What follows belongs to an exercise in optimizing a design on an open flow for small area and a short achievable clock period; a production flow would make more cautious choices.
Where RTL was checked, it was by simulation tests only, not by an equivalence proof against the original.
The series may have gaps, and a smaller design here may also do less where the tests do not look.
No functional check of the RTL was part of runs 7 and 8.

==> design.v <==
module RegFile(clk, reset, WriteData, WriteRegister, RegWrite, ReadReg1, ReadReg2, 
               ReadData1, ReadData2);
   output [31:0] ReadData1, ReadData2;
   reg [31:0]    ReadData1, ReadData2;
   input         reset;
   input [31:0]  WriteData;
   input [4:0]   WriteRegister, ReadReg1, ReadReg2;
   input         RegWrite, clk;
   integer       i;
   reg [31:0]    Reg_File[31:0];  
   always @(*)
     begin
        ReadData1 = Reg_File[ReadReg1];
        ReadData2 = Reg_File[ReadReg2];
        if (RegWrite && ReadReg1 == WriteRegister && (ReadReg1 != 0) )
          ReadData1 = WriteData;
        if (RegWrite && ReadReg2 == WriteRegister && (ReadReg2 != 0) )
          ReadData2 = WriteData;
     end
   always @(posedge clk)
     begin
        if (reset) 
          begin
             for (i=0; i<32; i=i+1)
               Reg_File[i] <= 0;
          end
        else if (RegWrite)
          begin
             if (WriteRegister != 32'd0)
               Reg_File[WriteRegister] <= WriteData;
          end
     end
endmodule
module alu(a, b, aluop, shamt,  result, hi, lo);
   input signed    [31:0]    a, b;
   input [3:0]               aluop;
   input [4:0]               shamt;
   output signed [31:0]      result, hi, lo;
   reg signed [31:0]         result, hi, lo;
   always @(a or b or aluop or shamt)
     begin
        lo = 0;
        hi = 0;
        result = 0;
        case (aluop)
          4'b0000:    result = a & b;           
          4'b0001:    result = a | b;           
          4'b0010:    result = a+b;             
          4'b0011:    result = b << shamt;      
          4'b0100:    result = b >> shamt;      
          4'b0101:    result = b << 16;         
          4'b0110:    result = a-b;             
          4'b0111:             
            if (a < b)
              result = 1;
            else
              result = 0;
          4'b1000:    begin                 
             {hi,lo} = a*b;
          end
          default:     result = 0;
        endcase
     end
endmodule
module alucontrol(funct,opcode,aluop, shamt, aluout);
   input [5:0]    funct,opcode;
   input [1:0]    aluop;
   output [8:0]   aluout;
   reg [3:0]      alu;
   input [4:0]    shamt;    
   assign  aluout = {shamt, alu};
   always @(funct or aluop or opcode)
     begin
        case (aluop)
          2'b00:    alu = 4'b0010;         
          2'b01:    alu = 4'b0110;         
          2'b10: begin
             case (funct)
               0:    alu = 4'b0011;        
               2:    alu = 4'b0100;        
               32:   alu = 4'b0010;        
               34:   alu = 4'b0110;        
               33:   alu = 4'b0010;        
               35:   alu = 4'b0110;        
               24:   alu = 4'b1000;        
               26:   alu = 4'b1001;        
               16:   alu = 4'b0010;        
               18:   alu = 4'b0010;        
               36:   alu = 4'b0000;        
               37:   alu = 4'b0001;        
               42:   alu = 4'b0111;        
               default: alu = 4'b1111; 
             endcase
          end
          2'b11: begin                 
             case (opcode)
               8:    alu = 4'b0010;        
               12:   alu = 4'b0000;        
               13:   alu = 4'b0001;        
               10:   alu = 4'b0111;        
               15:   alu = 4'b0101;        
               default: alu = 4'b1111;
             endcase
          end
        endcase
     end
endmodule
module hazardunit(IFIDWrite,PCWrite,HazardMux);
   output     IFIDWrite, PCWrite, HazardMux;
   assign IFIDWrite = 1;
   assign PCWrite = 1;
   assign HazardMux = 0;
endmodule
module incrementer(out, in);
   output [31:0] out;
   input [31:0]  in;
   reg [31:0]    out;
   always @(in)
     out = in + 1;
endmodule
module jumpadd(BranchAddress, JOffset, BOffset, OpCode, IDEX_PC);
   output  [31:0] BranchAddress;
   reg [31:0]     BranchAddress;
   input [25:0]   JOffset;
   input [31:0]   IDEX_PC;
   input [15:0]   BOffset;
   input [5:0]    OpCode;
   always @ (JOffset or BOffset or IDEX_PC or OpCode)
     if(OpCode == 2)
       if(JOffset[25] == 1)
         BranchAddress = {6'b111111,JOffset} + IDEX_PC;
       else
         BranchAddress = {6'b0000,JOffset} + IDEX_PC;
     else
       if(BOffset[15] == 1)
         BranchAddress = {16'hffff,BOffset} + IDEX_PC;
       else
         BranchAddress = {16'h0000,BOffset} + IDEX_PC;
endmodule
module multiplycontrol(Opcode,Funct,AluMux,HiLoEnable);
   input  [5:0] Funct, Opcode;
   output [1:0] AluMux;
   output       HiLoEnable;
   reg [1:0]    AluMux;
   reg          HiLoEnable;
   always @ (Funct or Opcode)
     begin
        AluMux = 0;
        HiLoEnable = 0;
        if (Opcode == 0)
          begin
             if (Funct == 24)
               begin
                  HiLoEnable = 1;
                  AluMux = 0;
               end
             if (Funct == 16)
               begin
                  HiLoEnable = 0;
                  AluMux = 2'b01;
               end
             if (Funct == 18)
               begin
                  HiLoEnable = 0;
                  AluMux = 2'b10;
               end
          end
     end
endmodule
module mux2to1(out, in0, in1, sel);
   output [31:0] out;
   reg [31:0]    out;
   input [31:0]  in0, in1;
   input         sel;
   always @(in0, in1, sel)
     out = sel ? in1: in0;
endmodule
module mux2to1_1bit(out, in0, in1, sel);
   output  out;
   reg     out;
   input   in0, in1;
   input   sel;
   always @(in0, in1, sel)
     out = sel ? in1: in0;
endmodule
module mux2to1_5bit(out, in0, in1, sel);
   output [4:0] out;
   reg [4:0]    out;
   input [4:0]  in0, in1;
   input        sel;
   always @(in0, in1, sel)
     out = sel ? in1: in0;
endmodule
module mux3to1_32bit(out, in0,in1,in2,select);
   output [31:0] out;
   reg [31:0]    out;
   input [31:0]  in0, in1, in2;
   input [1:0]   select;
   always @(select or in0 or in2 or in1)
     begin
        case(select)
          0:    out = in0;
          1:    out = in1;
          2:    out = in2;
          default: out = in0;
        endcase
     end
endmodule
module pipecontrol(opcode, equal, RegDst, AluOp, AluSrc, BranchMux, MemRead, MemWrite, ZeroMux, RegWrite, MemToReg, IfFlush);
   input     [5:0] opcode;
   input           equal;
   output [1:0]    AluOp, BranchMux;
   output          RegDst, AluSrc, MemRead, MemWrite, ZeroMux, RegWrite, MemToReg, IfFlush;
   reg [1:0]       AluOp;
   reg             RegDst, AluSrc, MemRead, MemWrite, ZeroMux, RegWrite, MemToReg, IfFlush;
   reg [2:0]       caseoperation;
   reg [1:0]       BranchMux;
   parameter rformat = 0;
   parameter    iformat = 1;
   parameter lw    = 2;
   parameter    sw = 3;
   parameter    beq = 4;
   parameter    bne = 5;
   parameter     j = 6;
   always @ (opcode)
     begin
        caseoperation = 0;
        if (opcode == 0)
          caseoperation = rformat;
        if (opcode == 6'd8 || opcode == 6'd10 || opcode == 6'd12 || opcode == 6'd13 || opcode == 6'd15)
          caseoperation = iformat;
        if (opcode == 6'd35)
          caseoperation = lw;
        if (opcode == 6'd43)
          caseoperation = sw;
        if (opcode == 6'd4)
          caseoperation = beq;
        if (opcode == 6'd5)
          caseoperation = bne;
        if (opcode == 6'd2)
          caseoperation = j;
     end 
   always @ (caseoperation or equal)
     begin
        RegDst = 0; AluOp = 2'b00; AluSrc = 0; BranchMux = 0; MemRead = 0;
        MemWrite = 0; ZeroMux = 0; RegWrite = 0; MemToReg = 0; IfFlush = 0;
        case (caseoperation)
          rformat: begin
             RegDst = 1;
             AluOp = 2'b10;
             AluSrc = 0;
             BranchMux = 0;
             MemRead = 0;
             MemWrite = 0;
             ZeroMux = 1;         
             RegWrite = 1;
             MemToReg = 0;
             IfFlush = 0;
          end
          iformat: begin
             RegDst = 0;          
             AluOp = 2'b11;
             AluSrc = 1;
             BranchMux = 0;
             MemRead = 0;
             MemWrite = 0;
             ZeroMux = 1;         
             RegWrite = 1;
             MemToReg = 0;
             IfFlush = 0;
          end
          lw: begin
             RegDst = 0;
             AluOp = 2'b00;
             AluSrc = 1;
             BranchMux = 0;
             MemRead = 1;
             MemWrite = 0;
             ZeroMux = 1;         
             RegWrite = 1;
             MemToReg = 1;
             IfFlush = 0;
          end
          sw: begin
             RegDst = 0;             
             AluOp = 2'b00;
             AluSrc = 1;
             BranchMux = 0;
             MemRead = 0;
             MemWrite = 1;
             ZeroMux = 1;         
             RegWrite = 0;
             MemToReg = 0;         
             IfFlush = 0;
          end
          beq: begin
             RegDst = 0;             
             AluOp = 2'b01;
             AluSrc = 0;
             MemRead = 0;
             MemWrite = 0;
             ZeroMux = 0;         
             RegWrite = 0;
             MemToReg = 0;         
             if (equal == 1)
               begin IfFlush = 1; BranchMux = 1; end
             else begin IfFlush = 0; BranchMux = 0; end
          end
          bne: begin
             RegDst = 0;             
             AluOp = 2'b01;
             AluSrc = 0;
             MemRead = 0;
             MemWrite = 0;
             ZeroMux = 1;         
             RegWrite = 0;
             MemToReg = 0;         
             if (equal == 1)
               begin IfFlush = 1; BranchMux = 1; end
             else begin IfFlush = 0; BranchMux = 0; end
          end
          j: begin
             RegDst = 0;             
             AluOp = 2'b00;         
             AluSrc = 0;             
             BranchMux = 2;            
             MemRead = 0;
             MemWrite = 0;        
             ZeroMux = 0;         
             RegWrite = 0;
             MemToReg = 0;         
             IfFlush = 1;
          end
        endcase
     end
endmodule
module reg_14bitne(out, in, reset, clk);
   output [13:0]  out;
   reg [13:0]     out;
   input [13:0]   in;
   input          clk, reset;
   always @(posedge clk)
     begin
        if(reset == 1'b1)
          out <= 0;
        else
          out <= in;
     end
endmodule
module reg_2bitne(out, in, reset, clk);
   output  [1:0]  out;
   reg [1:0]      out;
   input [1:0]    in;
   input          clk, reset;
   always @(posedge clk)
     begin
        if(reset == 1'b1)
          out <= 0;
        else
          out <= in;
     end
endmodule
module reg_32bit(out, in, enable, reset, clk);
   output [31:0] out;
   reg [31:0]    out;
   input [31:0]  in;
   input         enable, clk, reset;
   always @(posedge clk)
     begin
        if(reset)
          out <= 0;
        else
          if(enable)
            out <= in;
     end
endmodule
module reg_32bitne(out, in, reset, clk);
   output [31:0] out;
   reg [31:0]    out;
   input [31:0]  in;
   input         clk, reset;
   always @(posedge clk)
     begin
        if(reset == 1'b1)
          out <= 0;
        else
          out <= in;
     end
endmodule
module reg_5bitne(out, in, reset, clk);
   output  [4:0] out;
   reg [4:0]     out;
   input [4:0]   in;
   input         clk, reset;
   always @(posedge clk)
     begin
        if(reset == 1'b1)
          out <= 0;
        else
          out <= in;
     end
endmodule
module signextend(extendout, in);
   input [15:0] in;
   output [31:0] extendout;
   reg [31:0]    extendout;
   always @(in)
     if (in[15] == 1)
       extendout = {16'hffff,in};
     else
       extendout = {16'h0000,in};
endmodule
module signextend26(extendout, in);
   input [25:0] in;
   output [31:0] extendout;
   reg [31:0]    extendout;
   always @(in)
     if (in[25] == 1)
       extendout = {6'b111111,in};
     else
       extendout = {6'b000000,in};
endmodule
module stallmux(wb, m, ex, MemToReg, RegWrite,
                MemRead, MemWrite,
                RegDst, AluOp, AluSrc, AluMux, HiLoEnable,
                HazardMuxSelect);
   output [1:0] wb;
   output [1:0] m;
   output [13:0] ex;
   reg [1:0]    wb;
   reg [1:0]    m;
   reg [13:0]   ex;
   input        MemToReg, RegWrite, MemRead, MemWrite, RegDst, AluSrc, HazardMuxSelect;
   input [1:0]  AluMux;
   input        HiLoEnable;
   input [8:0]  AluOp;
   always @(MemToReg or RegWrite or MemRead or MemWrite or RegDst or AluOp or AluSrc or HazardMuxSelect
            or AluMux or HiLoEnable)
     begin
        if(~HazardMuxSelect)
          begin
             wb = {MemToReg, RegWrite};
             m  = {MemRead, MemWrite};
             ex =    {RegDst, AluOp, AluSrc, AluMux, HiLoEnable};
          end
        else
          begin
             wb = 0;
             m  = 0;
             ex = 0;
          end
     end
endmodule
module CPU(clk, Reset, imem_addr, imem_data, dmem_addr, dmem_wdata, dmem_we, dmem_re,
           dmem_rdata, wb_we, wb_dest, wb_data);
   input         Reset, clk;
   output [31:0] imem_addr;
   input [31:0]  imem_data;
   output [31:0] dmem_addr, dmem_wdata;
   output        dmem_we, dmem_re;
   input [31:0]  dmem_rdata;
   output        wb_we;
   output [4:0]  wb_dest;
   output [31:0] wb_data;
   wire [31:0]   PCIn, PCOut, IncrementedAddress, BranchAddress, InstructionOut;
   wire [31:0]   LoadAddress, InstructionAddress, JumpAddress;
   wire          PCWrite, IF_Flush, IF_FlushorReset, IFID_Enable;
   wire [1:0]    PCSelect;
   wire [31:0]   IDEX_Instruction, IDEX_PC;
   wire          HazardMuxSelect;
   wire [5:0]    OpCode;
   assign OpCode = IDEX_Instruction[31:26];
   wire          RegDst, Equal, AluSrc, MemRead, MemWrite;
   wire          ZeroMuxSelect, RegWrite, MemToReg;
   wire [1:0]    AluOp;
   wire [5:0]    Funct;
   assign Funct = IDEX_Instruction[5:0];
   wire [1:0]    AluMux;
   wire          HiLoEnable;
   wire [1:0]    WBControl, MEMControl;
   wire [13:0]   EXControl;
   wire [15:0]   BOffset;
   assign BOffset = IDEX_Instruction[15:0];
   wire [25:0]   JOffset;
   assign JOffset     = IDEX_Instruction[25:0];
   wire          CompareOut;
   assign CompareOut = (RegSrcA == RegSrcB);
   wire [4:0]    ReadReg1, ReadReg2;
   assign ReadReg1 = IDEX_Instruction[25:21];
   assign ReadReg2 = IDEX_Instruction[20:16];
   wire [31:0]   RegSrcA, RegSrcB;
   wire [31:0]   Immediate;
   wire [8:0]    AluCntrlOut;
   wire [4:0]    Shamt;
   assign Shamt = IDEX_Instruction[10:6];
   wire [1:0]    IDEX_WBControl, IDEX_MEMControl;
   wire [13:0]   IDEX_EXControl;
   wire [31:0]   IDEX_A, IDEX_B;
   wire [31:0]   IDEX_Immediate;
   wire [4:0]    IDEX_Rs, IDEX_Rt, IDEX_Rd;
   wire          MemReadEx;
   assign MemReadEx = IDEX_MEMControl[1];
   wire [1:0]    MuxASelect;
   wire [1:0]    MuxBSelect;
   wire [31:0]   AluA, AluB, AluIB;
   wire          EX_AluSrc,  EX_HiLoEnable, EX_RegDst;
   wire [8:0]    EX_AluCntrlOut;
   wire [1:0]    EX_AluMuxSelect;
   assign EX_HiLoEnable = IDEX_EXControl[0];
   assign EX_AluMuxSelect = IDEX_EXControl[2:1];
   assign EX_AluSrc = IDEX_EXControl[3];
   assign EX_AluCntrlOut = IDEX_EXControl[12:4];
   assign EX_RegDst =     IDEX_EXControl[13];
   wire [31:0]   AluResult, Hi, Lo, AluMuxResult;
   wire [31:0]   HiRegOut, LoRegOut;
   wire [4:0]    RegDestMuxOut;
   wire [1:0]    EXMEM_WBControl;
   wire [1:0]    EXMEM_MEMControl;
   wire [31:0]   MEM_Data;
   wire [31:0]   MemAluOut;
   wire [4:0]    MemDest;
   wire          MEM_RegWrite;
   assign MEM_RegWrite = EXMEM_WBControl[0];   
   wire          MEM_MemRead;
   wire          MEM_MemWrite;
   assign MEM_MemRead = EXMEM_MEMControl[1];
   assign MEM_MemWrite = EXMEM_MEMControl[0];
   wire [31:0]   MemOut;
   wire [1:0]    WB_WBControl;
   wire [31:0]   WBMemOut, WBAluOut;
   wire          RegWriteWB;
   assign RegWriteWB =  WB_WBControl[0];
   wire          MemToRegSelect;
   assign MemToRegSelect = WB_WBControl[1];
   wire [31:0]   WriteBackData;
   wire [4:0]    WriteBackDest;
   assign wb_data = WriteBackData;
   assign wb_dest = WriteBackDest;
   assign wb_we = RegWriteWB & (WriteBackDest != 5'd0);
   reg_32bit             PC(PCOut, PCIn, PCWrite, Reset, clk);
   assign imem_addr = PCOut;
   assign InstructionOut = imem_data;
   incrementer            Increment(IncrementedAddress, PCOut);
   mux3to1_32bit                BranchMux(PCIn, IncrementedAddress, BranchAddress, JumpAddress, PCSelect);
   reg_32bit            IFID_PCReg(IDEX_PC, IncrementedAddress, IFID_Enable, IF_FlushorReset, clk);
   or                     FlushOr(IF_FlushorReset, IF_Flush, Reset);
   reg_32bit            IFID_InstructionReg(IDEX_Instruction, InstructionOut, IFID_Enable, IF_FlushorReset, clk);
   hazardunit       HazardDetectionUnit(IFID_Enable,PCWrite,HazardMuxSelect);
   pipecontrol       Control(OpCode, Equal, RegDst, AluOp, AluSrc, PCSelect, MemRead, MemWrite,
                             ZeroMuxSelect, RegWrite, MemToReg, IF_Flush);
   multiplycontrol  MultControl(OpCode,Funct,AluMux,HiLoEnable);
   stallmux StalMux(WBControl, MEMControl, EXControl, MemToReg, RegWrite,
                    MemRead, MemWrite,
                    RegDst, AluCntrlOut, AluSrc, AluMux, HiLoEnable,
                    HazardMuxSelect);
   jumpadd  SmartAddressAdder(BranchAddress, JOffset, BOffset, OpCode, IDEX_PC);
   mux2to1_1bit ZeroMux(Equal, CompareOut, ~CompareOut, ZeroMuxSelect);
   RegFile RegisterFile(clk, Reset, WriteBackData, WriteBackDest, RegWriteWB, ReadReg1, ReadReg2, 
                        RegSrcA, RegSrcB);
   signextend SignExtender(Immediate, BOffset);
   signextend26 SignExtender26(JumpAddress, IDEX_Instruction[25:0]);
   alucontrol AluCntrl(Funct, OpCode, AluOp , Shamt, AluCntrlOut);
   reg_2bitne  IDEX_WBReg(IDEX_WBControl, WBControl, Reset, clk);
   reg_2bitne  IDEX_MEMReg(IDEX_MEMControl, MEMControl, Reset, clk);
   reg_14bitne IDEX_EXReg(IDEX_EXControl, EXControl, Reset, clk);
   reg_32bitne IDEX_RegSrcA(IDEX_A, RegSrcA, Reset, clk);
   reg_32bitne IDEX_RegSrcB(IDEX_B, RegSrcB, Reset, clk);
   reg_32bitne IDEX_ImmediateReg(IDEX_Immediate,
                                 HazardMuxSelect?0:Immediate,
                                 Reset, clk);
   reg_5bitne  IDEX_RsReg(IDEX_Rs,
                          HazardMuxSelect?0:IDEX_Instruction[25:21],
                          Reset, clk);
   reg_5bitne  IDEX_RtReg(IDEX_Rt,
                          HazardMuxSelect?0:IDEX_Instruction[20:16],
                          Reset, clk);
   reg_5bitne  IDEX_RdReg(IDEX_Rd,
                          HazardMuxSelect?0:IDEX_Instruction[15:11],
                          Reset, clk);
   mux2to1 ImmAluBMux(AluIB, IDEX_B, IDEX_Immediate, EX_AluSrc);
   alu MarkAlu(IDEX_A,
               AluIB,
               EX_AluCntrlOut[3:0],
               EX_AluCntrlOut[8:4],
               AluResult,
               Hi,
               Lo);
   reg_32bit HiReg(HiRegOut, Hi, EX_HiLoEnable, Reset, clk);
   reg_32bit LoReg(LoRegOut, Lo, EX_HiLoEnable, Reset, clk);
   mux3to1_32bit AluResultMux(AluMuxResult,
                              AluResult,
                              HiRegOut,
                              LoRegOut,
                              EX_AluMuxSelect);
   mux2to1_5bit RegDstMux(RegDestMuxOut, IDEX_Rt, IDEX_Rd, EX_RegDst);
   reg_2bitne  EXMEM_WBReg(EXMEM_WBControl, IDEX_WBControl, Reset, clk);
   reg_2bitne  EXMEM_MEMReg(EXMEM_MEMControl, IDEX_MEMControl, Reset, clk);
   reg_32bitne EXMEM_ALUReg(MemAluOut, AluMuxResult, Reset, clk);
   reg_5bitne  EXMEM_RegDest(MemDest, RegDestMuxOut, Reset, clk);
   reg_32bitne EXMEM_MemData(MEM_Data, IDEX_B, Reset, clk);
   assign dmem_addr = MemAluOut;
   assign dmem_wdata = MEM_Data;
   assign dmem_we = MEM_MemWrite;
   assign dmem_re = MEM_MemRead;
   assign MemOut = dmem_rdata;
   reg_2bitne  MEMWB_WBControl(WB_WBControl, EXMEM_WBControl, Reset, clk);
   reg_32bitne MEMWB_MemDataReg(WBMemOut, MemOut, Reset, clk);
   reg_32bitne MEMWB_ALUReg(WBAluOut, MemAluOut, Reset, clk);
   reg_5bitne MEMWB_DataMem(WriteBackDest, MemDest, Reset, clk);
   mux2to1 MemToRegMux(WriteBackData, WBAluOut, WBMemOut, MemToRegSelect);
endmodule
==> run.sh <==
#!/bin/bash
# synth_recipe.tcl (not shown) runs the flow's synth.tcl, then flattens the netlist and writes it again
# the make line also repeats each setting of config.mk as NAME=value (left out here)
make -C /OpenROAD-flow-scripts/flow DESIGN_CONFIG=/design/flow/config.mk WORK_HOME=/design/flow/orfs CLKGATE_MAP_FILE= SYNTH_SCRIPT=/design/flow/synth_recipe.tcl finish
==> config.mk <==
export PLATFORM = sky130hd
export DESIGN_NAME = CPU
export DESIGN_NICKNAME = CPU
export VERILOG_FILES = /design/flow/design.v
export SDC_FILE = /design/flow/constraint.sdc
export NUM_CORES = 8
export LEC_CHECK = 0
export CAP_MARGIN = 20
export CORE_MARGIN = 2
export CORE_UTILIZATION = 40
export SLEW_MARGIN = 20
==> constraint.sdc <==
create_clock -name core_clock -period 11.0 [get_ports {clk}]
set_input_delay 2.2000 -clock core_clock [delete_from_list [all_inputs] [get_ports {clk}]]
set_output_delay 2.2000 -clock core_clock [all_outputs]
set_load 0.01 [all_outputs]
**Run 1: the whole layout, all layers**

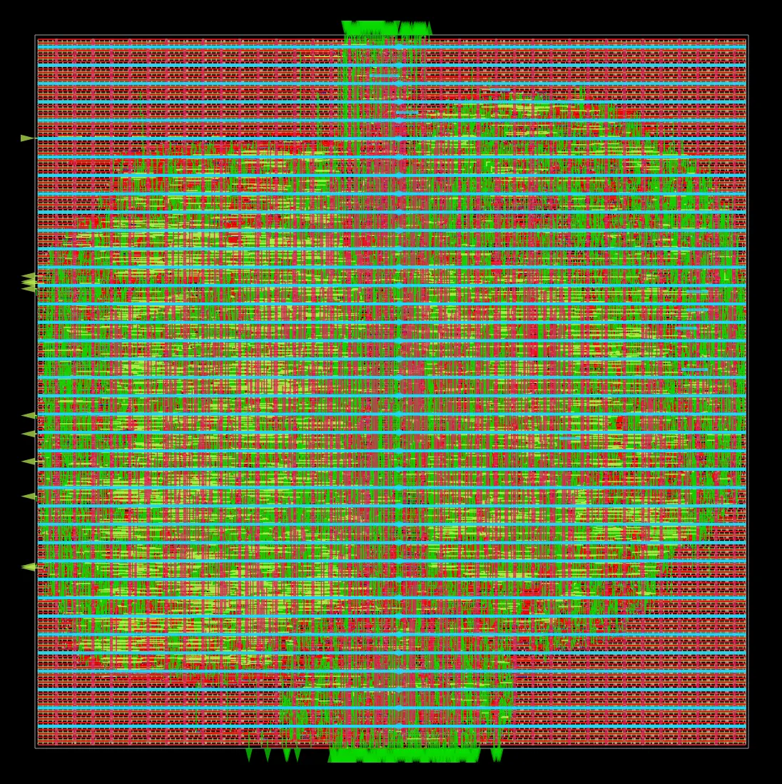
FP Rows: 192
Layout Cells excl Fill: 13.9k

**Run 1: register map, names as in the netlist**

The bar under the picture is 200 um long.
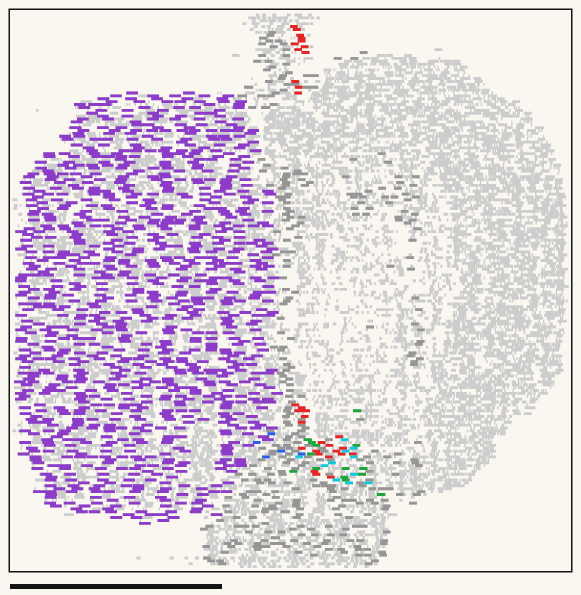
Key: `IDEX_ImmediateReg.out` = cyan [sequential cells 11, where south]; `RegisterFile.Reg_File` = purple [sequential cells 1,024]; `MEMWB_DataMem.out` = blue [sequential cells 5, where south]; `EXMEM_MemData.out` = red [sequential cells 32, where a column down the middle]; `IDEX_EXReg.out` = green [sequential cells 14, where south]
Another 342 sequential cells are not coloured.
Util after Layout: 0.446
register area: 38,900 um^2
Seq/total area: 0.318

**Run 1: signal wires on met3**

The bar under the picture is 200 um long.
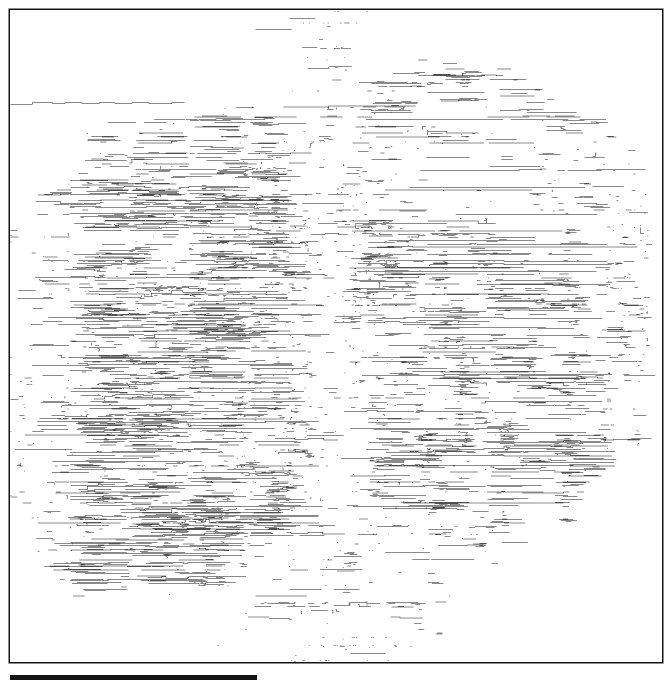
The longest straight run is 194 um. The layer carries 44.9 mm of wire. The wires run mostly horizontal.
DR vias: 84.6k
met3 Usage GRT: 0.0669
total wire length: 446,000 um

==> flow_metrics.env, run 1 <==
export IMPL_status="timing/DRC/antenna clean"
export IMPL_clock_skew_final_ns=0.0593
export IMPL_top_usage_layer="met2"
export IMPL_clock_latency_ns=0.87
export IMPL_async_flop_share=0
export IMPL_die_x_um=528
export IMPL_dpl_hpwl_um=314000
export IMPL_yosys_warnings=22
export IMPL_finalHoldViolations=0
export IMPL_hold_path_depth=1
export IMPL_via_per_inst=6.09
export IMPL_min_delay_start="EXMEM_RegDest.out[2]"
export IMPL_critPathSlowestCell="dfxtp_2"
export IMPL_drt_iter0_markers=10100
export IMPL_period_share=0.946
export IMPL_grt_pass1_vias=87900
export IMPL_slowest_delay_ns=0.67
export IMPL_largest_reg_flops=1024
export IMPL_place_gp_congestion=1.04
export IMPL_cts_repair_resized=0
export IMPL_io_pins=202
export IMPL_synthesis_instances=10200
export IMPL_wl_per_cell_um=32.1
export IMPL_ys_seq_elements=1428
export IMPL_clock_fmax_mhz=96.1
export IMPL_drtPass1Iterations=7
export IMPL_area_growth_pct=11.0
export IMPL_drc=0
export IMPL_max_slew_margin_rel=0.195
==> run 1: cell families (layout without fill, tap and decap cells) <==
family | Yosys count | in the layout | share of synthesized area
multiplexers | 801 | 801 | 0.128
AND/OR/NAND/NOR | 3248 | 3248 | 0.126
buffers and inverters | 1904 | 1945 | 0.0679
adder cells (fa/ha/maj) | 1402 | 1402 | 0.234
XOR/XNOR | 182 | 182 | 0.0145
other | 1 | 41 | 0.0000341
flip-flops | 1428 | 1428 | 0.353
AO/OA/AOI/OAI | 1254 | 1254 | 0.0763
==> run 1: synth_stat cells, drive strengths merged, types with 24 or more instances <==
| master | count |
|---|---|
| nor3 | 86 |
| mux2i | 309 |
| fa | 1085 |
| nand2 | 739 |
| edfxtp | 1024 |
| inv | 1123 |
| clkbuf | 585 |
| nor4 | 27 |
| clkinv | 27 |
| buf | 169 |
| and2 | 49 |
| o21bai | 24 |
| a221oi | 80 |
| o22ai | 50 |
| nand4 | 44 |
| a22oi | 182 |
| dfxtp | 404 |
| a21oi | 289 |
| a211oi | 65 |
| xor2 | 82 |
| mux4 | 486 |
| nor2b | 196 |
| a31oi | 31 |
| nand2b | 69 |
| nand3 | 77 |
| nor2 | 1853 |
| o21ai | 232 |
| a21o | 81 |
| xnor2 | 100 |
| ha | 317 |
==> run 1: stage by stage <==
step | utilization | cell area (um^2) | hold slack (ns)
floorplan | - | 110000 | 0.403
finish | 0.446 | 122000 | 0.422
CTS | 0.446 | 122000 | 0.426
global placement | 0.428 | 117000 | 0.421
detailed placement | 0.428 | 117000 | 0.426
global route | 0.446 | 122000 | 0.443
==> run 1: layout make-up <==
class                      count  area, um^2
antenna                        9        22.5
clock buffer                 191        4010
clock inverter                77         923
fill                       25400      152000
inverter                    1150        4320
multi-input combinational   6919       64800
sequential                  1428       38900
tap                         3589        4490
timing repair buffer         527        4610
==> run 1: critical path, delay by kind of cell (launching register included) <==
| family | cells | cell delay [ns] |
|---|---|---|
| adders and majority gates | 10 | 4.29 |
| AOI/OAI and AO/OA | 7 | 2.24 |
| and+or+nand+nor | 5 | 1.39 |
| buffers and inverters | 7 | 1.04 |
| DFF | 1 | 0.67 |
| muxes | 1 | 0.66 |
## Run 2: large edit since run 1, in outline
design.v: 611 -> 2089 lines; modules unchanged: 0
  mul_tree: new, 1878 lines
  CPU: edited, 158 -> 211 lines
  removed: RegFile, alu, alucontrol, hazardunit, incrementer, jumpadd, multiplycontrol, mux2to1, mux2to1_1bit, mux2to1_5bit, mux3to1_32bit, pipecontrol, reg_14bitne, reg_2bitne, reg_32bit, reg_32bitne, reg_5bitne, signextend, signextend26, stallmux
==> module CPU as of run 2 <==
module CPU(clk, Reset, imem_addr, imem_data, dmem_addr, dmem_wdata, dmem_we, dmem_re,
           dmem_rdata, wb_we, wb_dest, wb_data);
   input         Reset, clk;
   output [31:0] imem_addr;
   input [31:0]  imem_data;
   output [31:0] dmem_addr, dmem_wdata;
   output        dmem_we, dmem_re;
   input [31:0]  dmem_rdata;
   output        wb_we;
   output [4:0]  wb_dest;
   output [31:0] wb_data;
   integer       i;
   reg [31:0]    pc;
   reg [31:0]    ir;                  
   reg           idv;                 
   reg [31:0]    e_a, e_b;            
   reg [15:0]    e_imm;
   reg [4:0]     e_sh, e_dest;
   reg           e_we, e_mr, e_mw, e_mult;
   reg           e_src, e_add, e_sub, e_and, e_or, e_slt, e_sll, e_srl, e_mfhi, e_mflo;
   reg [31:0]    m_res, m_sd;         
   reg [4:0]     m_dest;
   reg           m_we, m_mr, m_mw, m_mfhi, m_mflo;
   reg [31:0]    w_data;              
   reg [4:0]     w_dest;
   reg           w_we;
   reg           rclr;                
   reg [31:0]    ma;                  
   reg [7:0]     cneg, cone, ctwo;    
   reg [7:0]     lneg, lone, ltwo;    
   reg [63:0]    hs, hc;              
   reg           p2;                  
   reg           hz;                  
   reg [31:0]    rf [1:31];
   wire [4:0]    rs = ir[25:21];
   wire [4:0]    rt = ir[20:16];
   wire [4:0]    rd = ir[15:11];
   reg [31:0]    rf_a, rf_b;
   always @(*) begin
      rf_a = 32'd0;
      rf_b = 32'd0;
      for (i = 1; i < 32; i = i + 1) begin
         rf_a = rf_a | ({32{rs == i}} & rf[i]);
         rf_b = rf_b | ({32{rt == i}} & rf[i]);
      end
   end
   wire [31:0]   va = (w_we && w_dest == rs) ? w_data : rf_a;
   wire [31:0]   vb = (w_we && w_dest == rt) ? w_data : rf_b;
   always @(posedge clk) begin
      for (i = 1; i < 32; i = i + 1)
        if (rclr || (w_we && w_dest == i))
          rf[i] <= rclr ? 32'd0 : w_data;
   end
   wire [5:0]    op = ir[31:26];
   wire [5:0]    fn = ir[5:0];
   wire          d_j    = op == 6'd2;
   wire          d_beq  = op == 6'd4;
   wire          d_bne  = op == 6'd5;
   wire          d_addi = op == 6'd8;
   wire          d_slti = op == 6'd10;
   wire          d_andi = op == 6'd12;
   wire          d_ori  = op == 6'd13;
   wire          d_lui  = op == 6'd15;
   wire          d_lw   = op == 6'd35;
   wire          d_sw   = op == 6'd43;
   wire          d_imm  = d_addi | d_slti | d_andi | d_ori | d_lui;
   wire          d_r    = ~(d_j | d_beq | d_bne | d_imm | d_lw | d_sw);
   wire          d_op0  = op == 6'd0;
   wire          f_add  = fn == 6'd32 || fn == 6'd33 || (!d_op0 && (fn == 6'd16 || fn == 6'd18));
   wire          f_sub  = fn == 6'd34 || fn == 6'd35;
   wire [4:0]    d_dest = d_r ? rd : rt;
   wire          d_we   = idv & (d_r | d_imm | d_lw) & (d_dest != 5'd0);
   wire          d_mult = idv & d_op0 & (fn == 6'd24);
   wire          eq     = va == vb;
   wire          taken  = idv & ((d_beq & eq) | (d_bne & ~eq));
   wire          jump   = idv & d_j;
   wire [31:0]   target = pc + {{16{ir[15]}}, ir[15:0]};
   wire [31:0]   pc_next = taken ? target : jump ? {{6{ir[25]}}, ir[25:0]} : pc + 32'd1;
   assign imem_addr = pc;
   always @(posedge clk) begin
      ir <= imem_data;
      if (Reset) begin
         pc <= 32'd0;
         idv <= 1'b0;
      end else begin
         pc <= pc_next;
         idv <= ~(taken | jump);
      end
   end
   wire [32:0]   bx = {vb, 1'b0};
   reg [15:0]    bneg, bone, btwo;
   always @(*) begin
      for (i = 0; i < 16; i = i + 1) begin
         bone[i] = bx[2*i+1] ^ bx[2*i];
         btwo[i] = (bx[2*i+2] & ~bx[2*i+1] & ~bx[2*i]) | (~bx[2*i+2] & bx[2*i+1] & bx[2*i]);
         bneg[i] = bx[2*i+2] & ~(bx[2*i+1] & bx[2*i]);
      end
   end
   always @(posedge clk) begin
      e_a <= va;
      e_b <= vb;
      e_imm <= ir[15:0];
      e_sh <= d_lui ? 5'd16 : ir[10:6];
      e_dest <= d_dest;
      e_src <= ~d_r;
      e_add <= d_lw | d_sw | d_addi | (d_r & f_add);
      e_sub <= d_r & f_sub;
      e_and <= d_andi | (d_r & fn == 6'd36);
      e_or  <= d_ori | (d_r & fn == 6'd37);
      e_slt <= d_slti | (d_r & fn == 6'd42);
      e_sll <= d_lui | (d_r & fn == 6'd0);
      e_srl <= d_r & fn == 6'd2;
      e_mfhi <= d_op0 & fn == 6'd16;
      e_mflo <= d_op0 & fn == 6'd18;
      if (Reset) begin
         e_we <= 1'b0;
         e_mr <= 1'b0;
         e_mw <= 1'b0;
         e_mult <= 1'b0;
      end else begin
         e_we <= d_we;
         e_mr <= idv & d_lw;
         e_mw <= idv & d_sw;
         e_mult <= d_mult;
      end
   end
   wire [31:0]   b = e_src ? {{16{e_imm[15]}}, e_imm} : e_b;
   wire          sub = e_sub | e_slt;
   wire [31:0]   sum = e_a + (b ^ {32{sub}}) + {31'd0, sub};
   wire          lt = (e_a[31] ^ b[31]) ? e_a[31] : sum[31];
   reg [31:0]    brev, srev;
   wire [31:0]   sin = e_srl ? brev : b;
   wire [31:0]   sout = sin << e_sh;
   always @(*)
     for (i = 0; i < 32; i = i + 1) begin
        brev[i] = b[31-i];
        srev[i] = sout[31-i];
     end
   wire [31:0]   res = ({32{e_add | e_sub}} & sum)
                     | ({32{e_and}} & (e_a & b))
                     | ({32{e_or}} & (e_a | b))
                     | {31'd0, e_slt & lt}
                     | ({32{e_sll}} & sout)
                     | ({32{e_srl}} & srev);
   always @(posedge clk) begin
      m_res <= res;
      m_sd <= e_b;
      m_dest <= e_dest;
      m_mfhi <= e_mfhi;
      m_mflo <= e_mflo;
      if (Reset) begin
         m_we <= 1'b0;
         m_mr <= 1'b0;
         m_mw <= 1'b0;
      end else begin
         m_we <= e_we;
         m_mr <= e_mr;
         m_mw <= e_mw;
      end
   end
   wire          it2 = p2 & ~e_mult;
   wire [63:0]   ts, tc;
   mul_tree tree(.a(ma), .neg(cneg), .one(cone), .two(ctwo),
                 .accs(hs[47:0] & {48{it2}}), .accc(hc[47:0] & {48{it2}}),
                 .s(ts), .c(tc));
   always @(posedge clk) begin
      if (d_mult) begin
         ma <= va;
         cneg <= bneg[15:8];
         cone <= bone[15:8];
         ctwo <= btwo[15:8];
         lneg <= bneg[7:0];
         lone <= bone[7:0];
         ltwo <= btwo[7:0];
      end else if (e_mult) begin
         cneg <= lneg;
         cone <= lone;
         ctwo <= ltwo;
      end
      if (e_mult | it2) begin
         hs <= ts;
         hc <= tc;
      end
      p2 <= ~Reset & e_mult;
      if (Reset)
        hz <= 1'b1;
      else if (e_mult)
        hz <= 1'b0;
   end
   wire [63:0]   hilo = hs + hc;
   assign dmem_addr = m_res;
   assign dmem_wdata = m_sd;
   assign dmem_we = m_mw;
   assign dmem_re = m_mr;
   always @(posedge clk) begin
      rclr <= Reset;
      w_dest <= m_dest;
      w_we <= ~Reset & m_we;
      if (m_mr)
        w_data <= dmem_rdata;
      else if (m_mfhi)
        w_data <= hz ? 32'd0 : hilo[63:32];
      else if (m_mflo)
        w_data <= hz ? 32'd0 : hilo[31:0];
      else
        w_data <= m_res;
   end
   assign wb_we = w_we;
   assign wb_dest = w_dest;
   assign wb_data = w_data;
endmodule
==> flow/run.sh (new file) <==
#!/bin/bash
# Standard ORFS layout; repair_timing asked for extra setup slack.
set -uo pipefail
bash standard.sh SETUP_SLACK_MARGIN=7.3 finish > standard.log 2>&1
==> standard.sh (new file) <==
#!/bin/bash
# synth_recipe.tcl (not shown) runs the flow's synth.tcl, then flattens the netlist and writes it again
# the make line also repeats each setting of config.mk as NAME=value (left out here)
make -C /OpenROAD-flow-scripts/flow DESIGN_CONFIG=/design/flow/config.mk WORK_HOME=/design/flow/orfs CLKGATE_MAP_FILE= SYNTH_SCRIPT=/design/flow/synth_recipe.tcl "${@:-finish}"
removed: run.sh
**Run 2: signal wires by layer**

The bar under the picture is 100 um long. Only two layers are drawn.
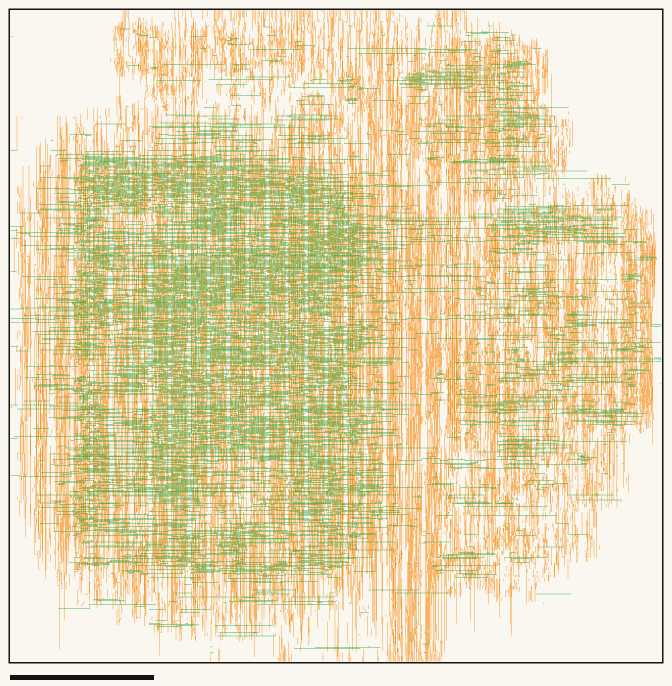
Key: met2 = orange [wire length 178 mm]; met3 = green [wire length 63.5 mm]

**Run 2: register map, names as in the netlist**

The bar under the picture is 100 um long.
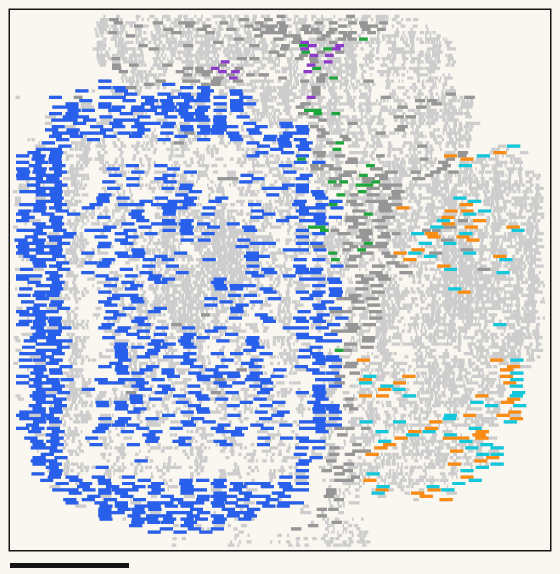
Key: `e_b` = green [sequential cells 32]; `hs` = orange [sequential cells 64]; `rf` = blue [sequential cells 992]; `hc` = cyan [sequential cells 63]; `e_imm` = purple [sequential cells 16, where north]

==> flow_metrics.env, run 2 <==
export IMPL_status="timing/DRC/antenna clean"
export IMPL_drt_iter0_markers=15400
export IMPL_via_per_inst=7.08
export IMPL_grt_pass1_vias=68500
export IMPL_cp_end_kind="flop"
export IMPL_yosysMostFrequentCell="edfxtp_1"
export IMPL_required_ns=11.75
export IMPL_tns_ns=0
export IMPL_cts_repair_resized=1217
export IMPL_synthFlopType="edfxtp_1"
export IMPL_core_area_um2=200000
export IMPL_drtPass1Iterations=15
export IMPL_clock_skew_final_ns=0.0744
export IMPL_final_cells=10300
export IMPL_rsz0062_at_grt="true"
export IMPL_start_util=0.403
export IMPL_dpl_hpwl_um=267000
export IMPL_critPathLaunchType="flop"
export IMPL_finalHoldViolations=0
export IMPL_drc=0
export IMPL_postLayoutCoreUtil=0.502
export IMPL_cts_root_buf="clkbuf_16"
export IMPL_ys_seq_elements=1483
export IMPL_avgSynthCellArea_um2=11.7
export IMPL_async_flop_share=0
export IMPL_max_cap_violations=0
export IMPL_num_vias=73000
export IMPL_dpl_cell_area_um2=86300
export IMPL_routed_wl_um=433000
export IMPL_area_growth_pct=24.6
export IMPL_synthesis_instances=6915
export IMPL_syn_area_um2=80600
export IMPL_mostFrequentLayoutCells="1,199 x edfxtp_1, 843 x a22oi_1, 497 x buf_4"
export IMPL_fillers=17600
export IMPL_die_x_um=453
export IMPL_place_gp_congestion=1.05
export IMPL_wl_per_cell_um=42.0
export IMPL_max_slew_margin_rel=0.104
export IMPL_synth_commonest_cells="1,199 x edfxtp_1, 856 x a22oi_1, 446 x nand2_1"
export IMPL_m1WireLength_um=145000
export IMPL_largest_reg_flops=992
export IMPL_yosys_warnings=2
export IMPL_maxSlewViolCount=0
export IMPL_r2r_slack_ns=6.18
export IMPL_clock_latency_ns=0.89
export IMPL_postRouteAntennaNets=0
export IMPL_hold_ws_ns=0.321
export IMPL_clock_fmax_mhz=207
export IMPL_period_share=0.439
**Run 2: the whole layout, all layers**

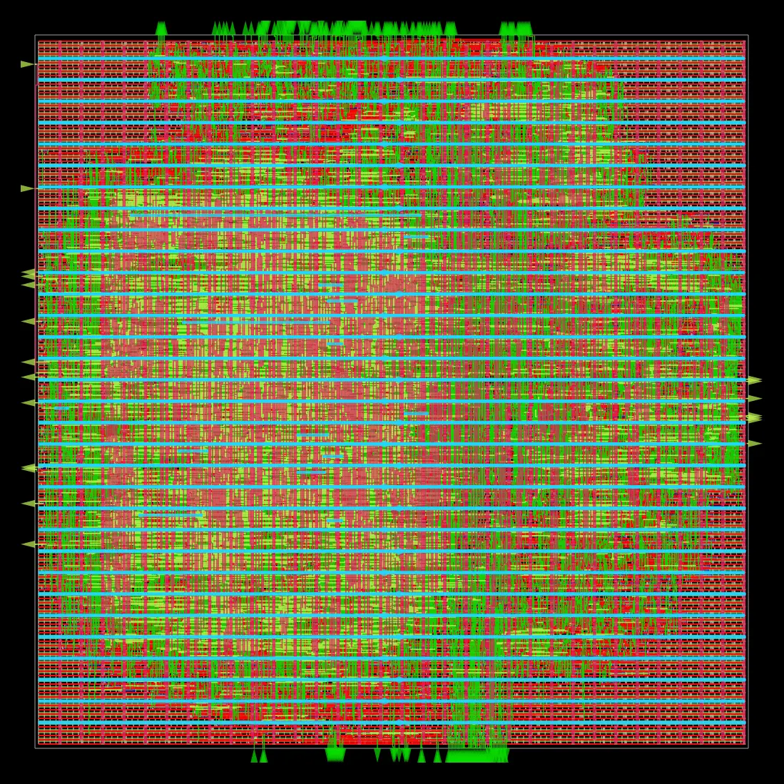
fin area: 100,000 um^2
boundary pin count: 202
FP Rows: 164
Die Height: 453 um

==> run 2: cell types whose count changed after synthesis, moves of 131 or more <==
cell,delta
nor2_1,-1477
a22oi_1,+674
inv_1,-808
a22o_1,+131
xor2_1,+160
edfxtp_1,+175
nand2_1,-292
mux4_2,-468
ha_1,-149
fa_1,-826
mux2i_1,-263
clkbuf_1,-282
==> run 2: final timing paths <==
| check | depth (start not counted) | end | from |
|---|---|---|---|
| worst max-delay path | 16 | pc[11] | ir[19] |
| worst min-delay path | 0 | w_dest[4] | m_dest[4] |
| worst max register to register | 16 | pc[11] | ir[19] |
| worst min register to register | 0 | w_dest[4] | m_dest[4] |
==> run 2: final cells by class <==
class,count,area (um^2),area share
Timing Repair Buffer,912,9410,0.0937
Clock inverter,101,1240,0.0123
Tap cell,2656,3320,0.0331
Multi-Input combinational cell,4604,38700,0.386
Antenna cell,39,97.6,0.000972
Clock buffer,199,4280,0.0426
Timing Repair inverter,1,7.51,0.0000748
Inverter,318,1210,0.0120
Sequential cell,1483,42100,0.419
==> run 2: routing by layer <==
| metal | global-route usage | up-vias |
|---|---|---|
| li1 | - | 27600 |
| met1 | 0.482 | 35800 |
| met2 | 0.583 | 7165 |
| met3 | 0.175 | 2443 |
| met4 | 0.333 | 28 |
| met5 | 0.00700 | - |
==> run 2: worst max-delay path, cell delays in order, from the launching register on <==
cell,delay (ns)
dfxtp_4,0.35
buf_12,0.15
buf_4,0.18
nor3_1,0.97
buf_4,0.33
a22oi_1,0.11
a2bb2oi_1,0.24
a41oi_4,0.42
xnor2_1,0.17
nand4_1,0.17
nor4_4,0.37
nand4b_4,0.20
mux2i_4,0.24
buf_12,0.15
buf_12,0.13
buf_16,0.15
mux2_4,0.29
==> run 2: cells by family after synthesis <==
family / share of synthesized area
compound gates: 0.187
simple gates: 0.0908
flops: 0.518
buf+inv: 0.0420
xor+xnor: 0.0510
fa+ha+maj: 0.0905
mux: 0.0210
==> inputs of run 3 (changes only) <==
==> run.sh (new file) <==
#!/bin/bash
# synth_recipe.tcl (not shown) runs the flow's synth.tcl, then flattens the netlist and writes it again
# the make line also repeats each setting of config.mk as NAME=value (left out here)
make -C /OpenROAD-flow-scripts/flow DESIGN_CONFIG=/design/flow/config.mk WORK_HOME=/design/flow/orfs CLKGATE_MAP_FILE= SYNTH_SCRIPT=/design/flow/synth_recipe.tcl finish
removed: flow/run.sh
removed: standard.sh
**Run 3: placement view**

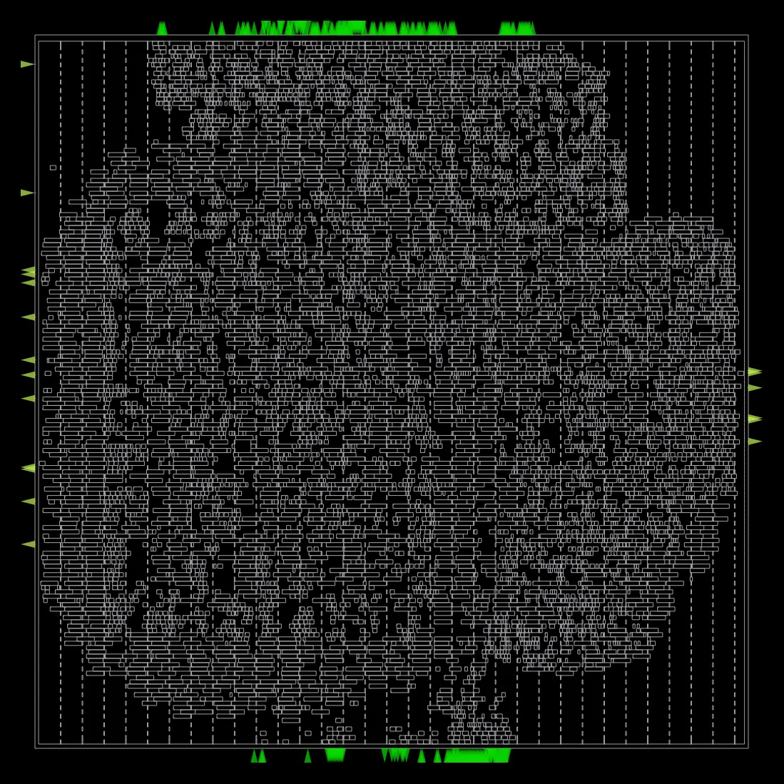
core area: 200,000 um^2
Layout Cells excl Fill: 9,806
Seq cells: 1,483
Util after Layout: 0.458

**Run 3: wires at chosen ports, followed through buffers**

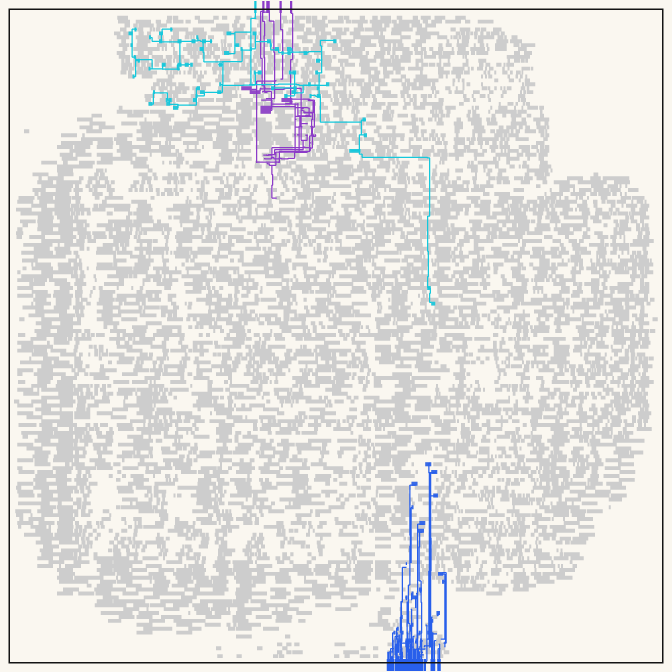
Key: `Reset` = cyan [bits 1, direction input, end cells 69, buffers 2, wire 972 um]; `dmem_rdata` = blue [bits 32, direction input, end cells 32, buffers 32, wire 1,620 um]; `wb_dest` = purple [bits 5, direction output, end cells 5, buffers 5, wire 1,000 um]

==> flow_metrics.env, run 3 <==
export IMPL_max_cap_violations=0
export IMPL_syn_area_um2=80600
export IMPL_crit_buf_inv=4
export IMPL_slowest_delay_ns=1.19
export IMPL_period_share=0.617
export IMPL_avgSynthCellArea_um2=11.7
export IMPL_yosysMostFrequentCell="edfxtp_1"
export IMPL_maxSlewViolCount=0
export IMPL_yosys_warnings=2
export IMPL_synthFlopType="edfxtp_1"
export IMPL_rsz0062_at_grt="false"
export IMPL_fin_nets=7473
export IMPL_synth_edf_count=1199
export IMPL_grt_pass1_vias=65000
export IMPL_status="timing/DRC/antenna clean"
export IMPL_path_cells="buf_4, nand2b_1, nor2_4, buf_4, a22oi_1, nand4_1, nor4_1, buf_4, nor2_1, xnor2_1, nand4_1, nor4_2, nand4b_2, mux2i_4, buf_4, mux2_1"
export IMPL_timing_critical_path_mode_cell="buf_4"
export IMPL_min_period_ns=6.79
export IMPL_largest_reg_flops=992
export IMPL_required_ns=11.71
export IMPL_postRouteAntennaNets=0
export IMPL_via_per_inst=7.06
export IMPL_area_growth_pct=13.6
export IMPL_critPathLaunchType="flop"
export IMPL_dpl_hpwl_um=260000
export IMPL_drc=0
export IMPL_cts_repair_resized=0
export IMPL_routed_wl_um=404000
export IMPL_wl_per_cell_um=41.2
export IMPL_num_vias=69300
export IMPL_cp_end_kind="flop"
export IMPL_synth_commonest_cells="1,199 x edfxtp_1, 856 x a22oi_1, 446 x nand2_1"
export IMPL_mostFrequentLayoutCells="1,199 x edfxtp_1, 856 x a22oi_1, 437 x nand2_1"
export IMPL_ys_seq_elements=1483
export IMPL_clock_fmax_mhz=147
export IMPL_clock_latency_ns=0.85
export IMPL_tns_ns=0
export IMPL_cp_top_family="simple AND/OR/NAND/NOR gates"
export IMPL_die_x_um=453
export IMPL_drt_iter0_markers=14300
export IMPL_io_pins=202
export IMPL_critPathSlowestCell="nor2_4"
export IMPL_clock_skew_final_ns=0.0679
export IMPL_rows=164
export IMPL_place_gp_congestion=1.03
export IMPL_async_flop_share=0
export IMPL_synthesis_instances=6915
export IMPL_drtPass1Iterations=14
**Run 3: signal wires on met3**

The bar under the picture is 100 um long.
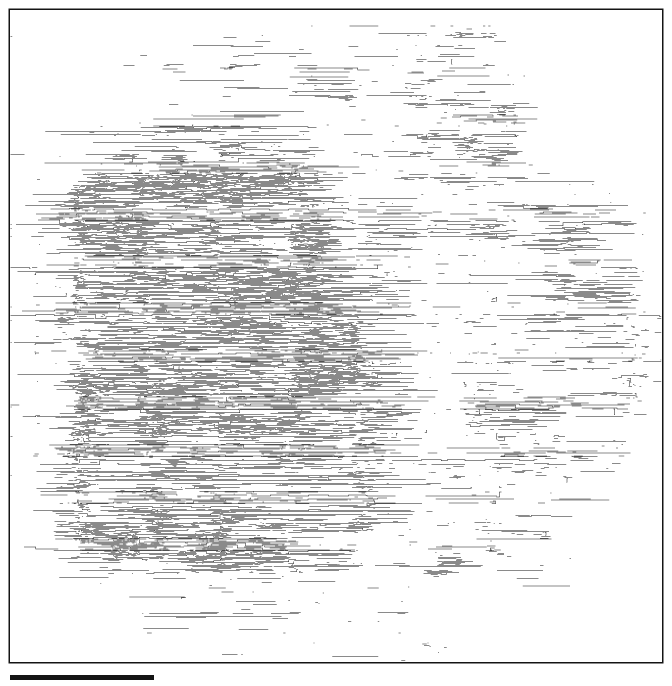
1,429 nets have wire on it. The layer carries 56.0 mm of wire.

[run 3: cell counts after synthesis]
Identical to the previous run, type by type.
[run 3: worst paths after layout]
kind                                start         to  slack, ns  depth (start not counted)
worst max register to register     ir[19]     pc[19]       4.21                         16
worst max-delay path               ir[19]     pc[19]       4.21                         16
worst min register to register  e_dest[3]  m_dest[3]       0.33                          0
worst min-delay path            e_dest[3]  m_dest[3]       0.33                          0
[run 3: final cells by class]
| class | instances | area, um^2 |
|---|---|---|
| Antenna cell | 33 | 82.6 |
| Clock buffer | 208 | 4340 |
| Clock inverter | 91 | 921 |
| Fill cell | 18200 | 108000 |
| Inverter | 318 | 1190 |
| Multi-Input combinational cell | 4603 | 36300 |
| Sequential cell | 1483 | 41700 |
| Tap cell | 2656 | 3320 |
| Timing Repair Buffer | 414 | 3630 |
[run 3: layer usage]
metal | GRT usage | part of all wire
met1 | 0.462 | 0.35
met2 | 0.553 | 0.42
met3 | 0.142 | 0.14
met4 | 0.288 | 0.096
met5 | 0.0107 | 0.00089
[run 3: kinds of logic (layout without fill, tap and decap cells)]
| kind of cell | after synthesis | in the layout | share of synthesized area |
|---|---|---|---|
| muxes | 136 | 136 | 0.0210 |
| DFF | 1483 | 1483 | 0.518 |
| other | 0 | 33 | 0 |
| AOI/OAI and AO/OA | 2053 | 2053 | 0.187 |
| adders and majority gates | 427 | 427 | 0.0905 |
| xor gates and xnor gates | 469 | 469 | 0.0510 |
| buffers and inverters | 829 | 1031 | 0.0420 |
| and+or+nand+nor | 1518 | 1518 | 0.0908 |
[run 3: stage by stage]
step / cells / util / area (um^2) / hold slack, ns
floorplan: 6915 / - / 80600 / 0.310
finish: 9806 / 0.458 / 91500 / 0.328
global route: 9785 / 0.458 / 91500 / 0.330
CTS: 9771 / 0.457 / 91400 / 0.327
detailed placement: 9472 / 0.431 / 86100 / 0.312
global placement: 9471 / 0.431 / 86100 / 0.312
==> inputs of run 4 (changes only) <==
--- a/design.v
+++ b/design.v
@@ -1892,4 +1892,7 @@
    reg [31:0]    ir;                  
    reg           idv;                 
+   reg [31:1]    sa, sb;              
+   reg           ba, bb;              
+   reg           i_j, i_beq, i_bne;   
    reg [31:0]    e_a, e_b;            
    reg [15:0]    e_imm;
@@ -1914,15 +1917,13 @@
    wire [4:0]    rt = ir[20:16];
    wire [4:0]    rd = ir[15:11];
-   reg [31:0]    rf_a, rf_b;
+   reg [31:0]    va, vb;
    always @(*) begin
-      rf_a = 32'd0;
-      rf_b = 32'd0;
+      va = {32{ba}} & w_data;
+      vb = {32{bb}} & w_data;
       for (i = 1; i < 32; i = i + 1) begin
-         rf_a = rf_a | ({32{rs == i}} & rf[i]);
-         rf_b = rf_b | ({32{rt == i}} & rf[i]);
+         va = va | ({32{sa[i]}} & rf[i]);
+         vb = vb | ({32{sb[i]}} & rf[i]);
       end
    end
-   wire [31:0]   va = (w_we && w_dest == rs) ? w_data : rf_a;
-   wire [31:0]   vb = (w_we && w_dest == rt) ? w_data : rf_b;
    always @(posedge clk) begin
       for (i = 1; i < 32; i = i + 1)
@@ -1951,11 +1952,26 @@
    wire          d_mult = idv & d_op0 & (fn == 6'd24);
    wire          eq     = va == vb;
-   wire          taken  = idv & ((d_beq & eq) | (d_bne & ~eq));
-   wire          jump   = idv & d_j;
+   wire          taken  = idv & ((i_beq & eq) | (i_bne & ~eq));
+   wire          jump   = idv & i_j;
    wire [31:0]   target = pc + {{16{ir[15]}}, ir[15:0]};
    wire [31:0]   pc_next = taken ? target : jump ? {{6{ir[25]}}, ir[25:0]} : pc + 32'd1;
    assign imem_addr = pc;
+   wire [5:0]    f_op = imem_data[31:26];
+   wire [4:0]    f_rs = imem_data[25:21];
+   wire [4:0]    f_rt = imem_data[20:16];
+   wire          f_wbe = ~Reset & m_we;      
+   wire          f_ba = f_wbe && m_dest == f_rs;
+   wire          f_bb = f_wbe && m_dest == f_rt;
    always @(posedge clk) begin
       ir <= imem_data;
+      i_j <= f_op == 6'd2;
+      i_beq <= f_op == 6'd4;
+      i_bne <= f_op == 6'd5;
+      ba <= f_ba;
+      bb <= f_bb;
+      for (i = 1; i < 32; i = i + 1) begin
+         sa[i] <= ~f_ba && f_rs == i;
+         sb[i] <= ~f_bb && f_rt == i;
+      end
       if (Reset) begin
          pc <= 32'd0;
==> flow/run.sh (new file) <==
#!/bin/bash
# Standard ORFS layout with stronger timing repair: repair_timing aims for
# extra setup slack and may swap cells across footprints; ports get buf_2
# buffers instead of the default delay-cell buffers; clock tree leaves drive
# sink clusters of up to 20 and no dummy loads are added.
set -uo pipefail
bash standard.sh \
  SETUP_SLACK_MARGIN=7.2 \
  MATCH_CELL_FOOTPRINT=0 \
  "BUFFER_PORTS_ARGS=-buffer_cell sky130_fd_sc_hd__buf_2" \
  "CTS_ARGS=-sink_clustering_enable -repair_clock_nets -dont_use_dummy_load -sink_clustering_size 20 -sink_clustering_max_diameter 60" \
  finish > standard.log 2>&1
==> standard.sh (new file) <==
#!/bin/bash
# synth_recipe.tcl (not shown) runs the flow's synth.tcl, then flattens the netlist and writes it again
# the make line also repeats each setting of config.mk as NAME=value (left out here)
make -C /OpenROAD-flow-scripts/flow DESIGN_CONFIG=/design/flow/config.mk WORK_HOME=/design/flow/orfs CLKGATE_MAP_FILE= SYNTH_SCRIPT=/design/flow/synth_recipe.tcl "${@:-finish}"
removed: run.sh
**Run 4: placement view**

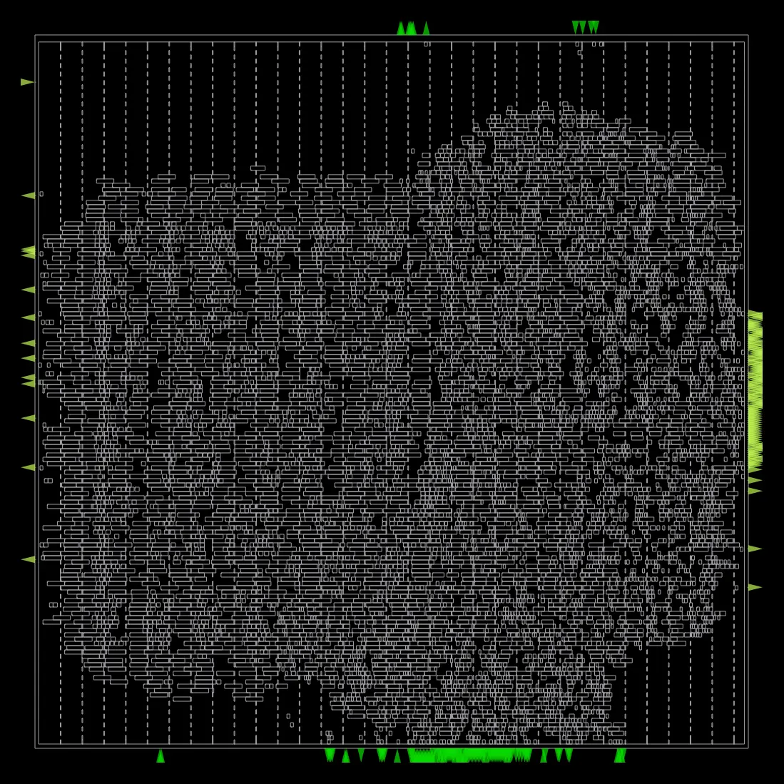
fillers: 17.9k
Seq/total area: 0.466
Util after Layout: 0.464

**Run 4: signal wires by layer**

The bar under the picture is 100 um long. Only two layers are drawn.
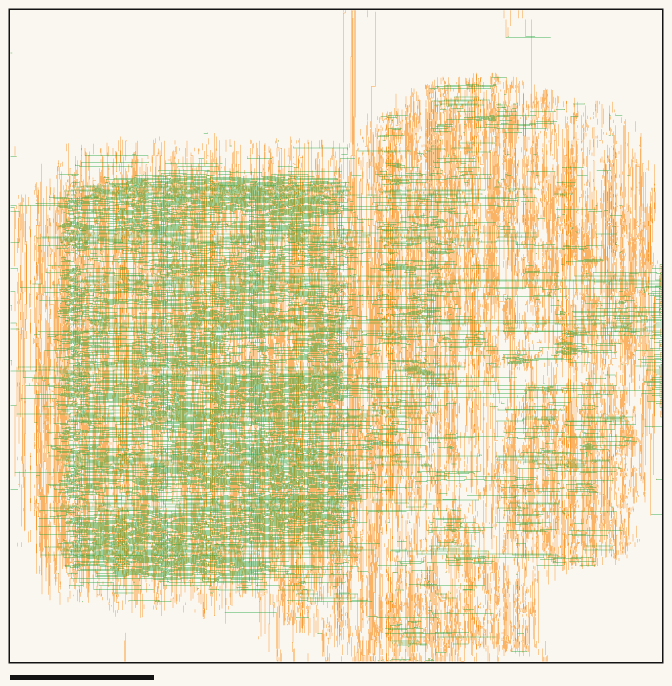
Key: met3 = green [wire length 63.3 mm]; met2 = orange [wire length 159 mm]

==> flow_metrics.env, run 4 <==
export IMPL_via_per_inst=7.13
export IMPL_start_util=0.404
export IMPL_tns_ns=0
export IMPL_critPathLaunchType="flop"
export IMPL_syn_area_um2=80700
export IMPL_synthesis_instances=6751
export IMPL_required_ns=11.47
export IMPL_path_cells="buf_4, buf_6, clkbuf_16, a22oi_2, xor2_1, fa_2, fa_1, inv_2, fa_2, inv_2, fa_1, inv_2, fa_1"
export IMPL_num_vias=69400
export IMPL_slowest_delay_ns=0.53
export IMPL_reg2regPathDepth=13
export IMPL_place_gp_congestion=0.962
export IMPL_max_cap_violations=0
export IMPL_r2r_end="hc[31]"
export IMPL_die_x_um=453
export IMPL_cts_path_max_buffers=3
export IMPL_hold_path_class="reg2reg"
export IMPL_dpl_hpwl_um=211000
export IMPL_maxSlewViolCount=0
export IMPL_rsz0062_at_grt="true"
export IMPL_period_share=0.361
export IMPL_pre_cts_ws_ns=6.53
export IMPL_clock_fmax_mhz=252
export IMPL_critPathSlowestCell="fa_1"
export IMPL_r2r_start="ctwo[0]"
export IMPL_wl_per_cell_um=39.9
export IMPL_hold_path_depth=0
export IMPL_r2r_slack_ns=7.02
export IMPL_yosysMostFrequentCell="a22oi_1"
export IMPL_clock_skew_final_ns=0.123
export IMPL_setup_violations=0
export IMPL_synth_commonest_cells="1,295 x a22oi_1, 1,199 x edfxtp_1, 362 x clkbuf_1"
export IMPL_core_area_um2=200000
export IMPL_setup_worst_path_end="hc[31]"
export IMPL_status="timing/DRC/antenna clean"
export IMPL_final_cells=9738
export IMPL_dp_cells=9290
export IMPL_hold_ws_ns=0.324
export IMPL_async_flop_share=0
export IMPL_synth_edf_count=1199
export IMPL_largest_reg_flops=992
export IMPL_synth_area_top_cells="edfxtp_1 45%, a22oi_1 12%, dfxtp_1 8.7%"
export IMPL_drc=0
export IMPL_yosys_warnings=2
export IMPL_grt_pass1_vias=63600
export IMPL_area_growth_pct=15.1
export IMPL_mostFrequentLayoutCells="1,254 x a22oi_1, 1,199 x edfxtp_1, 329 x nand2_1"
export IMPL_synthFlopType="edfxtp_1"
export IMPL_avgSynthCellArea_um2=12.0
export IMPL_fin_nets=7533
export IMPL_io_pins=202
export IMPL_drt_iter0_markers=15300
export IMPL_min_delay_start="e_dest[1]"
export IMPL_cp_startpoint="ctwo[0]"
export IMPL_min_period_ns=3.98
export IMPL_clock_latency_ns=0.85
export IMPL_yosysTopAreaCellShare=0.446
export IMPL_cp_end_kind="flop"
**Run 4: the whole layout, all layers**

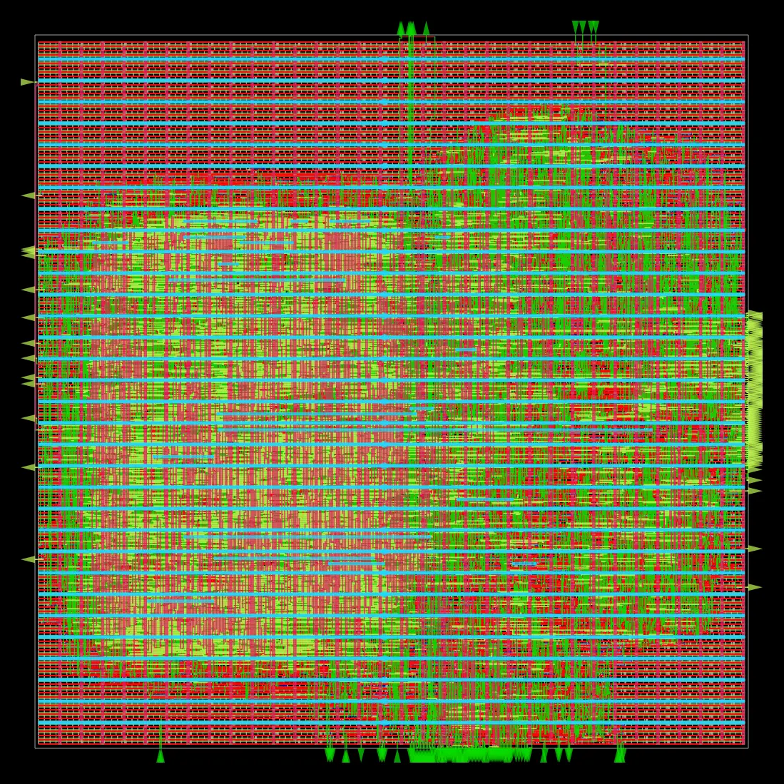
fin area: 92,900 um^2
Die Height: 453 um
total wire length: 388,000 um

run 4: critical path: cells and delay by family, from the launching register on:
kind	cells	cell delay [ns]
fa+ha+maj	5	2.18
xor+xnor	1	0.21
flops	1	0.42
buf+inv	6	0.63
compound gates	1	0.19
run 4: what timing repair did:
item / CTS / global route
cloned: 7 / 10
resized for setup: 229 / 194
endpoints found under the setup margin: 151 / 127
setup buffers: 150 / 120
pin swaps: 86 / 87
run 4: layer usage:
layer	vias to the layer above	GRT usage	share of wire
met2	6998	0.518	0.41
li1	26400	-	-
met4	40	0.227	0.089
met1	33700	0.426	0.34
met3	2193	0.174	0.16
met5	-	0.0170	0.0029
run 4: how the worst min path moves through the flow:
stage	end	slack [ns]
floorplan	m_dest[0]	0.31
finish	m_dest[1]	0.32
global placement	m_dest[2]	0.32
global route	m_dest[1]	0.33
detailed placement	m_mflo	0.31
CTS	m_dest[1]	0.33
run 4: logic make-up (layout without fill, tap and decap cells):
group                      after synthesis  in the layout  synth area share
DFF                                   1550           1550             0.533
buffers and inverters                  834           1120            0.0400
AOI/OAI and AO/OA                     2061           2061             0.183
other                                    0             44                 0
adders and majority gates              427            427            0.0903
xor gates and xnor gates               458            458            0.0497
muxes                                  123            123            0.0198
and+or+nand+nor                       1298           1299            0.0843
run 4: stage by stage:
stage	util	cell area, um^2
after floorplan	-	80800
after global placement	0.424	84900
after detailed placement	0.424	84900
after CTS	0.453	90700
after global routing	0.464	92800
final	0.464	92900
run 4: layout make-up:
| cell class | instances | area (um^2) | share of cell area |
|---|---|---|---|
| diodes | 44 | 110 | 0.00118 |
| repair buffers | 654 | 6300 | 0.0678 |
| multi-input cells | 4368 | 35700 | 0.384 |
| clock buffers | 117 | 2930 | 0.0315 |
| well taps | 2656 | 3320 | 0.0358 |
| inverters | 349 | 1310 | 0.0141 |
| flip-flops and latches | 1550 | 43300 | 0.466 |
==> inputs of run 5 (changes only) <==
--- a/flow/run.sh
+++ b/flow/run.sh
@@ -6,5 +6,5 @@
 set -uo pipefail
 bash standard.sh \
-  SETUP_SLACK_MARGIN=7.2 \
+  SETUP_SLACK_MARGIN=7.5 \
   MATCH_CELL_FOOTPRINT=0 \
   "BUFFER_PORTS_ARGS=-buffer_cell sky130_fd_sc_hd__buf_2" \
**Run 5: register map, names as in the netlist**

The bar under the picture is 100 um long.
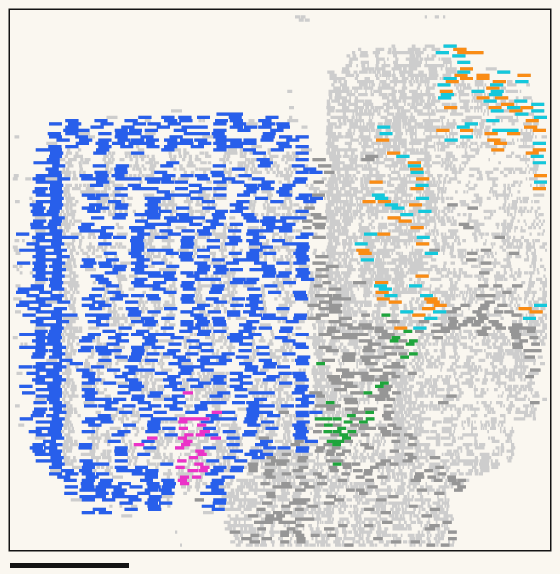
Key: `hs` = orange [sequential cells 64]; `sb` = magenta [sequential cells 31]; `e_b` = green [sequential cells 32]; `hc` = cyan [sequential cells 63]; `rf` = blue [sequential cells 992]

**Run 5: the whole layout, all layers**

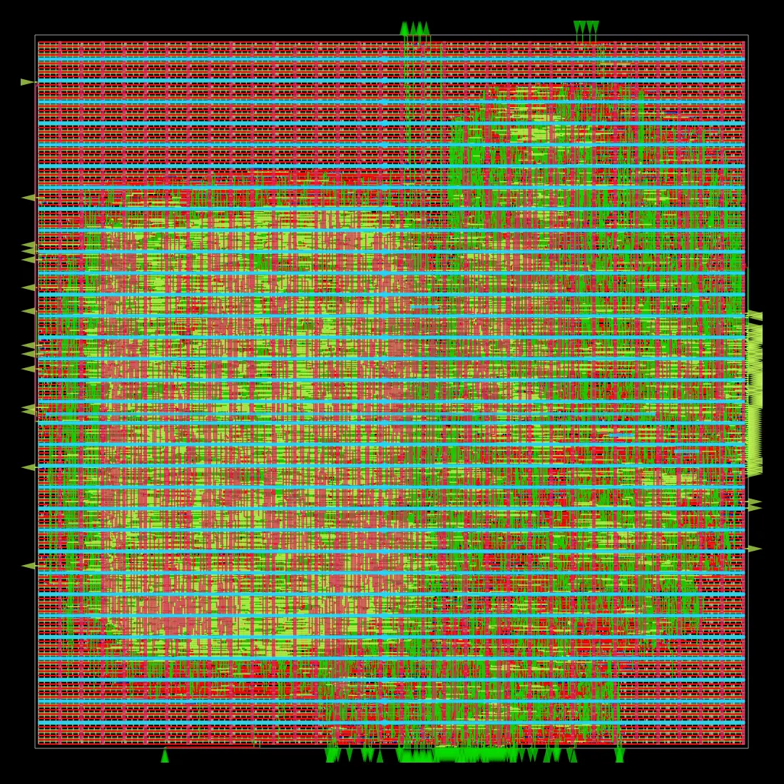
Util after Layout: 0.476
die area: 205,000 um^2
die width: 453 um
fin area: 95,200 um^2

==> flow_metrics.env, run 5 <==
export IMPL_status="timing/DRC/antenna clean"
export IMPL_r2r_start="sb[28]"
export IMPL_seq_area_um2=43500
export IMPL_clock_latency_ns=0.84
export IMPL_required_ns=11.69
export IMPL_clock_fmax_mhz=260
export IMPL_place_gp_congestion=0.979
export IMPL_cp_end_kind="flop"
export IMPL_critical_path_depth=14
export IMPL_setup_violations=0
export IMPL_fillers=17700
export IMPL_yosysMostFrequentCell="a22oi_1"
export IMPL_async_flop_share=0
export IMPL_synthesis_instances=6751
export IMPL_mostFrequentLayoutCells="1,237 x a22oi_1, 1,199 x edfxtp_1, 363 x buf_4"
export IMPL_synthFlopType="edfxtp_1"
export IMPL_critPathLaunchType="flop"
export IMPL_synth_compound_area_frac=0.183
export IMPL_period_share=0.350
export IMPL_syn_area_um2=80700
export IMPL_synth_commonest_cells="1,295 x a22oi_1, 1,199 x edfxtp_1, 362 x clkbuf_1"
export IMPL_yosys_area_share_simple=0.0843
export IMPL_avgSynthCellArea_um2=12.0
export IMPL_multi_input_area_um2=36300
export IMPL_hold_path_end="m_dest[1]"
export IMPL_synth_edf_count=1199
export IMPL_dpl_cell_area_um2=85100
export IMPL_clock_skew_final_ns=0.0823
export IMPL_routed_wl_um=381000
export IMPL_synth_top_family_by_area="compound AO/OA/AOI/OAI gates"
export IMPL_min_period_ns=3.85
export IMPL_num_vias=69000
export IMPL_cts_path_max_buffers=3
export IMPL_maxSlewViolCount=0
export IMPL_drc=0
export IMPL_slowest_delay_ns=0.46
export IMPL_grt_pass1_vias=65000
export IMPL_cp_top_family="simple AND/OR/NAND/NOR gates"
export IMPL_crit_buf_inv=4
export IMPL_fin_nets=7624
export IMPL_area_growth_pct=17.9
export IMPL_start_util=0.404
export IMPL_critPathSlowestCell="dfxtp_4"
export IMPL_hold_path_class="reg2reg"
export IMPL_r2r_slack_ns=7.15
export IMPL_io_pins=202
export IMPL_dpl_hpwl_um=216000
export IMPL_r2r_end="pc[29]"
export IMPL_tns_ns=0
export IMPL_synth_xor_area_frac=0.0497
export IMPL_yosys_warnings=2
**Run 5: wires at chosen ports, followed through buffers**

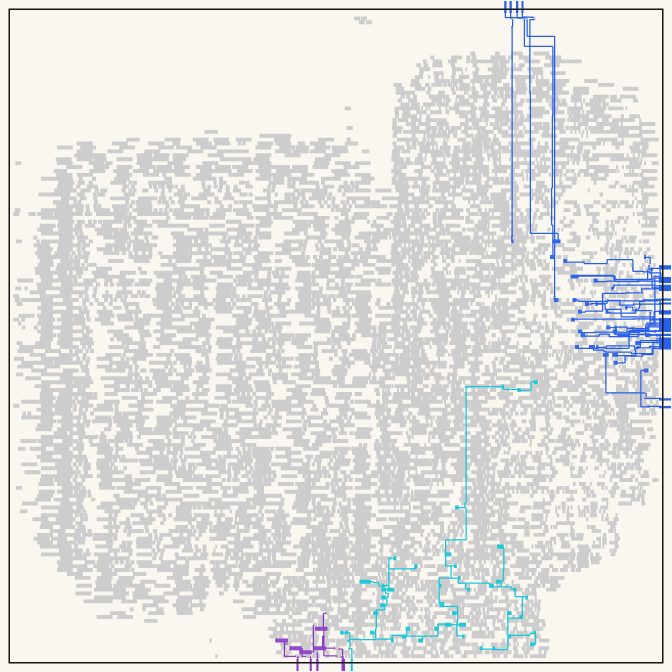
Key: `wb_dest` = purple [bits 5, direction output, end cells 5, buffers 5, wire 140 um]; `Reset` = cyan [bits 1, direction input, end cells 43, buffers 2, wire 742 um]; `dmem_rdata` = blue [bits 32, direction input, end cells 32, buffers 32, wire 2,280 um]

[run 5: cell counts after synthesis]
No cell type changed its count.
[run 5: timing repair]
item | in CTS | in global routing
pin swaps | 73 | 109
hold buffers | 0 | 0
buffers inserted | 261 | 59
resized for setup | 689 | 218
gates cloned | 24 | 1
endpoints found under the setup margin | 265 | 183
[run 5: metrics by stage]
step           setup slack, ns  std cells
3_3_place_gp              6.48       9310
5_1_grt                   7.11       9786
2_1_floorplan             7.09       6751
6_report                  7.15       9799
4_1_cts                   7.26       9725
3_5_place_dp              6.45       9310
[run 5: worst max path at each step]
stage / start / end / slack (ns)
floorplan: w_dest[3] / rf[25][0] / 7.09
global placement: hs[7] / w_data[22] / 6.48
detailed placement: sb[5] / pc[1] / 6.45
CTS: ctwo[0] / hc[25] / 7.26
global route: ctwo[0] / hc[25] / 7.11
finish: sb[28] / pc[29] / 7.15
[run 5: cell type report]
type / instances / share of cell area
Antenna cell: 14 / 0.000368
Clock buffer: 130 / 0.0342
Inverter: 349 / 0.0138
Multi-Input combinational cell: 4367 / 0.381
Sequential cell: 1550 / 0.457
Tap cell: 2656 / 0.0349
Timing Repair Buffer: 733 / 0.0782
[run 5: cell families after synthesis]
group / count (synthesis)
AOI/OAI and AO/OA: 2061
xor gates and xnor gates: 458
adders and majority gates: 427
buffers and inverters: 834
DFF: 1550
muxes: 123
and+or+nand+nor: 1298
[run 5: per-layer routing]
layer	wire (um)	vias up	share of wire	GRT usage
met5	428	-	0.0011	0.0131
met4	33200	8	0.087	0.227
met3	59100	2054	0.16	0.147
met2	159000	6687	0.42	0.529
met1	129000	33700	0.34	0.432
li1	-	26600	-	-
==> inputs of run 6 (changes only) <==
==> flow/run.sh (replaced) <==
#!/bin/bash
# Standard ORFS layout with stronger timing repair: repair_timing aims for
# extra setup slack, may swap cells across footprints, and ports get buf_4
# buffers instead of the default delay-cell buffers.
set -uo pipefail
bash standard.sh \
  SETUP_SLACK_MARGIN=7.2 \
  MATCH_CELL_FOOTPRINT=0 \
  "BUFFER_PORTS_ARGS=-buffer_cell sky130_fd_sc_hd__buf_4" \
  finish > standard.log 2>&1
**Run 6: signal wires by layer**

The bar under the picture is 100 um long. Only two layers are drawn.
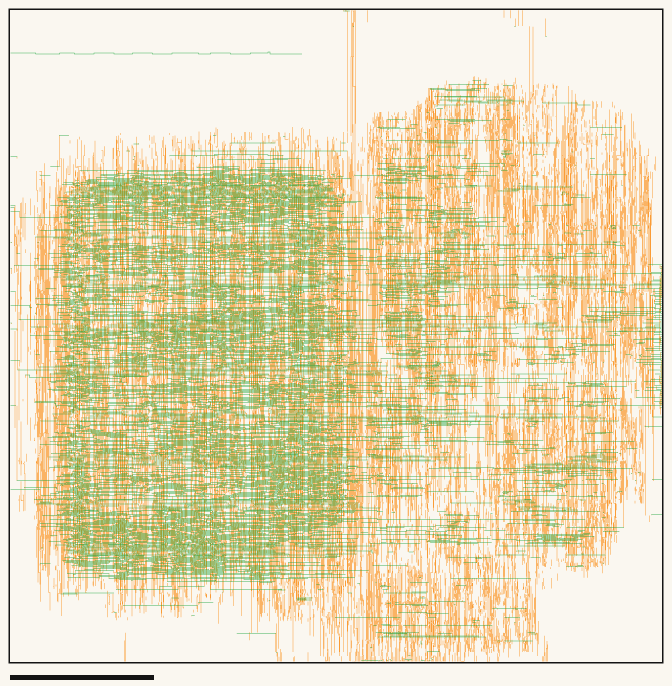
Key: met3 = green [wire length 63.5 mm]; met2 = orange [wire length 158 mm]
Overall Global Routing Usage: 0.361
total wire length: 386,000 um
DR vias: 69.4k

**Run 6: register map, names as in the netlist**

The bar under the picture is 100 um long.
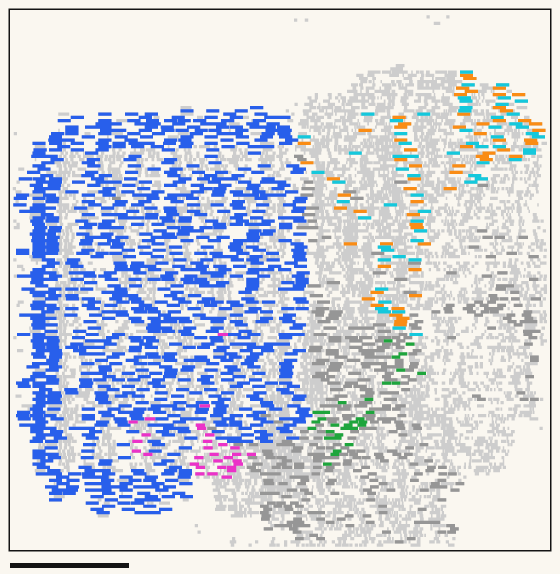
Key: `sb` = magenta [sequential cells 31]; `rf` = blue [sequential cells 992]; `hs` = orange [sequential cells 64]; `e_b` = green [sequential cells 32]; `hc` = cyan [sequential cells 63]
Another 368 sequential cells are not coloured.

==> flow_metrics.env, run 6 <==
export IMPL_area_growth_pct=17.5
export IMPL_period_share=0.354
export IMPL_maxSlewViolCount=0
export IMPL_synthesis_instances=6751
export IMPL_r2r_start="ctwo[0]"
export IMPL_fin_ws_ns=7.11
export IMPL_min_period_ns=3.89
export IMPL_tns_ns=0
export IMPL_syn_area_um2=80700
export IMPL_drc=0
export IMPL_multi_input_area_um2=35600
export IMPL_place_gp_congestion=0.955
export IMPL_hold_path_end="m_dest[2]"
export IMPL_fillers=17600
export IMPL_clock_latency_ns=0.84
export IMPL_mostFrequentLayoutCells="1,244 x a22oi_1, 1,199 x edfxtp_1, 467 x buf_4"
export IMPL_status="timing/DRC/antenna clean"
export IMPL_avgSynthCellArea_um2=12.0
export IMPL_synthFlopType="edfxtp_1"
export IMPL_critPathLaunchType="flop"
export IMPL_dp_cells=9295
export IMPL_grt_pass1_vias=65000
export IMPL_yosys_warnings=2
export IMPL_dpl_cell_area_um2=85400
export IMPL_fin_nets=7520
export IMPL_clock_skew_final_ns=0.0346
export IMPL_cp_end_kind="flop"
export IMPL_pre_cts_ws_ns=6.52
export IMPL_io_pins=202
**Run 6: signal wires on met3**

The bar under the picture is 100 um long.
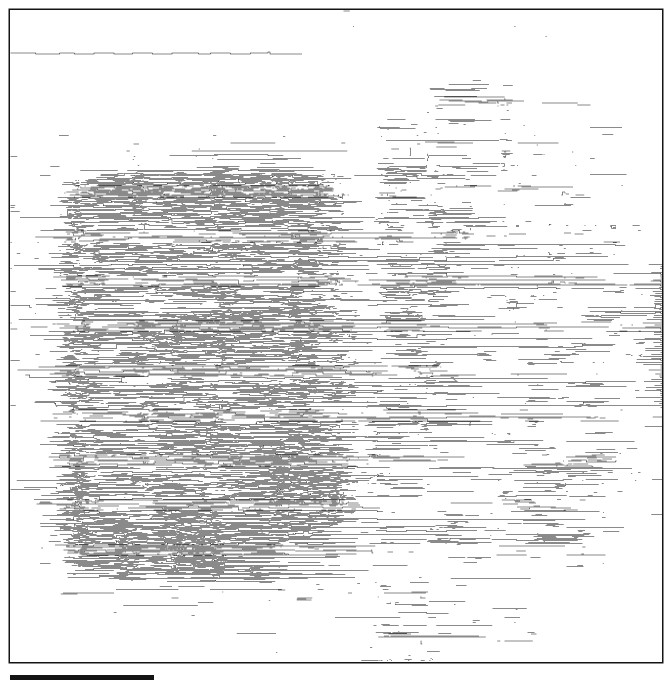
The layer holds 16% of the routed length. 1,370 nets have wire on it.

run 6: worst max-delay path, cell delays in order (launching register included):
cell and delay (ns):
edfxtp_1 0.45, buf_12 0.18, buf_4 0.15, a22oi_2 0.20, xor2_1 0.22, fa_1 0.49, fa_1 0.55, inv_2 0.05
fa_2 0.33, inv_2 0.06, fa_1 0.45, inv_2 0.08, fa_1 0.42
run 6: final cells by class:
type,instances,area share
multi-input cells,4367,0.376
clock buffers,198,0.0457
inverters,349,0.0138
repair buffers,598,0.0620
clock inverters,99,0.0109
diodes,31,0.000818
flip-flops and latches,1550,0.456
well taps,2656,0.0350
run 6: kinds of logic after synthesis:
kind of cell / synth area share
compound gates: 0.183
flops: 0.533
simple gates: 0.0843
buf+inv: 0.0400
xor+xnor: 0.0497
fa+ha+maj: 0.0903
mux: 0.0198
run 6: what timing repair did:
item | 4_1_cts | 5_1_grt
setup buffers | 128 | 84
endpoints found under the setup margin | 151 | 98
pin swaps | 43 | 88
gates cloned | 7 | 6
hold buffers | 0 | 0
resized for setup | 205 | 198
run 6: how the worst max path moves through the flow:
stage / startpoint / end / slack [ns] / cells after the start
after floorplan: w_dest[3] / rf[25][0] / 7.09 / 4
after global placement: e_src / m_res[26] / 6.63 / 15
after detailed placement: e_src / m_res[26] / 6.52 / 15
after CTS: e_src / m_res[26] / 7.16 / 14
after global routing: ctwo[0] / hc[24] / 7.03 / 12
final: ctwo[0] / hc[22] / 7.11 / 12
run 6: per-layer routing:
metal	global-route usage	wire length (um)
met4	0.233	33600
met2	0.517	158000
met5	0.0217	1130
met1	0.430	130000
met3	0.174	63500
==> inputs of run 7 (changes only) <==
--- a/design.v
+++ b/design.v
@@ -1904,4 +1904,5 @@
    reg           m_we, m_mr, m_mw, m_mfhi, m_mflo;
    reg [31:0]    w_data;              
+   reg [31:0]    w_rfd;               
    reg [4:0]     w_dest;
    reg           w_we;
@@ -1919,6 +1920,6 @@
    reg [31:0]    va, vb;
    always @(*) begin
-      va = {32{ba}} & w_data;
-      vb = {32{bb}} & w_data;
+      va = {32{ba}} & w_rfd;
+      vb = {32{bb}} & w_rfd;
       for (i = 1; i < 32; i = i + 1) begin
          va = va | ({32{sa[i]}} & rf[i]);
@@ -1929,5 +1930,5 @@
       for (i = 1; i < 32; i = i + 1)
         if (rclr || (w_we && w_dest == i))
-          rf[i] <= rclr ? 32'd0 : w_data;
+          rf[i] <= w_rfd;
    end
    wire [5:0]    op = ir[31:26];
@@ -1948,4 +1949,5 @@
    wire          f_add  = fn == 6'd32 || fn == 6'd33 || (!d_op0 && (fn == 6'd16 || fn == 6'd18));
    wire          f_sub  = fn == 6'd34 || fn == 6'd35;
+   wire          d_subm = (d_r & f_sub) | d_slti | (d_r & fn == 6'd42);
    wire [4:0]    d_dest = d_r ? rd : rt;
    wire          d_we   = idv & (d_r | d_imm | d_lw) & (d_dest != 5'd0);
@@ -1993,6 +1995,6 @@
    always @(posedge clk) begin
       e_a <= va;
-      e_b <= vb;
-      e_imm <= ir[15:0];
+      e_b <= vb ^ {32{d_subm}};       
+      e_imm <= ir[15:0] ^ {16{d_subm}};
       e_sh <= d_lui ? 5'd16 : ir[10:6];
       e_dest <= d_dest;
@@ -2021,6 +2023,6 @@
    wire [31:0]   b = e_src ? {{16{e_imm[15]}}, e_imm} : e_b;
    wire          sub = e_sub | e_slt;
-   wire [31:0]   sum = e_a + (b ^ {32{sub}}) + {31'd0, sub};
-   wire          lt = (e_a[31] ^ b[31]) ? e_a[31] : sum[31];
+   wire [31:0]   sum = e_a + b + {31'd0, sub};
+   wire          lt = (e_a[31] ^ ~b[31]) ? e_a[31] : sum[31];
    reg [31:0]    brev, srev;
    wire [31:0]   sin = e_srl ? brev : b;
@@ -2087,16 +2089,14 @@
    assign dmem_we = m_mw;
    assign dmem_re = m_mr;
+   wire [31:0]   wsel = m_mr ? dmem_rdata
+                      : m_mfhi ? (hz ? 32'd0 : hilo[63:32])
+                      : m_mflo ? (hz ? 32'd0 : hilo[31:0])
+                      : m_res;
    always @(posedge clk) begin
       rclr <= Reset;
       w_dest <= m_dest;
       w_we <= ~Reset & m_we;
-      if (m_mr)
-        w_data <= dmem_rdata;
-      else if (m_mfhi)
-        w_data <= hz ? 32'd0 : hilo[63:32];
-      else if (m_mflo)
-        w_data <= hz ? 32'd0 : hilo[31:0];
-      else
-        w_data <= m_res;
+      w_data <= wsel;
+      w_rfd <= Reset ? 32'd0 : wsel;
    end
    assign wb_we = w_we;
==> flow/run.sh (replaced) <==
#!/bin/bash
# Standard ORFS layout with stronger timing repair: repair_timing aims for
# extra setup slack and may swap cells across footprints; ports get buf_2
# buffers instead of the default delay-cell buffers; a denser core.
set -uo pipefail
bash standard.sh \
  SETUP_SLACK_MARGIN=7.2 \
  MATCH_CELL_FOOTPRINT=0 \
  "BUFFER_PORTS_ARGS=-buffer_cell sky130_fd_sc_hd__buf_2" \
  CORE_UTILIZATION=55 \
  PLACE_DENSITY=0.65 \
  finish > standard.log 2>&1
**Run 7: signal wires on met3**

The bar under the picture is 100 um long.
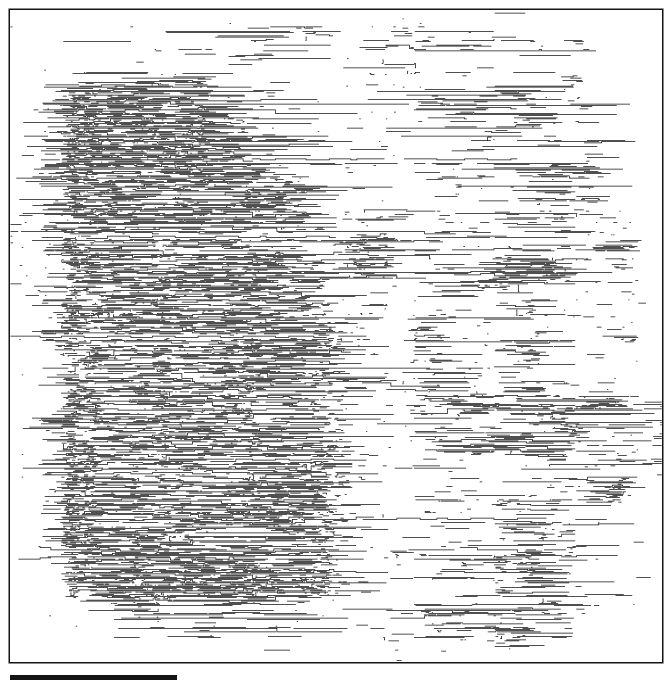
The longest straight run is 189 um. The layer carries 60.1 mm of wire.

**Run 7: signal wires by layer**

The bar under the picture is 100 um long. Only two layers are drawn.
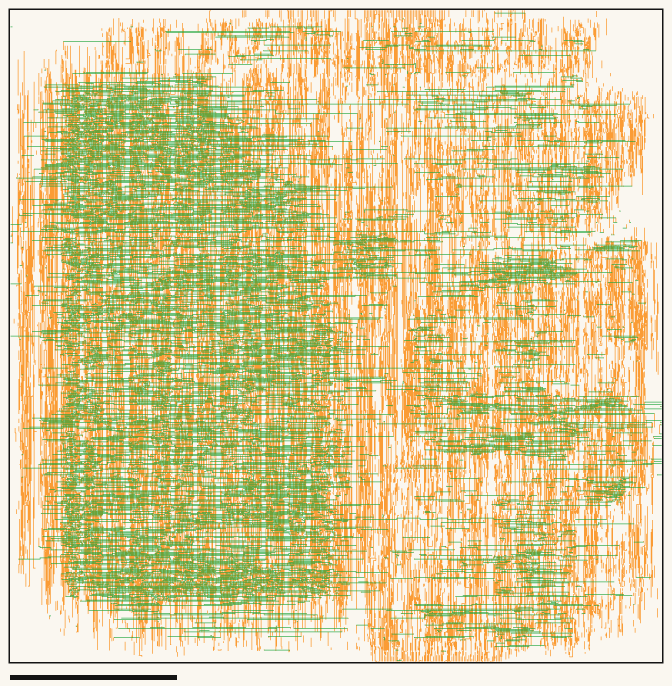
Key: met3 = green [wire length 60.1 mm]; met2 = orange [wire length 146 mm]

==> flow_metrics.env, run 7 <==
export IMPL_status="timing/DRC/antenna clean"
export IMPL_area_growth_pct=16.5
export IMPL_maxSlewViolCount=0
export IMPL_num_vias=69200
export IMPL_synthFlopType="edfxtp_1"
export IMPL_dpl_cell_area_um2=85300
export IMPL_ys_types=83
export IMPL_grt_pass1_wl_um=492000
export IMPL_synthesis_instances=6887
export IMPL_worst_slew_pin_slew_ns=1.21
export IMPL_start_util=0.554
export IMPL_crit_buf_inv=3
export IMPL_slowest_delay_ns=0.36
export IMPL_critPathSlowestCell="dfxtp_4"
export IMPL_routed_wl_um=364000
export IMPL_hold_path_class="reg2reg"
export IMPL_cp_top_family="compound AO/OA/AOI/OAI gates"
export IMPL_cp_end_kind="flop"
export IMPL_tns_ns=0
export IMPL_die_y_um=390
export IMPL_ctsHoldBuffers=0
export IMPL_syn_area_um2=81900
export IMPL_clock_skew_final_ns=0.0615
export IMPL_min_period_ns=4.12
export IMPL_critical_path_depth=21
export IMPL_grt_pass1_vias=64100
export IMPL_max_cap_violations=0
export IMPL_grt_util_all_layers=0.462
export IMPL_clock_latency_ns=0.84
export IMPL_fin_nets=7673
export IMPL_place_gp_congestion=0.998
export IMPL_drc=0
export IMPL_critPathLaunchType="flop"
export IMPL_avgSynthCellArea_um2=11.9
export IMPL_io_pins=202
export IMPL_path_cells="buf_12, mux2_4, inv_2, fa_2, nor2b_2, o21ai_2, a21boi_2, o211ai_1, a21oi_1, nor2b_2, o31a_1, o31a_1, a21oi_2, nand2_1, a21oi_2, fa_2, inv_2, a222oi_1, o21ai_1, a31oi_1, o21ai_1"
export IMPL_drtPass1Iterations=11
export IMPL_period_share=0.375
export IMPL_via_per_inst=7.49
export IMPL_yosys_warnings=2
export IMPL_mostFrequentLayoutCells="1,233 x a22oi_1, 1,199 x edfxtp_1, 380 x inv_1"
**Run 7: wires at chosen ports, followed through buffers**

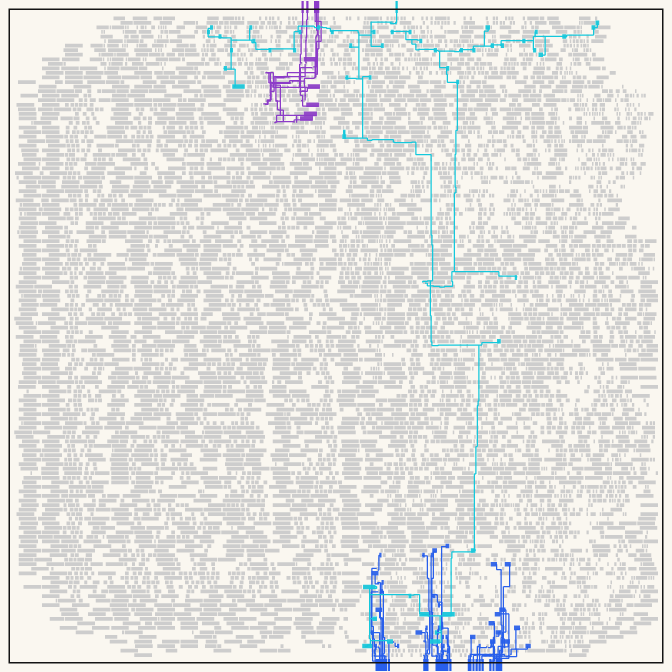
Key: `dmem_rdata` = blue [bits 32, direction input, end cells 34, buffers 32, wire 1,210 um]; `Reset` = cyan [bits 1, direction input, end cells 50, buffers 3, wire 1,280 um]; `wb_dest` = purple [bits 5, direction output, end cells 5, buffers 5, wire 601 um]

## run 7: cell count changes after synthesis, sizes merged, moves of 24 or more
cell	change
dfxtp	+32
inv	+78
nor2b	-36
ha	+32
mux2	-24
clkbuf	+29
## run 7: cell type report
| class | instances | area [um^2] |
|---|---|---|
| repair buffers | 589 | 5400 |
| flip-flops and latches | 1582 | 43900 |
| inverters | 431 | 1630 |
| well taps | 1930 | 2410 |
| multi-input cells | 4379 | 36300 |
| clock buffers | 199 | 4370 |
| fillers | 11200 | 52400 |
| diodes | 28 | 70.1 |
| clock inverters | 104 | 1360 |
| repair inverters | 1 | 5.00 |
## run 7: timing repair
| item | in CTS | in global routing |
|---|---|---|
| pin swaps | 99 | 118 |
| gates resized for setup | 300 | 329 |
| endpoints found under the setup margin | 170 | 123 |
| hold endpoints to repair | 0 | 0 |
| gates cloned | 10 | 10 |
| buffers inserted | 64 | 112 |
## run 7: stage by stage
step            util  hold slack, ns  setup slack (ns)  std cells
3_3_place_gp   0.577           0.313              6.00       8714
2_1_floorplan      -           0.310              7.09       6887
6_report       0.645           0.329              6.88       9243
5_1_grt        0.645           0.331              6.71       9232
3_5_place_dp   0.577           0.314              5.99       8715
4_1_cts        0.628           0.327              6.95       9092
## run 7: final timing paths
kind         slack [ns]        to    from
max                6.88  m_res[0]   e_src
min                0.33    m_mfhi  e_mfhi
max reg2reg        6.88  m_res[0]   e_src
min reg2reg        0.33    m_mfhi  e_mfhi
## run 7: kinds of logic after synthesis
kind of cell               count (synthesis)  synth area share
buffers and inverters                    926            0.0438
and+or+nand+nor                         1292            0.0810
adders and majority gates                461            0.0944
AOI/OAI and AO/OA                       2038             0.179
xor gates and xnor gates                 476            0.0509
DFF                                     1582             0.533
muxes                                    112            0.0180
## run 7: layer usage
layer / track usage / up-vias / wire, um
met5: 0 / - / 237
met3: 0.185 / 2224 / 60100
met1: 0.580 / 33100 / 120000
li1: - / 26700 / -
met4: 0.334 / 17 / 37500
met2: 0.647 / 7104 / 146000
==> inputs of run 8 (changes only) <==
--- a/design.v
+++ b/design.v
@@ -1903,9 +1903,10 @@
    reg [4:0]     m_dest;
    reg           m_we, m_mr, m_mw, m_mfhi, m_mflo;
+   reg           m_ld;                
    reg [31:0]    w_data;              
    reg [31:0]    w_rfd;               
    reg [4:0]     w_dest;
    reg           w_we;
-   reg           rclr;                
+   reg [31:1]    wen;                 
    reg [31:0]    ma;                  
    reg [7:0]     cneg, cone, ctwo;    
@@ -1929,5 +1930,5 @@
    always @(posedge clk) begin
       for (i = 1; i < 32; i = i + 1)
-        if (rclr || (w_we && w_dest == i))
+        if (wen[i])
           rf[i] <= w_rfd;
    end
@@ -2023,5 +2024,6 @@
    wire [31:0]   b = e_src ? {{16{e_imm[15]}}, e_imm} : e_b;
    wire          sub = e_sub | e_slt;
-   wire [31:0]   sum = e_a + b + {31'd0, sub};
+   wire [32:0]   sum1 = {e_a, 1'b1} + {b, sub};    
+   wire [31:0]   sum = sum1[32:1];
    wire          lt = (e_a[31] ^ ~b[31]) ? e_a[31] : sum[31];
    reg [31:0]    brev, srev;
@@ -2044,4 +2046,5 @@
       m_dest <= e_dest;
       m_mfhi <= e_mfhi;
+      m_ld <= e_mr;
       m_mflo <= e_mflo;
       if (Reset) begin
@@ -2061,17 +2064,11 @@
                  .s(ts), .c(tc));
    always @(posedge clk) begin
-      if (d_mult) begin
-         ma <= va;
-         cneg <= bneg[15:8];
-         cone <= bone[15:8];
-         ctwo <= btwo[15:8];
-         lneg <= bneg[7:0];
-         lone <= bone[7:0];
-         ltwo <= btwo[7:0];
-      end else if (e_mult) begin
-         cneg <= lneg;
-         cone <= lone;
-         ctwo <= ltwo;
-      end
+      ma <= d_mult ? va : e_a;
+      lneg <= bneg[7:0];
+      lone <= bone[7:0];
+      ltwo <= btwo[7:0];
+      cneg <= d_mult ? bneg[15:8] : lneg;
+      cone <= d_mult ? bone[15:8] : lone;
+      ctwo <= d_mult ? btwo[15:8] : ltwo;
       if (e_mult | it2) begin
          hs <= ts;
@@ -2089,10 +2086,11 @@
    assign dmem_we = m_mw;
    assign dmem_re = m_mr;
-   wire [31:0]   wsel = m_mr ? dmem_rdata
+   wire [31:0]   wsel = m_ld ? dmem_rdata
                       : m_mfhi ? (hz ? 32'd0 : hilo[63:32])
                       : m_mflo ? (hz ? 32'd0 : hilo[31:0])
                       : m_res;
    always @(posedge clk) begin
-      rclr <= Reset;
+      for (i = 1; i < 32; i = i + 1)
+        wen[i] <= Reset | (m_we && m_dest == i);
       w_dest <= m_dest;
       w_we <= ~Reset & m_we;
==> flow/run.sh (replaced) <==
#!/bin/bash
# Standard ORFS layout with stronger timing repair: repair_timing aims for
# extra setup slack and may swap cells across footprints; ports get buf_2
# buffers instead of the default delay-cell buffers; clock tree leaves drive
# sink clusters of up to 20 and no dummy loads are added.
set -uo pipefail
bash standard.sh \
  SETUP_SLACK_MARGIN=7.3 \
  MATCH_CELL_FOOTPRINT=0 \
  "BUFFER_PORTS_ARGS=-buffer_cell sky130_fd_sc_hd__buf_2" \
  CORE_UTILIZATION=45 \
  "CTS_ARGS=-sink_clustering_enable -repair_clock_nets -dont_use_dummy_load -sink_clustering_size 20 -sink_clustering_max_diameter 60" \
  finish > standard.log 2>&1
**Run 8: placement view**

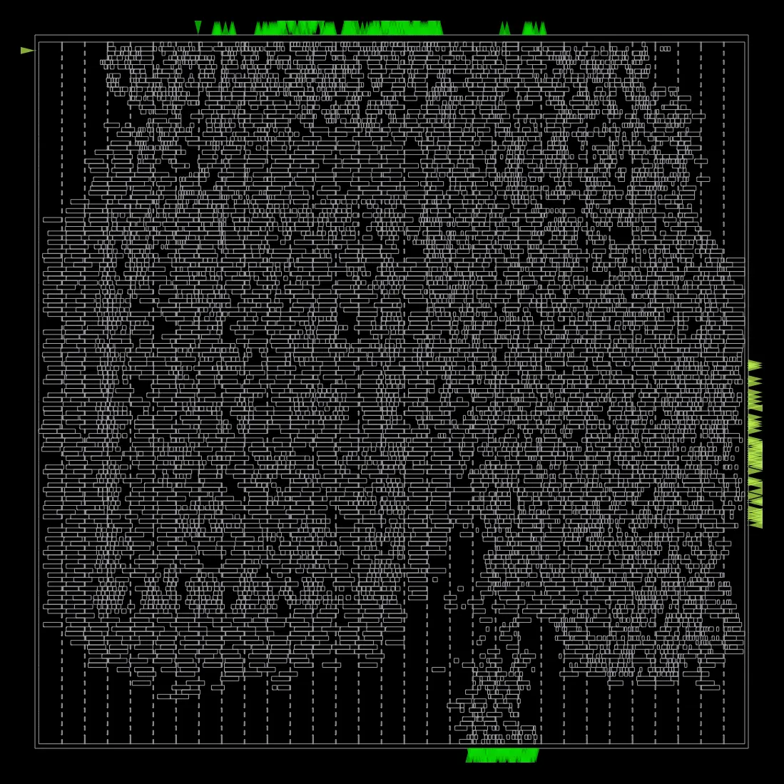
FP Rows: 156
fillers: 15.5k
Seq cells: 1,613
# Taps: 2,370

**Run 8: the whole layout, all layers**

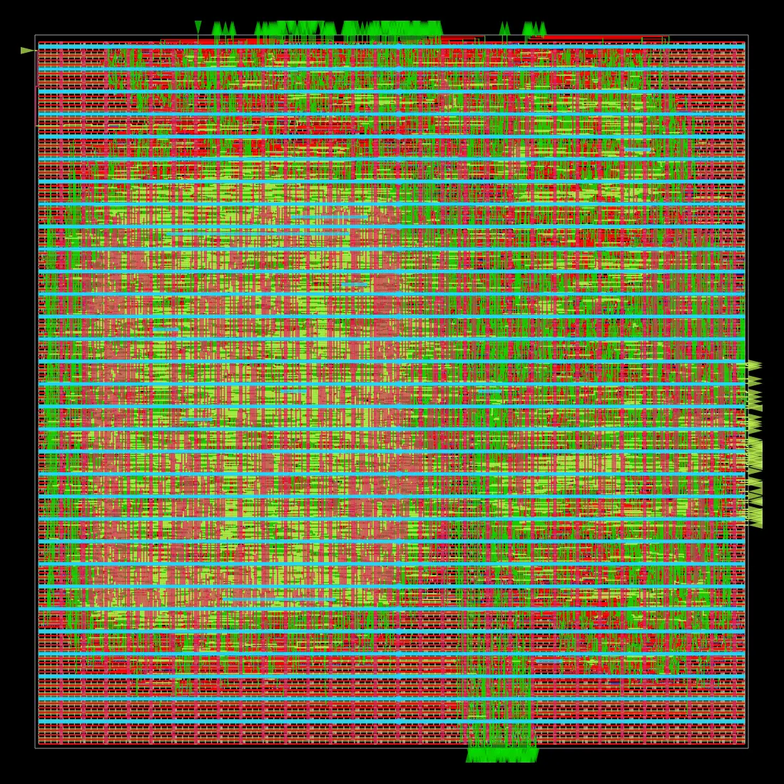
total wire length: 378,000 um
Util after Layout: 0.524
fin area: 94,900 um^2

==> flow_metrics.env, run 8 <==
export IMPL_worst_slew_pin_slew_ns=1.16
export IMPL_mostFrequentLayoutCells="1,243 x a22oi_1, 1,119 x edfxtp_1, 392 x inv_1"
export IMPL_dp_cells=9297
export IMPL_max_cap_violations=0
export IMPL_clock_fmax_mhz=236
export IMPL_regMostFlops="rf"
export IMPL_final_cells=9679
export IMPL_maxSlewViolCount=0
export IMPL_dpl_hpwl_um=227000
export IMPL_avgSynthCellArea_um2=11.7
export IMPL_fin_nets=7827
export IMPL_yosys_warnings=2
export IMPL_io_pins=202
export IMPL_hold_ws_ns=0.296
export IMPL_clock_skew_final_ns=0.130
export IMPL_fin_ws_ns=6.76
export IMPL_grt_pass1_vias=65000
export IMPL_synthFlopType="edfxtp_1"
export IMPL_place_gp_congestion=1.02
export IMPL_ys_types=93
export IMPL_path_cells="buf_12, mux2i_4, inv_2, ha_2, or3_1, a211oi_2, o31a_1, o311a_1, nor3_4, a311oi_2, o21bai_1, a21o_1, a211oi_2, o21bai_1, fa_2, a21oi_2, o21ai_1, a21o_1"
export IMPL_status="timing/DRC/antenna clean"
export IMPL_start_util=0.454
export IMPL_slowest_delay_ns=0.46
export IMPL_num_vias=69200
export IMPL_min_period_ns=4.24
export IMPL_ys_seq_elements=1613
export IMPL_area_growth_pct=15.4
export IMPL_die_y_um=431
export IMPL_critPathLaunchType="flop"
export IMPL_grt_util_all_layers=0.392
export IMPL_cts_tree="yes"
export IMPL_die_x_um=431
export IMPL_cts_max_level=4
export IMPL_period_share=0.386
export IMPL_via_per_inst=7.15
export IMPL_clock_latency_ns=0.83
export IMPL_synth_edf_count=1119
export IMPL_grt_pass1_wl_um=513000
export IMPL_synthesis_instances=7029
export IMPL_tns_ns=0
export IMPL_syn_area_um2=82200
export IMPL_hold_path_class="reg2reg"
export IMPL_drtPass1Iterations=13
export IMPL_dpl_cell_area_um2=86100
export IMPL_async_flop_share=0
export IMPL_critPathSlowestCell="fa_2"
export IMPL_drc=0
export IMPL_pre_cts_ws_ns=5.74
**Run 8: register map, names as in the netlist**

The bar under the picture is 100 um long.
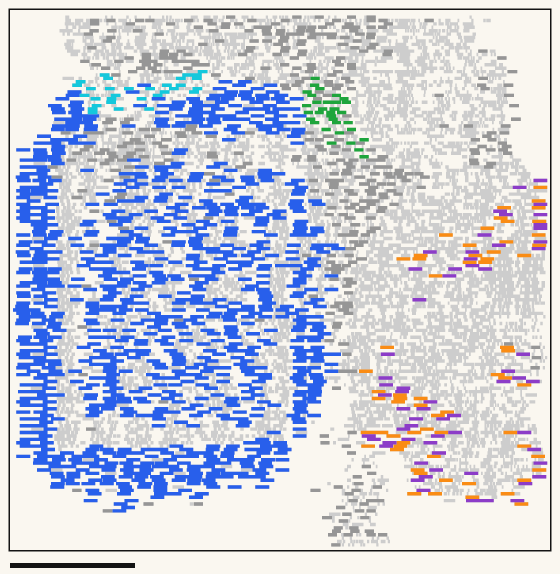
Key: `rf` = blue [sequential cells 992]; `hs` = orange [sequential cells 64]; `wen` = cyan [sequential cells 31, where north-west]; `hc` = purple [sequential cells 63]; `e_b` = green [sequential cells 32, where north]
Another 431 sequential cells are not coloured.

[run 8: changes by cell type in the layout (fill, tap and decap cells not counted), sizes merged, moves of 16 or more]
cell    previous run  this run
dfxtp            383       494
edfxtp          1199      1119
clkbuf           218       146
clkinv            68         2
buf              570       628
nand2            355       398
o21ai            164       205
or4               41         1
nor4              42        74
a21oi            200       230
bufinv            23         0
diode             28        10
nor2b             35        51
[run 8: final timing paths]
check	startpoint	end	slack, ns
setup / recovery	e_src	m_res[31]	6.76
hold / removal	e_dest[3]	m_dest[3]	0.30
setup reg to reg	e_src	m_res[31]	6.76
hold reg to reg	e_dest[3]	m_dest[3]	0.30
[run 8: cell families (layout without fill, tap and decap cells)]
logic type | after synthesis | in the layout | synth area share
AOI/OAI and AO/OA | 2072 | 2072 | 0.179
xor gates and xnor gates | 485 | 485 | 0.0517
adders and majority gates | 460 | 460 | 0.0938
and+or+nand+nor | 1332 | 1332 | 0.0833
DFF | 1613 | 1613 | 0.529
buffers and inverters | 948 | 1218 | 0.0443
other | 0 | 10 | 0
muxes | 119 | 119 | 0.0184
[run 8: final cells by class]
cell class / count / area (um^2)
timing repair buffer: 642 / 5710
fill: 15500 / 86300
multi-input combinational: 4468 / 37300
antenna: 10 / 25.0
tap: 2370 / 2970
inverter: 444 / 1680
clock buffer: 132 / 3300
sequential: 1613 / 43900
[run 8: metal layers]
metal	vias up	GRT usage	wire (um)
met3	2117	0.161	57700
met4	20	0.254	34100
met2	6635	0.562	155000
li1	26900	-	-
met5	-	0.00494	316
met1	33500	0.487	131000
[run 8: timing repair]
item	CTS	global route
gates cloned	13	4
setup endpoints to repair	256	168
hold buffers	0	0
pin swaps	108	167
resized for setup	524	308
setup buffers	119	104
[run 8: critical path, delay by kind of cell, from the launching register on]
| kind | cells | cell delay [ns] |
|---|---|---|
| AO/OA/AOI/OAI | 11 | 2.10 |
| AND/OR/NAND/NOR | 2 | 0.46 |
| buffers and inverters | 2 | 0.21 |
| adder cells (fa/ha/maj) | 2 | 0.67 |
| multiplexers | 1 | 0.27 |
| flip-flops | 1 | 0.38 |
==> inputs of run 9 (changes only) <==
--- a/design.v
+++ b/design.v
@@ -1903,15 +1903,13 @@
    reg [4:0]     m_dest;
    reg           m_we, m_mr, m_mw, m_mfhi, m_mflo;
-   reg           m_ld;                
    reg [31:0]    w_data;              
-   reg [31:0]    w_rfd;               
    reg [4:0]     w_dest;
    reg           w_we;
-   reg [31:1]    wen;                 
+   reg           rclr;                
    reg [31:0]    ma;                  
    reg [7:0]     cneg, cone, ctwo;    
    reg [7:0]     lneg, lone, ltwo;    
    reg [63:0]    hs, hc;              
-   reg           p2;                  
+   reg           it2;                 
    reg           hz;                  
    reg [31:0]    rf [1:31];
@@ -1921,6 +1919,6 @@
    reg [31:0]    va, vb;
    always @(*) begin
-      va = {32{ba}} & w_rfd;
-      vb = {32{bb}} & w_rfd;
+      va = {32{ba}} & w_data;
+      vb = {32{bb}} & w_data;
       for (i = 1; i < 32; i = i + 1) begin
          va = va | ({32{sa[i]}} & rf[i]);
@@ -1930,6 +1928,6 @@
    always @(posedge clk) begin
       for (i = 1; i < 32; i = i + 1)
-        if (wen[i])
-          rf[i] <= w_rfd;
+        if (rclr || (w_we && w_dest == i))
+          rf[i] <= rclr ? 32'd0 : w_data;
    end
    wire [5:0]    op = ir[31:26];
@@ -1950,13 +1948,17 @@
    wire          f_add  = fn == 6'd32 || fn == 6'd33 || (!d_op0 && (fn == 6'd16 || fn == 6'd18));
    wire          f_sub  = fn == 6'd34 || fn == 6'd35;
-   wire          d_subm = (d_r & f_sub) | d_slti | (d_r & fn == 6'd42);
    wire [4:0]    d_dest = d_r ? rd : rt;
    wire          d_we   = idv & (d_r | d_imm | d_lw) & (d_dest != 5'd0);
    wire          d_mult = idv & d_op0 & (fn == 6'd24);
    wire          eq     = va == vb;
-   wire          taken  = idv & ((i_beq & eq) | (i_bne & ~eq));
    wire          jump   = idv & i_j;
+   wire          br_eq  = idv & i_beq;    
+   wire          br_ne  = idv & i_bne;    
    wire [31:0]   target = pc + {{16{ir[15]}}, ir[15:0]};
-   wire [31:0]   pc_next = taken ? target : jump ? {{6{ir[25]}}, ir[25:0]} : pc + 32'd1;
+   wire [31:0]   seq    = jump ? {{6{ir[25]}}, ir[25:0]} : pc + 32'd1;
+   wire [31:0]   pc_eq  = br_eq ? target : seq;
+   wire [31:0]   pc_ne  = br_ne ? target : seq;
+   wire [31:0]   pc_next = eq ? pc_eq : pc_ne;
+   wire          redirect = eq ? (br_eq | jump) : (br_ne | jump);
    assign imem_addr = pc;
    wire [5:0]    f_op = imem_data[31:26];
@@ -1982,5 +1984,5 @@
       end else begin
          pc <= pc_next;
-         idv <= ~(taken | jump);
+         idv <= ~redirect;
       end
    end
@@ -1996,6 +1998,6 @@
    always @(posedge clk) begin
       e_a <= va;
-      e_b <= vb ^ {32{d_subm}};       
-      e_imm <= ir[15:0] ^ {16{d_subm}};
+      e_b <= vb;
+      e_imm <= ir[15:0];
       e_sh <= d_lui ? 5'd16 : ir[10:6];
       e_dest <= d_dest;
@@ -2024,7 +2026,6 @@
    wire [31:0]   b = e_src ? {{16{e_imm[15]}}, e_imm} : e_b;
    wire          sub = e_sub | e_slt;
-   wire [32:0]   sum1 = {e_a, 1'b1} + {b, sub};    
-   wire [31:0]   sum = sum1[32:1];
-   wire          lt = (e_a[31] ^ ~b[31]) ? e_a[31] : sum[31];
+   wire [31:0]   sum = e_a + (b ^ {32{sub}}) + {31'd0, sub};
+   wire          lt = (e_a[31] ^ b[31]) ? e_a[31] : sum[31];
    reg [31:0]    brev, srev;
    wire [31:0]   sin = e_srl ? brev : b;
@@ -2046,5 +2047,4 @@
       m_dest <= e_dest;
       m_mfhi <= e_mfhi;
-      m_ld <= e_mr;
       m_mflo <= e_mflo;
       if (Reset) begin
@@ -2058,5 +2058,4 @@
       end
    end
-   wire          it2 = p2 & ~e_mult;
    wire [63:0]   ts, tc;
    mul_tree tree(.a(ma), .neg(cneg), .one(cone), .two(ctwo),
@@ -2075,5 +2074,5 @@
          hc <= tc;
       end
-      p2 <= ~Reset & e_mult;
+      it2 <= ~Reset & e_mult & ~d_mult;
       if (Reset)
         hz <= 1'b1;
@@ -2086,15 +2085,16 @@
    assign dmem_we = m_mw;
    assign dmem_re = m_mr;
-   wire [31:0]   wsel = m_ld ? dmem_rdata
-                      : m_mfhi ? (hz ? 32'd0 : hilo[63:32])
-                      : m_mflo ? (hz ? 32'd0 : hilo[31:0])
-                      : m_res;
    always @(posedge clk) begin
-      for (i = 1; i < 32; i = i + 1)
-        wen[i] <= Reset | (m_we && m_dest == i);
+      rclr <= Reset;
       w_dest <= m_dest;
       w_we <= ~Reset & m_we;
-      w_data <= wsel;
-      w_rfd <= Reset ? 32'd0 : wsel;
+      if (m_mr)
+        w_data <= dmem_rdata;
+      else if (m_mfhi)
+        w_data <= hz ? 32'd0 : hilo[63:32];
+      else if (m_mflo)
+        w_data <= hz ? 32'd0 : hilo[31:0];
+      else
+        w_data <= m_res;
    end
    assign wb_we = w_we;
--- a/flow/run.sh
+++ b/flow/run.sh
@@ -6,8 +6,7 @@
 set -uo pipefail
 bash standard.sh \
-  SETUP_SLACK_MARGIN=7.3 \
+  SETUP_SLACK_MARGIN=7.6 \
   MATCH_CELL_FOOTPRINT=0 \
   "BUFFER_PORTS_ARGS=-buffer_cell sky130_fd_sc_hd__buf_2" \
-  CORE_UTILIZATION=45 \
   "CTS_ARGS=-sink_clustering_enable -repair_clock_nets -dont_use_dummy_load -sink_clustering_size 20 -sink_clustering_max_diameter 60" \
   finish > standard.log 2>&1
**Run 9: placement view**

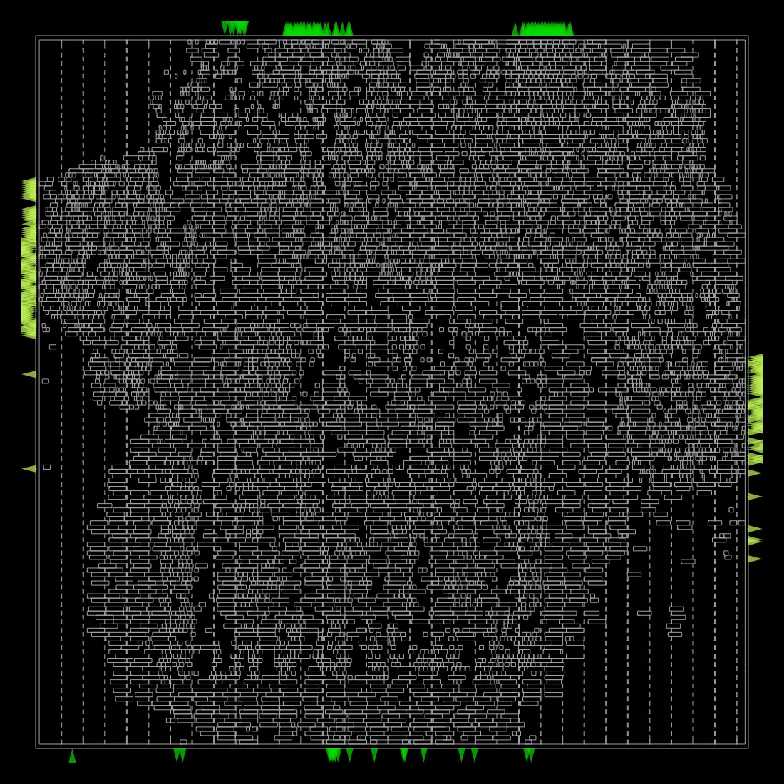
Seq cells: 1,548
# Taps: 2,656
FP Rows: 164

**Run 9: register map, names as in the netlist**

The bar under the picture is 100 um long.
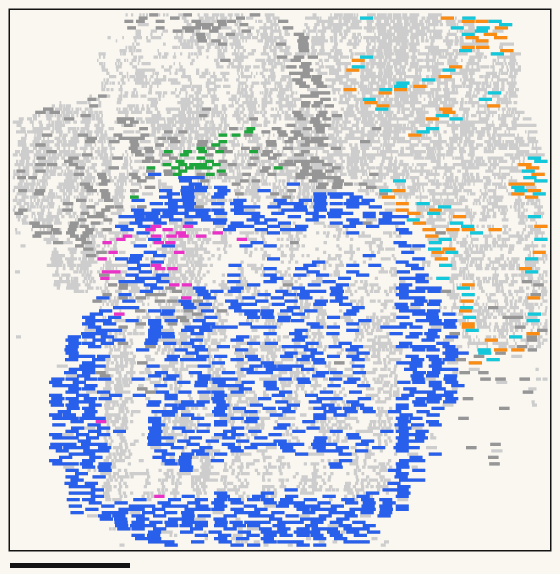
Key: `hs` = orange [sequential cells 64]; `e_b` = green [sequential cells 32]; `rf` = blue [sequential cells 992]; `sb` = magenta [sequential cells 31, where west]; `hc` = cyan [sequential cells 63]
register area: 42,900 um^2
Seq/total area: 0.438

==> flow_metrics.env, run 9 <==
export IMPL_critPathLaunchType="flop"
export IMPL_period_share=0.346
export IMPL_drc=0
export IMPL_max_cap_violations=0
export IMPL_synthesis_instances=6849
export IMPL_grt_util_all_layers=0.386
export IMPL_clock_latency_ns=0.87
export IMPL_clock_skew_final_ns=0.122
export IMPL_num_vias=71200
export IMPL_final_layout_size_suffix_gt1_frac=0.259
export IMPL_routed_wl_um=411000
export IMPL_die_y_um=452
export IMPL_grt_pass1_vias=67100
export IMPL_hold_path_class="reg2reg"
export IMPL_critPathSlowestCell="dfxtp_4"
export IMPL_synth_edf_count=1119
export IMPL_min_period_ns=3.81
export IMPL_worstSetupPathType="reg2reg"
export IMPL_yosysMostFrequentCell="a22oi_1"
export IMPL_grtUsageMet1=0.499
export IMPL_slowest_delay_ns=0.47
export IMPL_worst_slew_pin_slew_ns=1.19
export IMPL_tns_ns=0
export IMPL_start_util=0.402
export IMPL_ys_seq_elements=1548
export IMPL_yosysTopAreaCell="edfxtp_1"
export IMPL_die_x_um=452
export IMPL_cts_tree="yes"
export IMPL_regMostFlops="rf"
export IMPL_via_per_inst=7.07
export IMPL_fin_nets=7897
export IMPL_ys_types=100
export IMPL_syn_area_um2=80100
export IMPL_synthFlopType="edfxtp_1"
export IMPL_clock_fmax_mhz=263
export IMPL_path_cells="buf_8, a22oi_1, nand4_1, nor4_4, buf_6, xnor2_1, nand4_1, nor4_2, nand2_2, mux2i_2, nor2b_4, buf_12, clkbuf_16, a211o_1, a21oi_2"
export IMPL_grt_pass1_wl_um=547000
export IMPL_async_flop_share=0
export IMPL_top_usage_layer="met2"
export IMPL_status="timing/DRC/antenna clean"
export IMPL_dpl_hpwl_um=242000
export IMPL_io_pins=202
export IMPL_drtPass1Iterations=15
export IMPL_fillers=17400
export IMPL_place_gp_congestion=1.03
export IMPL_area_growth_pct=22.4
export IMPL_yosys_warnings=2
export IMPL_synth_area_top_cells="edfxtp_1 42%, a22oi_1 12%, dfxtp_1 11%"
export IMPL_maxSlewViolCount=0
export IMPL_cts_max_level=4
export IMPL_mostFrequentLayoutCells="1,233 x a22oi_1, 1,119 x edfxtp_1, 500 x buf_4"
export IMPL_use_met2=0.528
**Run 9: the whole layout, all layers**

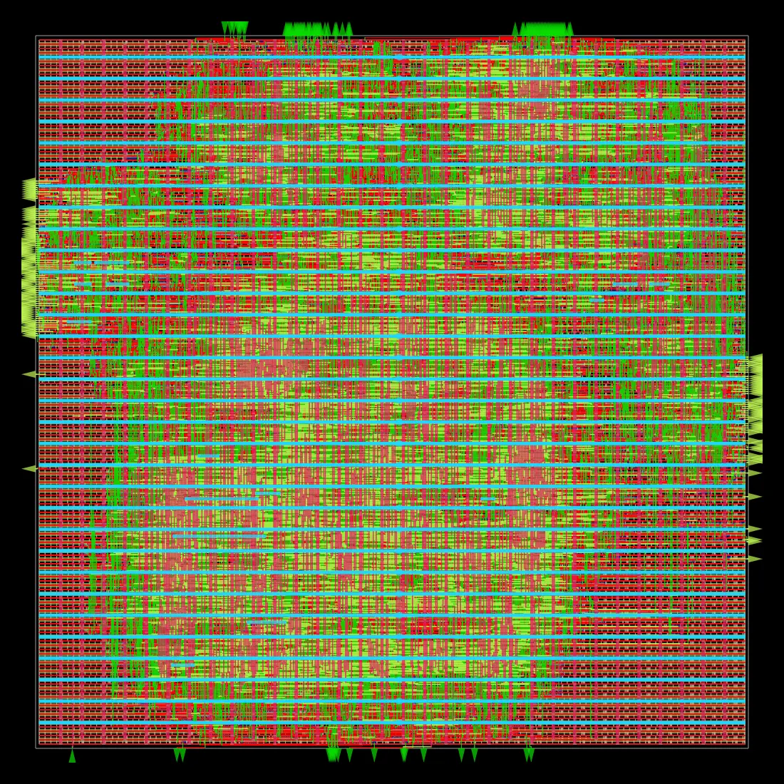
fin area: 98,100 um^2
Util after Layout: 0.492

-- run 9: cell type report --
| class | instances | area (um^2) | area share |
|---|---|---|---|
| antenna | 11 | 27.5 | 0.000281 |
| inverter | 373 | 1420 | 0.0145 |
| multi-input combinational | 4425 | 37400 | 0.381 |
| clock buffer | 136 | 3400 | 0.0347 |
| tap | 2656 | 3320 | 0.0339 |
| sequential | 1548 | 42900 | 0.438 |
| timing repair inverter | 2 | 15.0 | 0.000153 |
| timing repair buffer | 918 | 9590 | 0.0977 |
-- run 9: path summary, 6_finish.rpt --
check / startpoint / to / slack, ns
hold / removal: e_dest[2] / m_dest[2] / 0.32
setup reg to reg: sb[19] / pc[12] / 7.19
hold reg to reg: e_dest[2] / m_dest[2] / 0.32
setup / recovery: sb[19] / pc[12] / 7.19
-- run 9: metal layers --
layer	wire, um	vias up	part of all wire
li1	-	27100	-
met4	35000	30	0.085
met5	268	-	0.00065
met1	147000	35000	0.36
met2	160000	7107	0.39
met3	68000	1928	0.17
-- run 9: cells by family after synthesis --
kind of cell / synth area share
AO/OA/AOI/OAI: 0.185
flip-flops: 0.527
AND/OR/NAND/NOR: 0.0847
buffers and inverters: 0.0430
XOR/XNOR: 0.0516
adder cells (fa/ha/maj): 0.0910
multiplexers: 0.0176
-- run 9: timing repair --
| item | CTS | global route |
|---|---|---|
| gates resized for setup | 1013 | 341 |
| pin swaps | 161 | 189 |
| hold buffers | 0 | 0 |
| cloned | 31 | 9 |
| setup endpoints to repair | 295 | 284 |
| buffers inserted | 327 | 139 |
-- run 9: per-stage QoR --
stage,instance area (um^2),setup slack [ns],instances,hold WS [ns]
global route,98100,7.17,10100,0.326
global placement,84700,6.05,9414,0.313
CTS,95300,7.23,9910,0.327
detailed placement,84700,6.49,9416,0.313
finish,98100,7.19,10100,0.322
floorplan,80700,7.09,6849,0.310
-- run 9: critical path: cells and delay by family (launching register included) --
kind,cells,cell delay (ns)
simple gates,6,1.31
buf+inv,4,0.80
compound gates,3,0.67
flops,1,0.47
mux,1,0.27
xor+xnor,1,0.13

==> separate check: timing with driven ports <==
The results above use ideal ports. As a check the final layouts listed here were re-extracted and re-timed, cells and wires unchanged.
Step 1: set_driving_cell puts a clkbuf_16 on clk and a buf_2 on each other input, an assumption about the parent block.
Step 2, shift: input delay + t, output delay - t, t = (earliest + latest rising clock arrival at the registers) / 2. This alone moves slack from input paths to output paths.
Slacks: ideal ports / drivers / drivers and shift; pairs: ideal ports / drivers.
run	t (ns)	setup WS [ns]	cell pins on the clock port's net
run 1	0.925	0.589 / 0.589 / 0.589	1
run 2	0.948	6.176 / 6.176 / 6.176	1
run 3	0.907	4.208 / 4.208 / 4.208	1
run 4	0.883	7.024 / 7.024 / 6.868	1
run 5	0.892	7.147 / 7.147 / 6.876	1
run 6	0.911	7.108 / 7.108 / 6.627	1
run 7	0.889	6.880 / 6.880 / 6.614	1
run 8	0.861	6.756 / 6.756 / 6.536	1
run 9	0.905	7.193 / 7.133 / 6.922	1
After both steps every run listed still meets setup and hold. The setup slack of run 6, which loses most, moves by 0.000 ns with the drivers and by -0.481 ns with both steps.
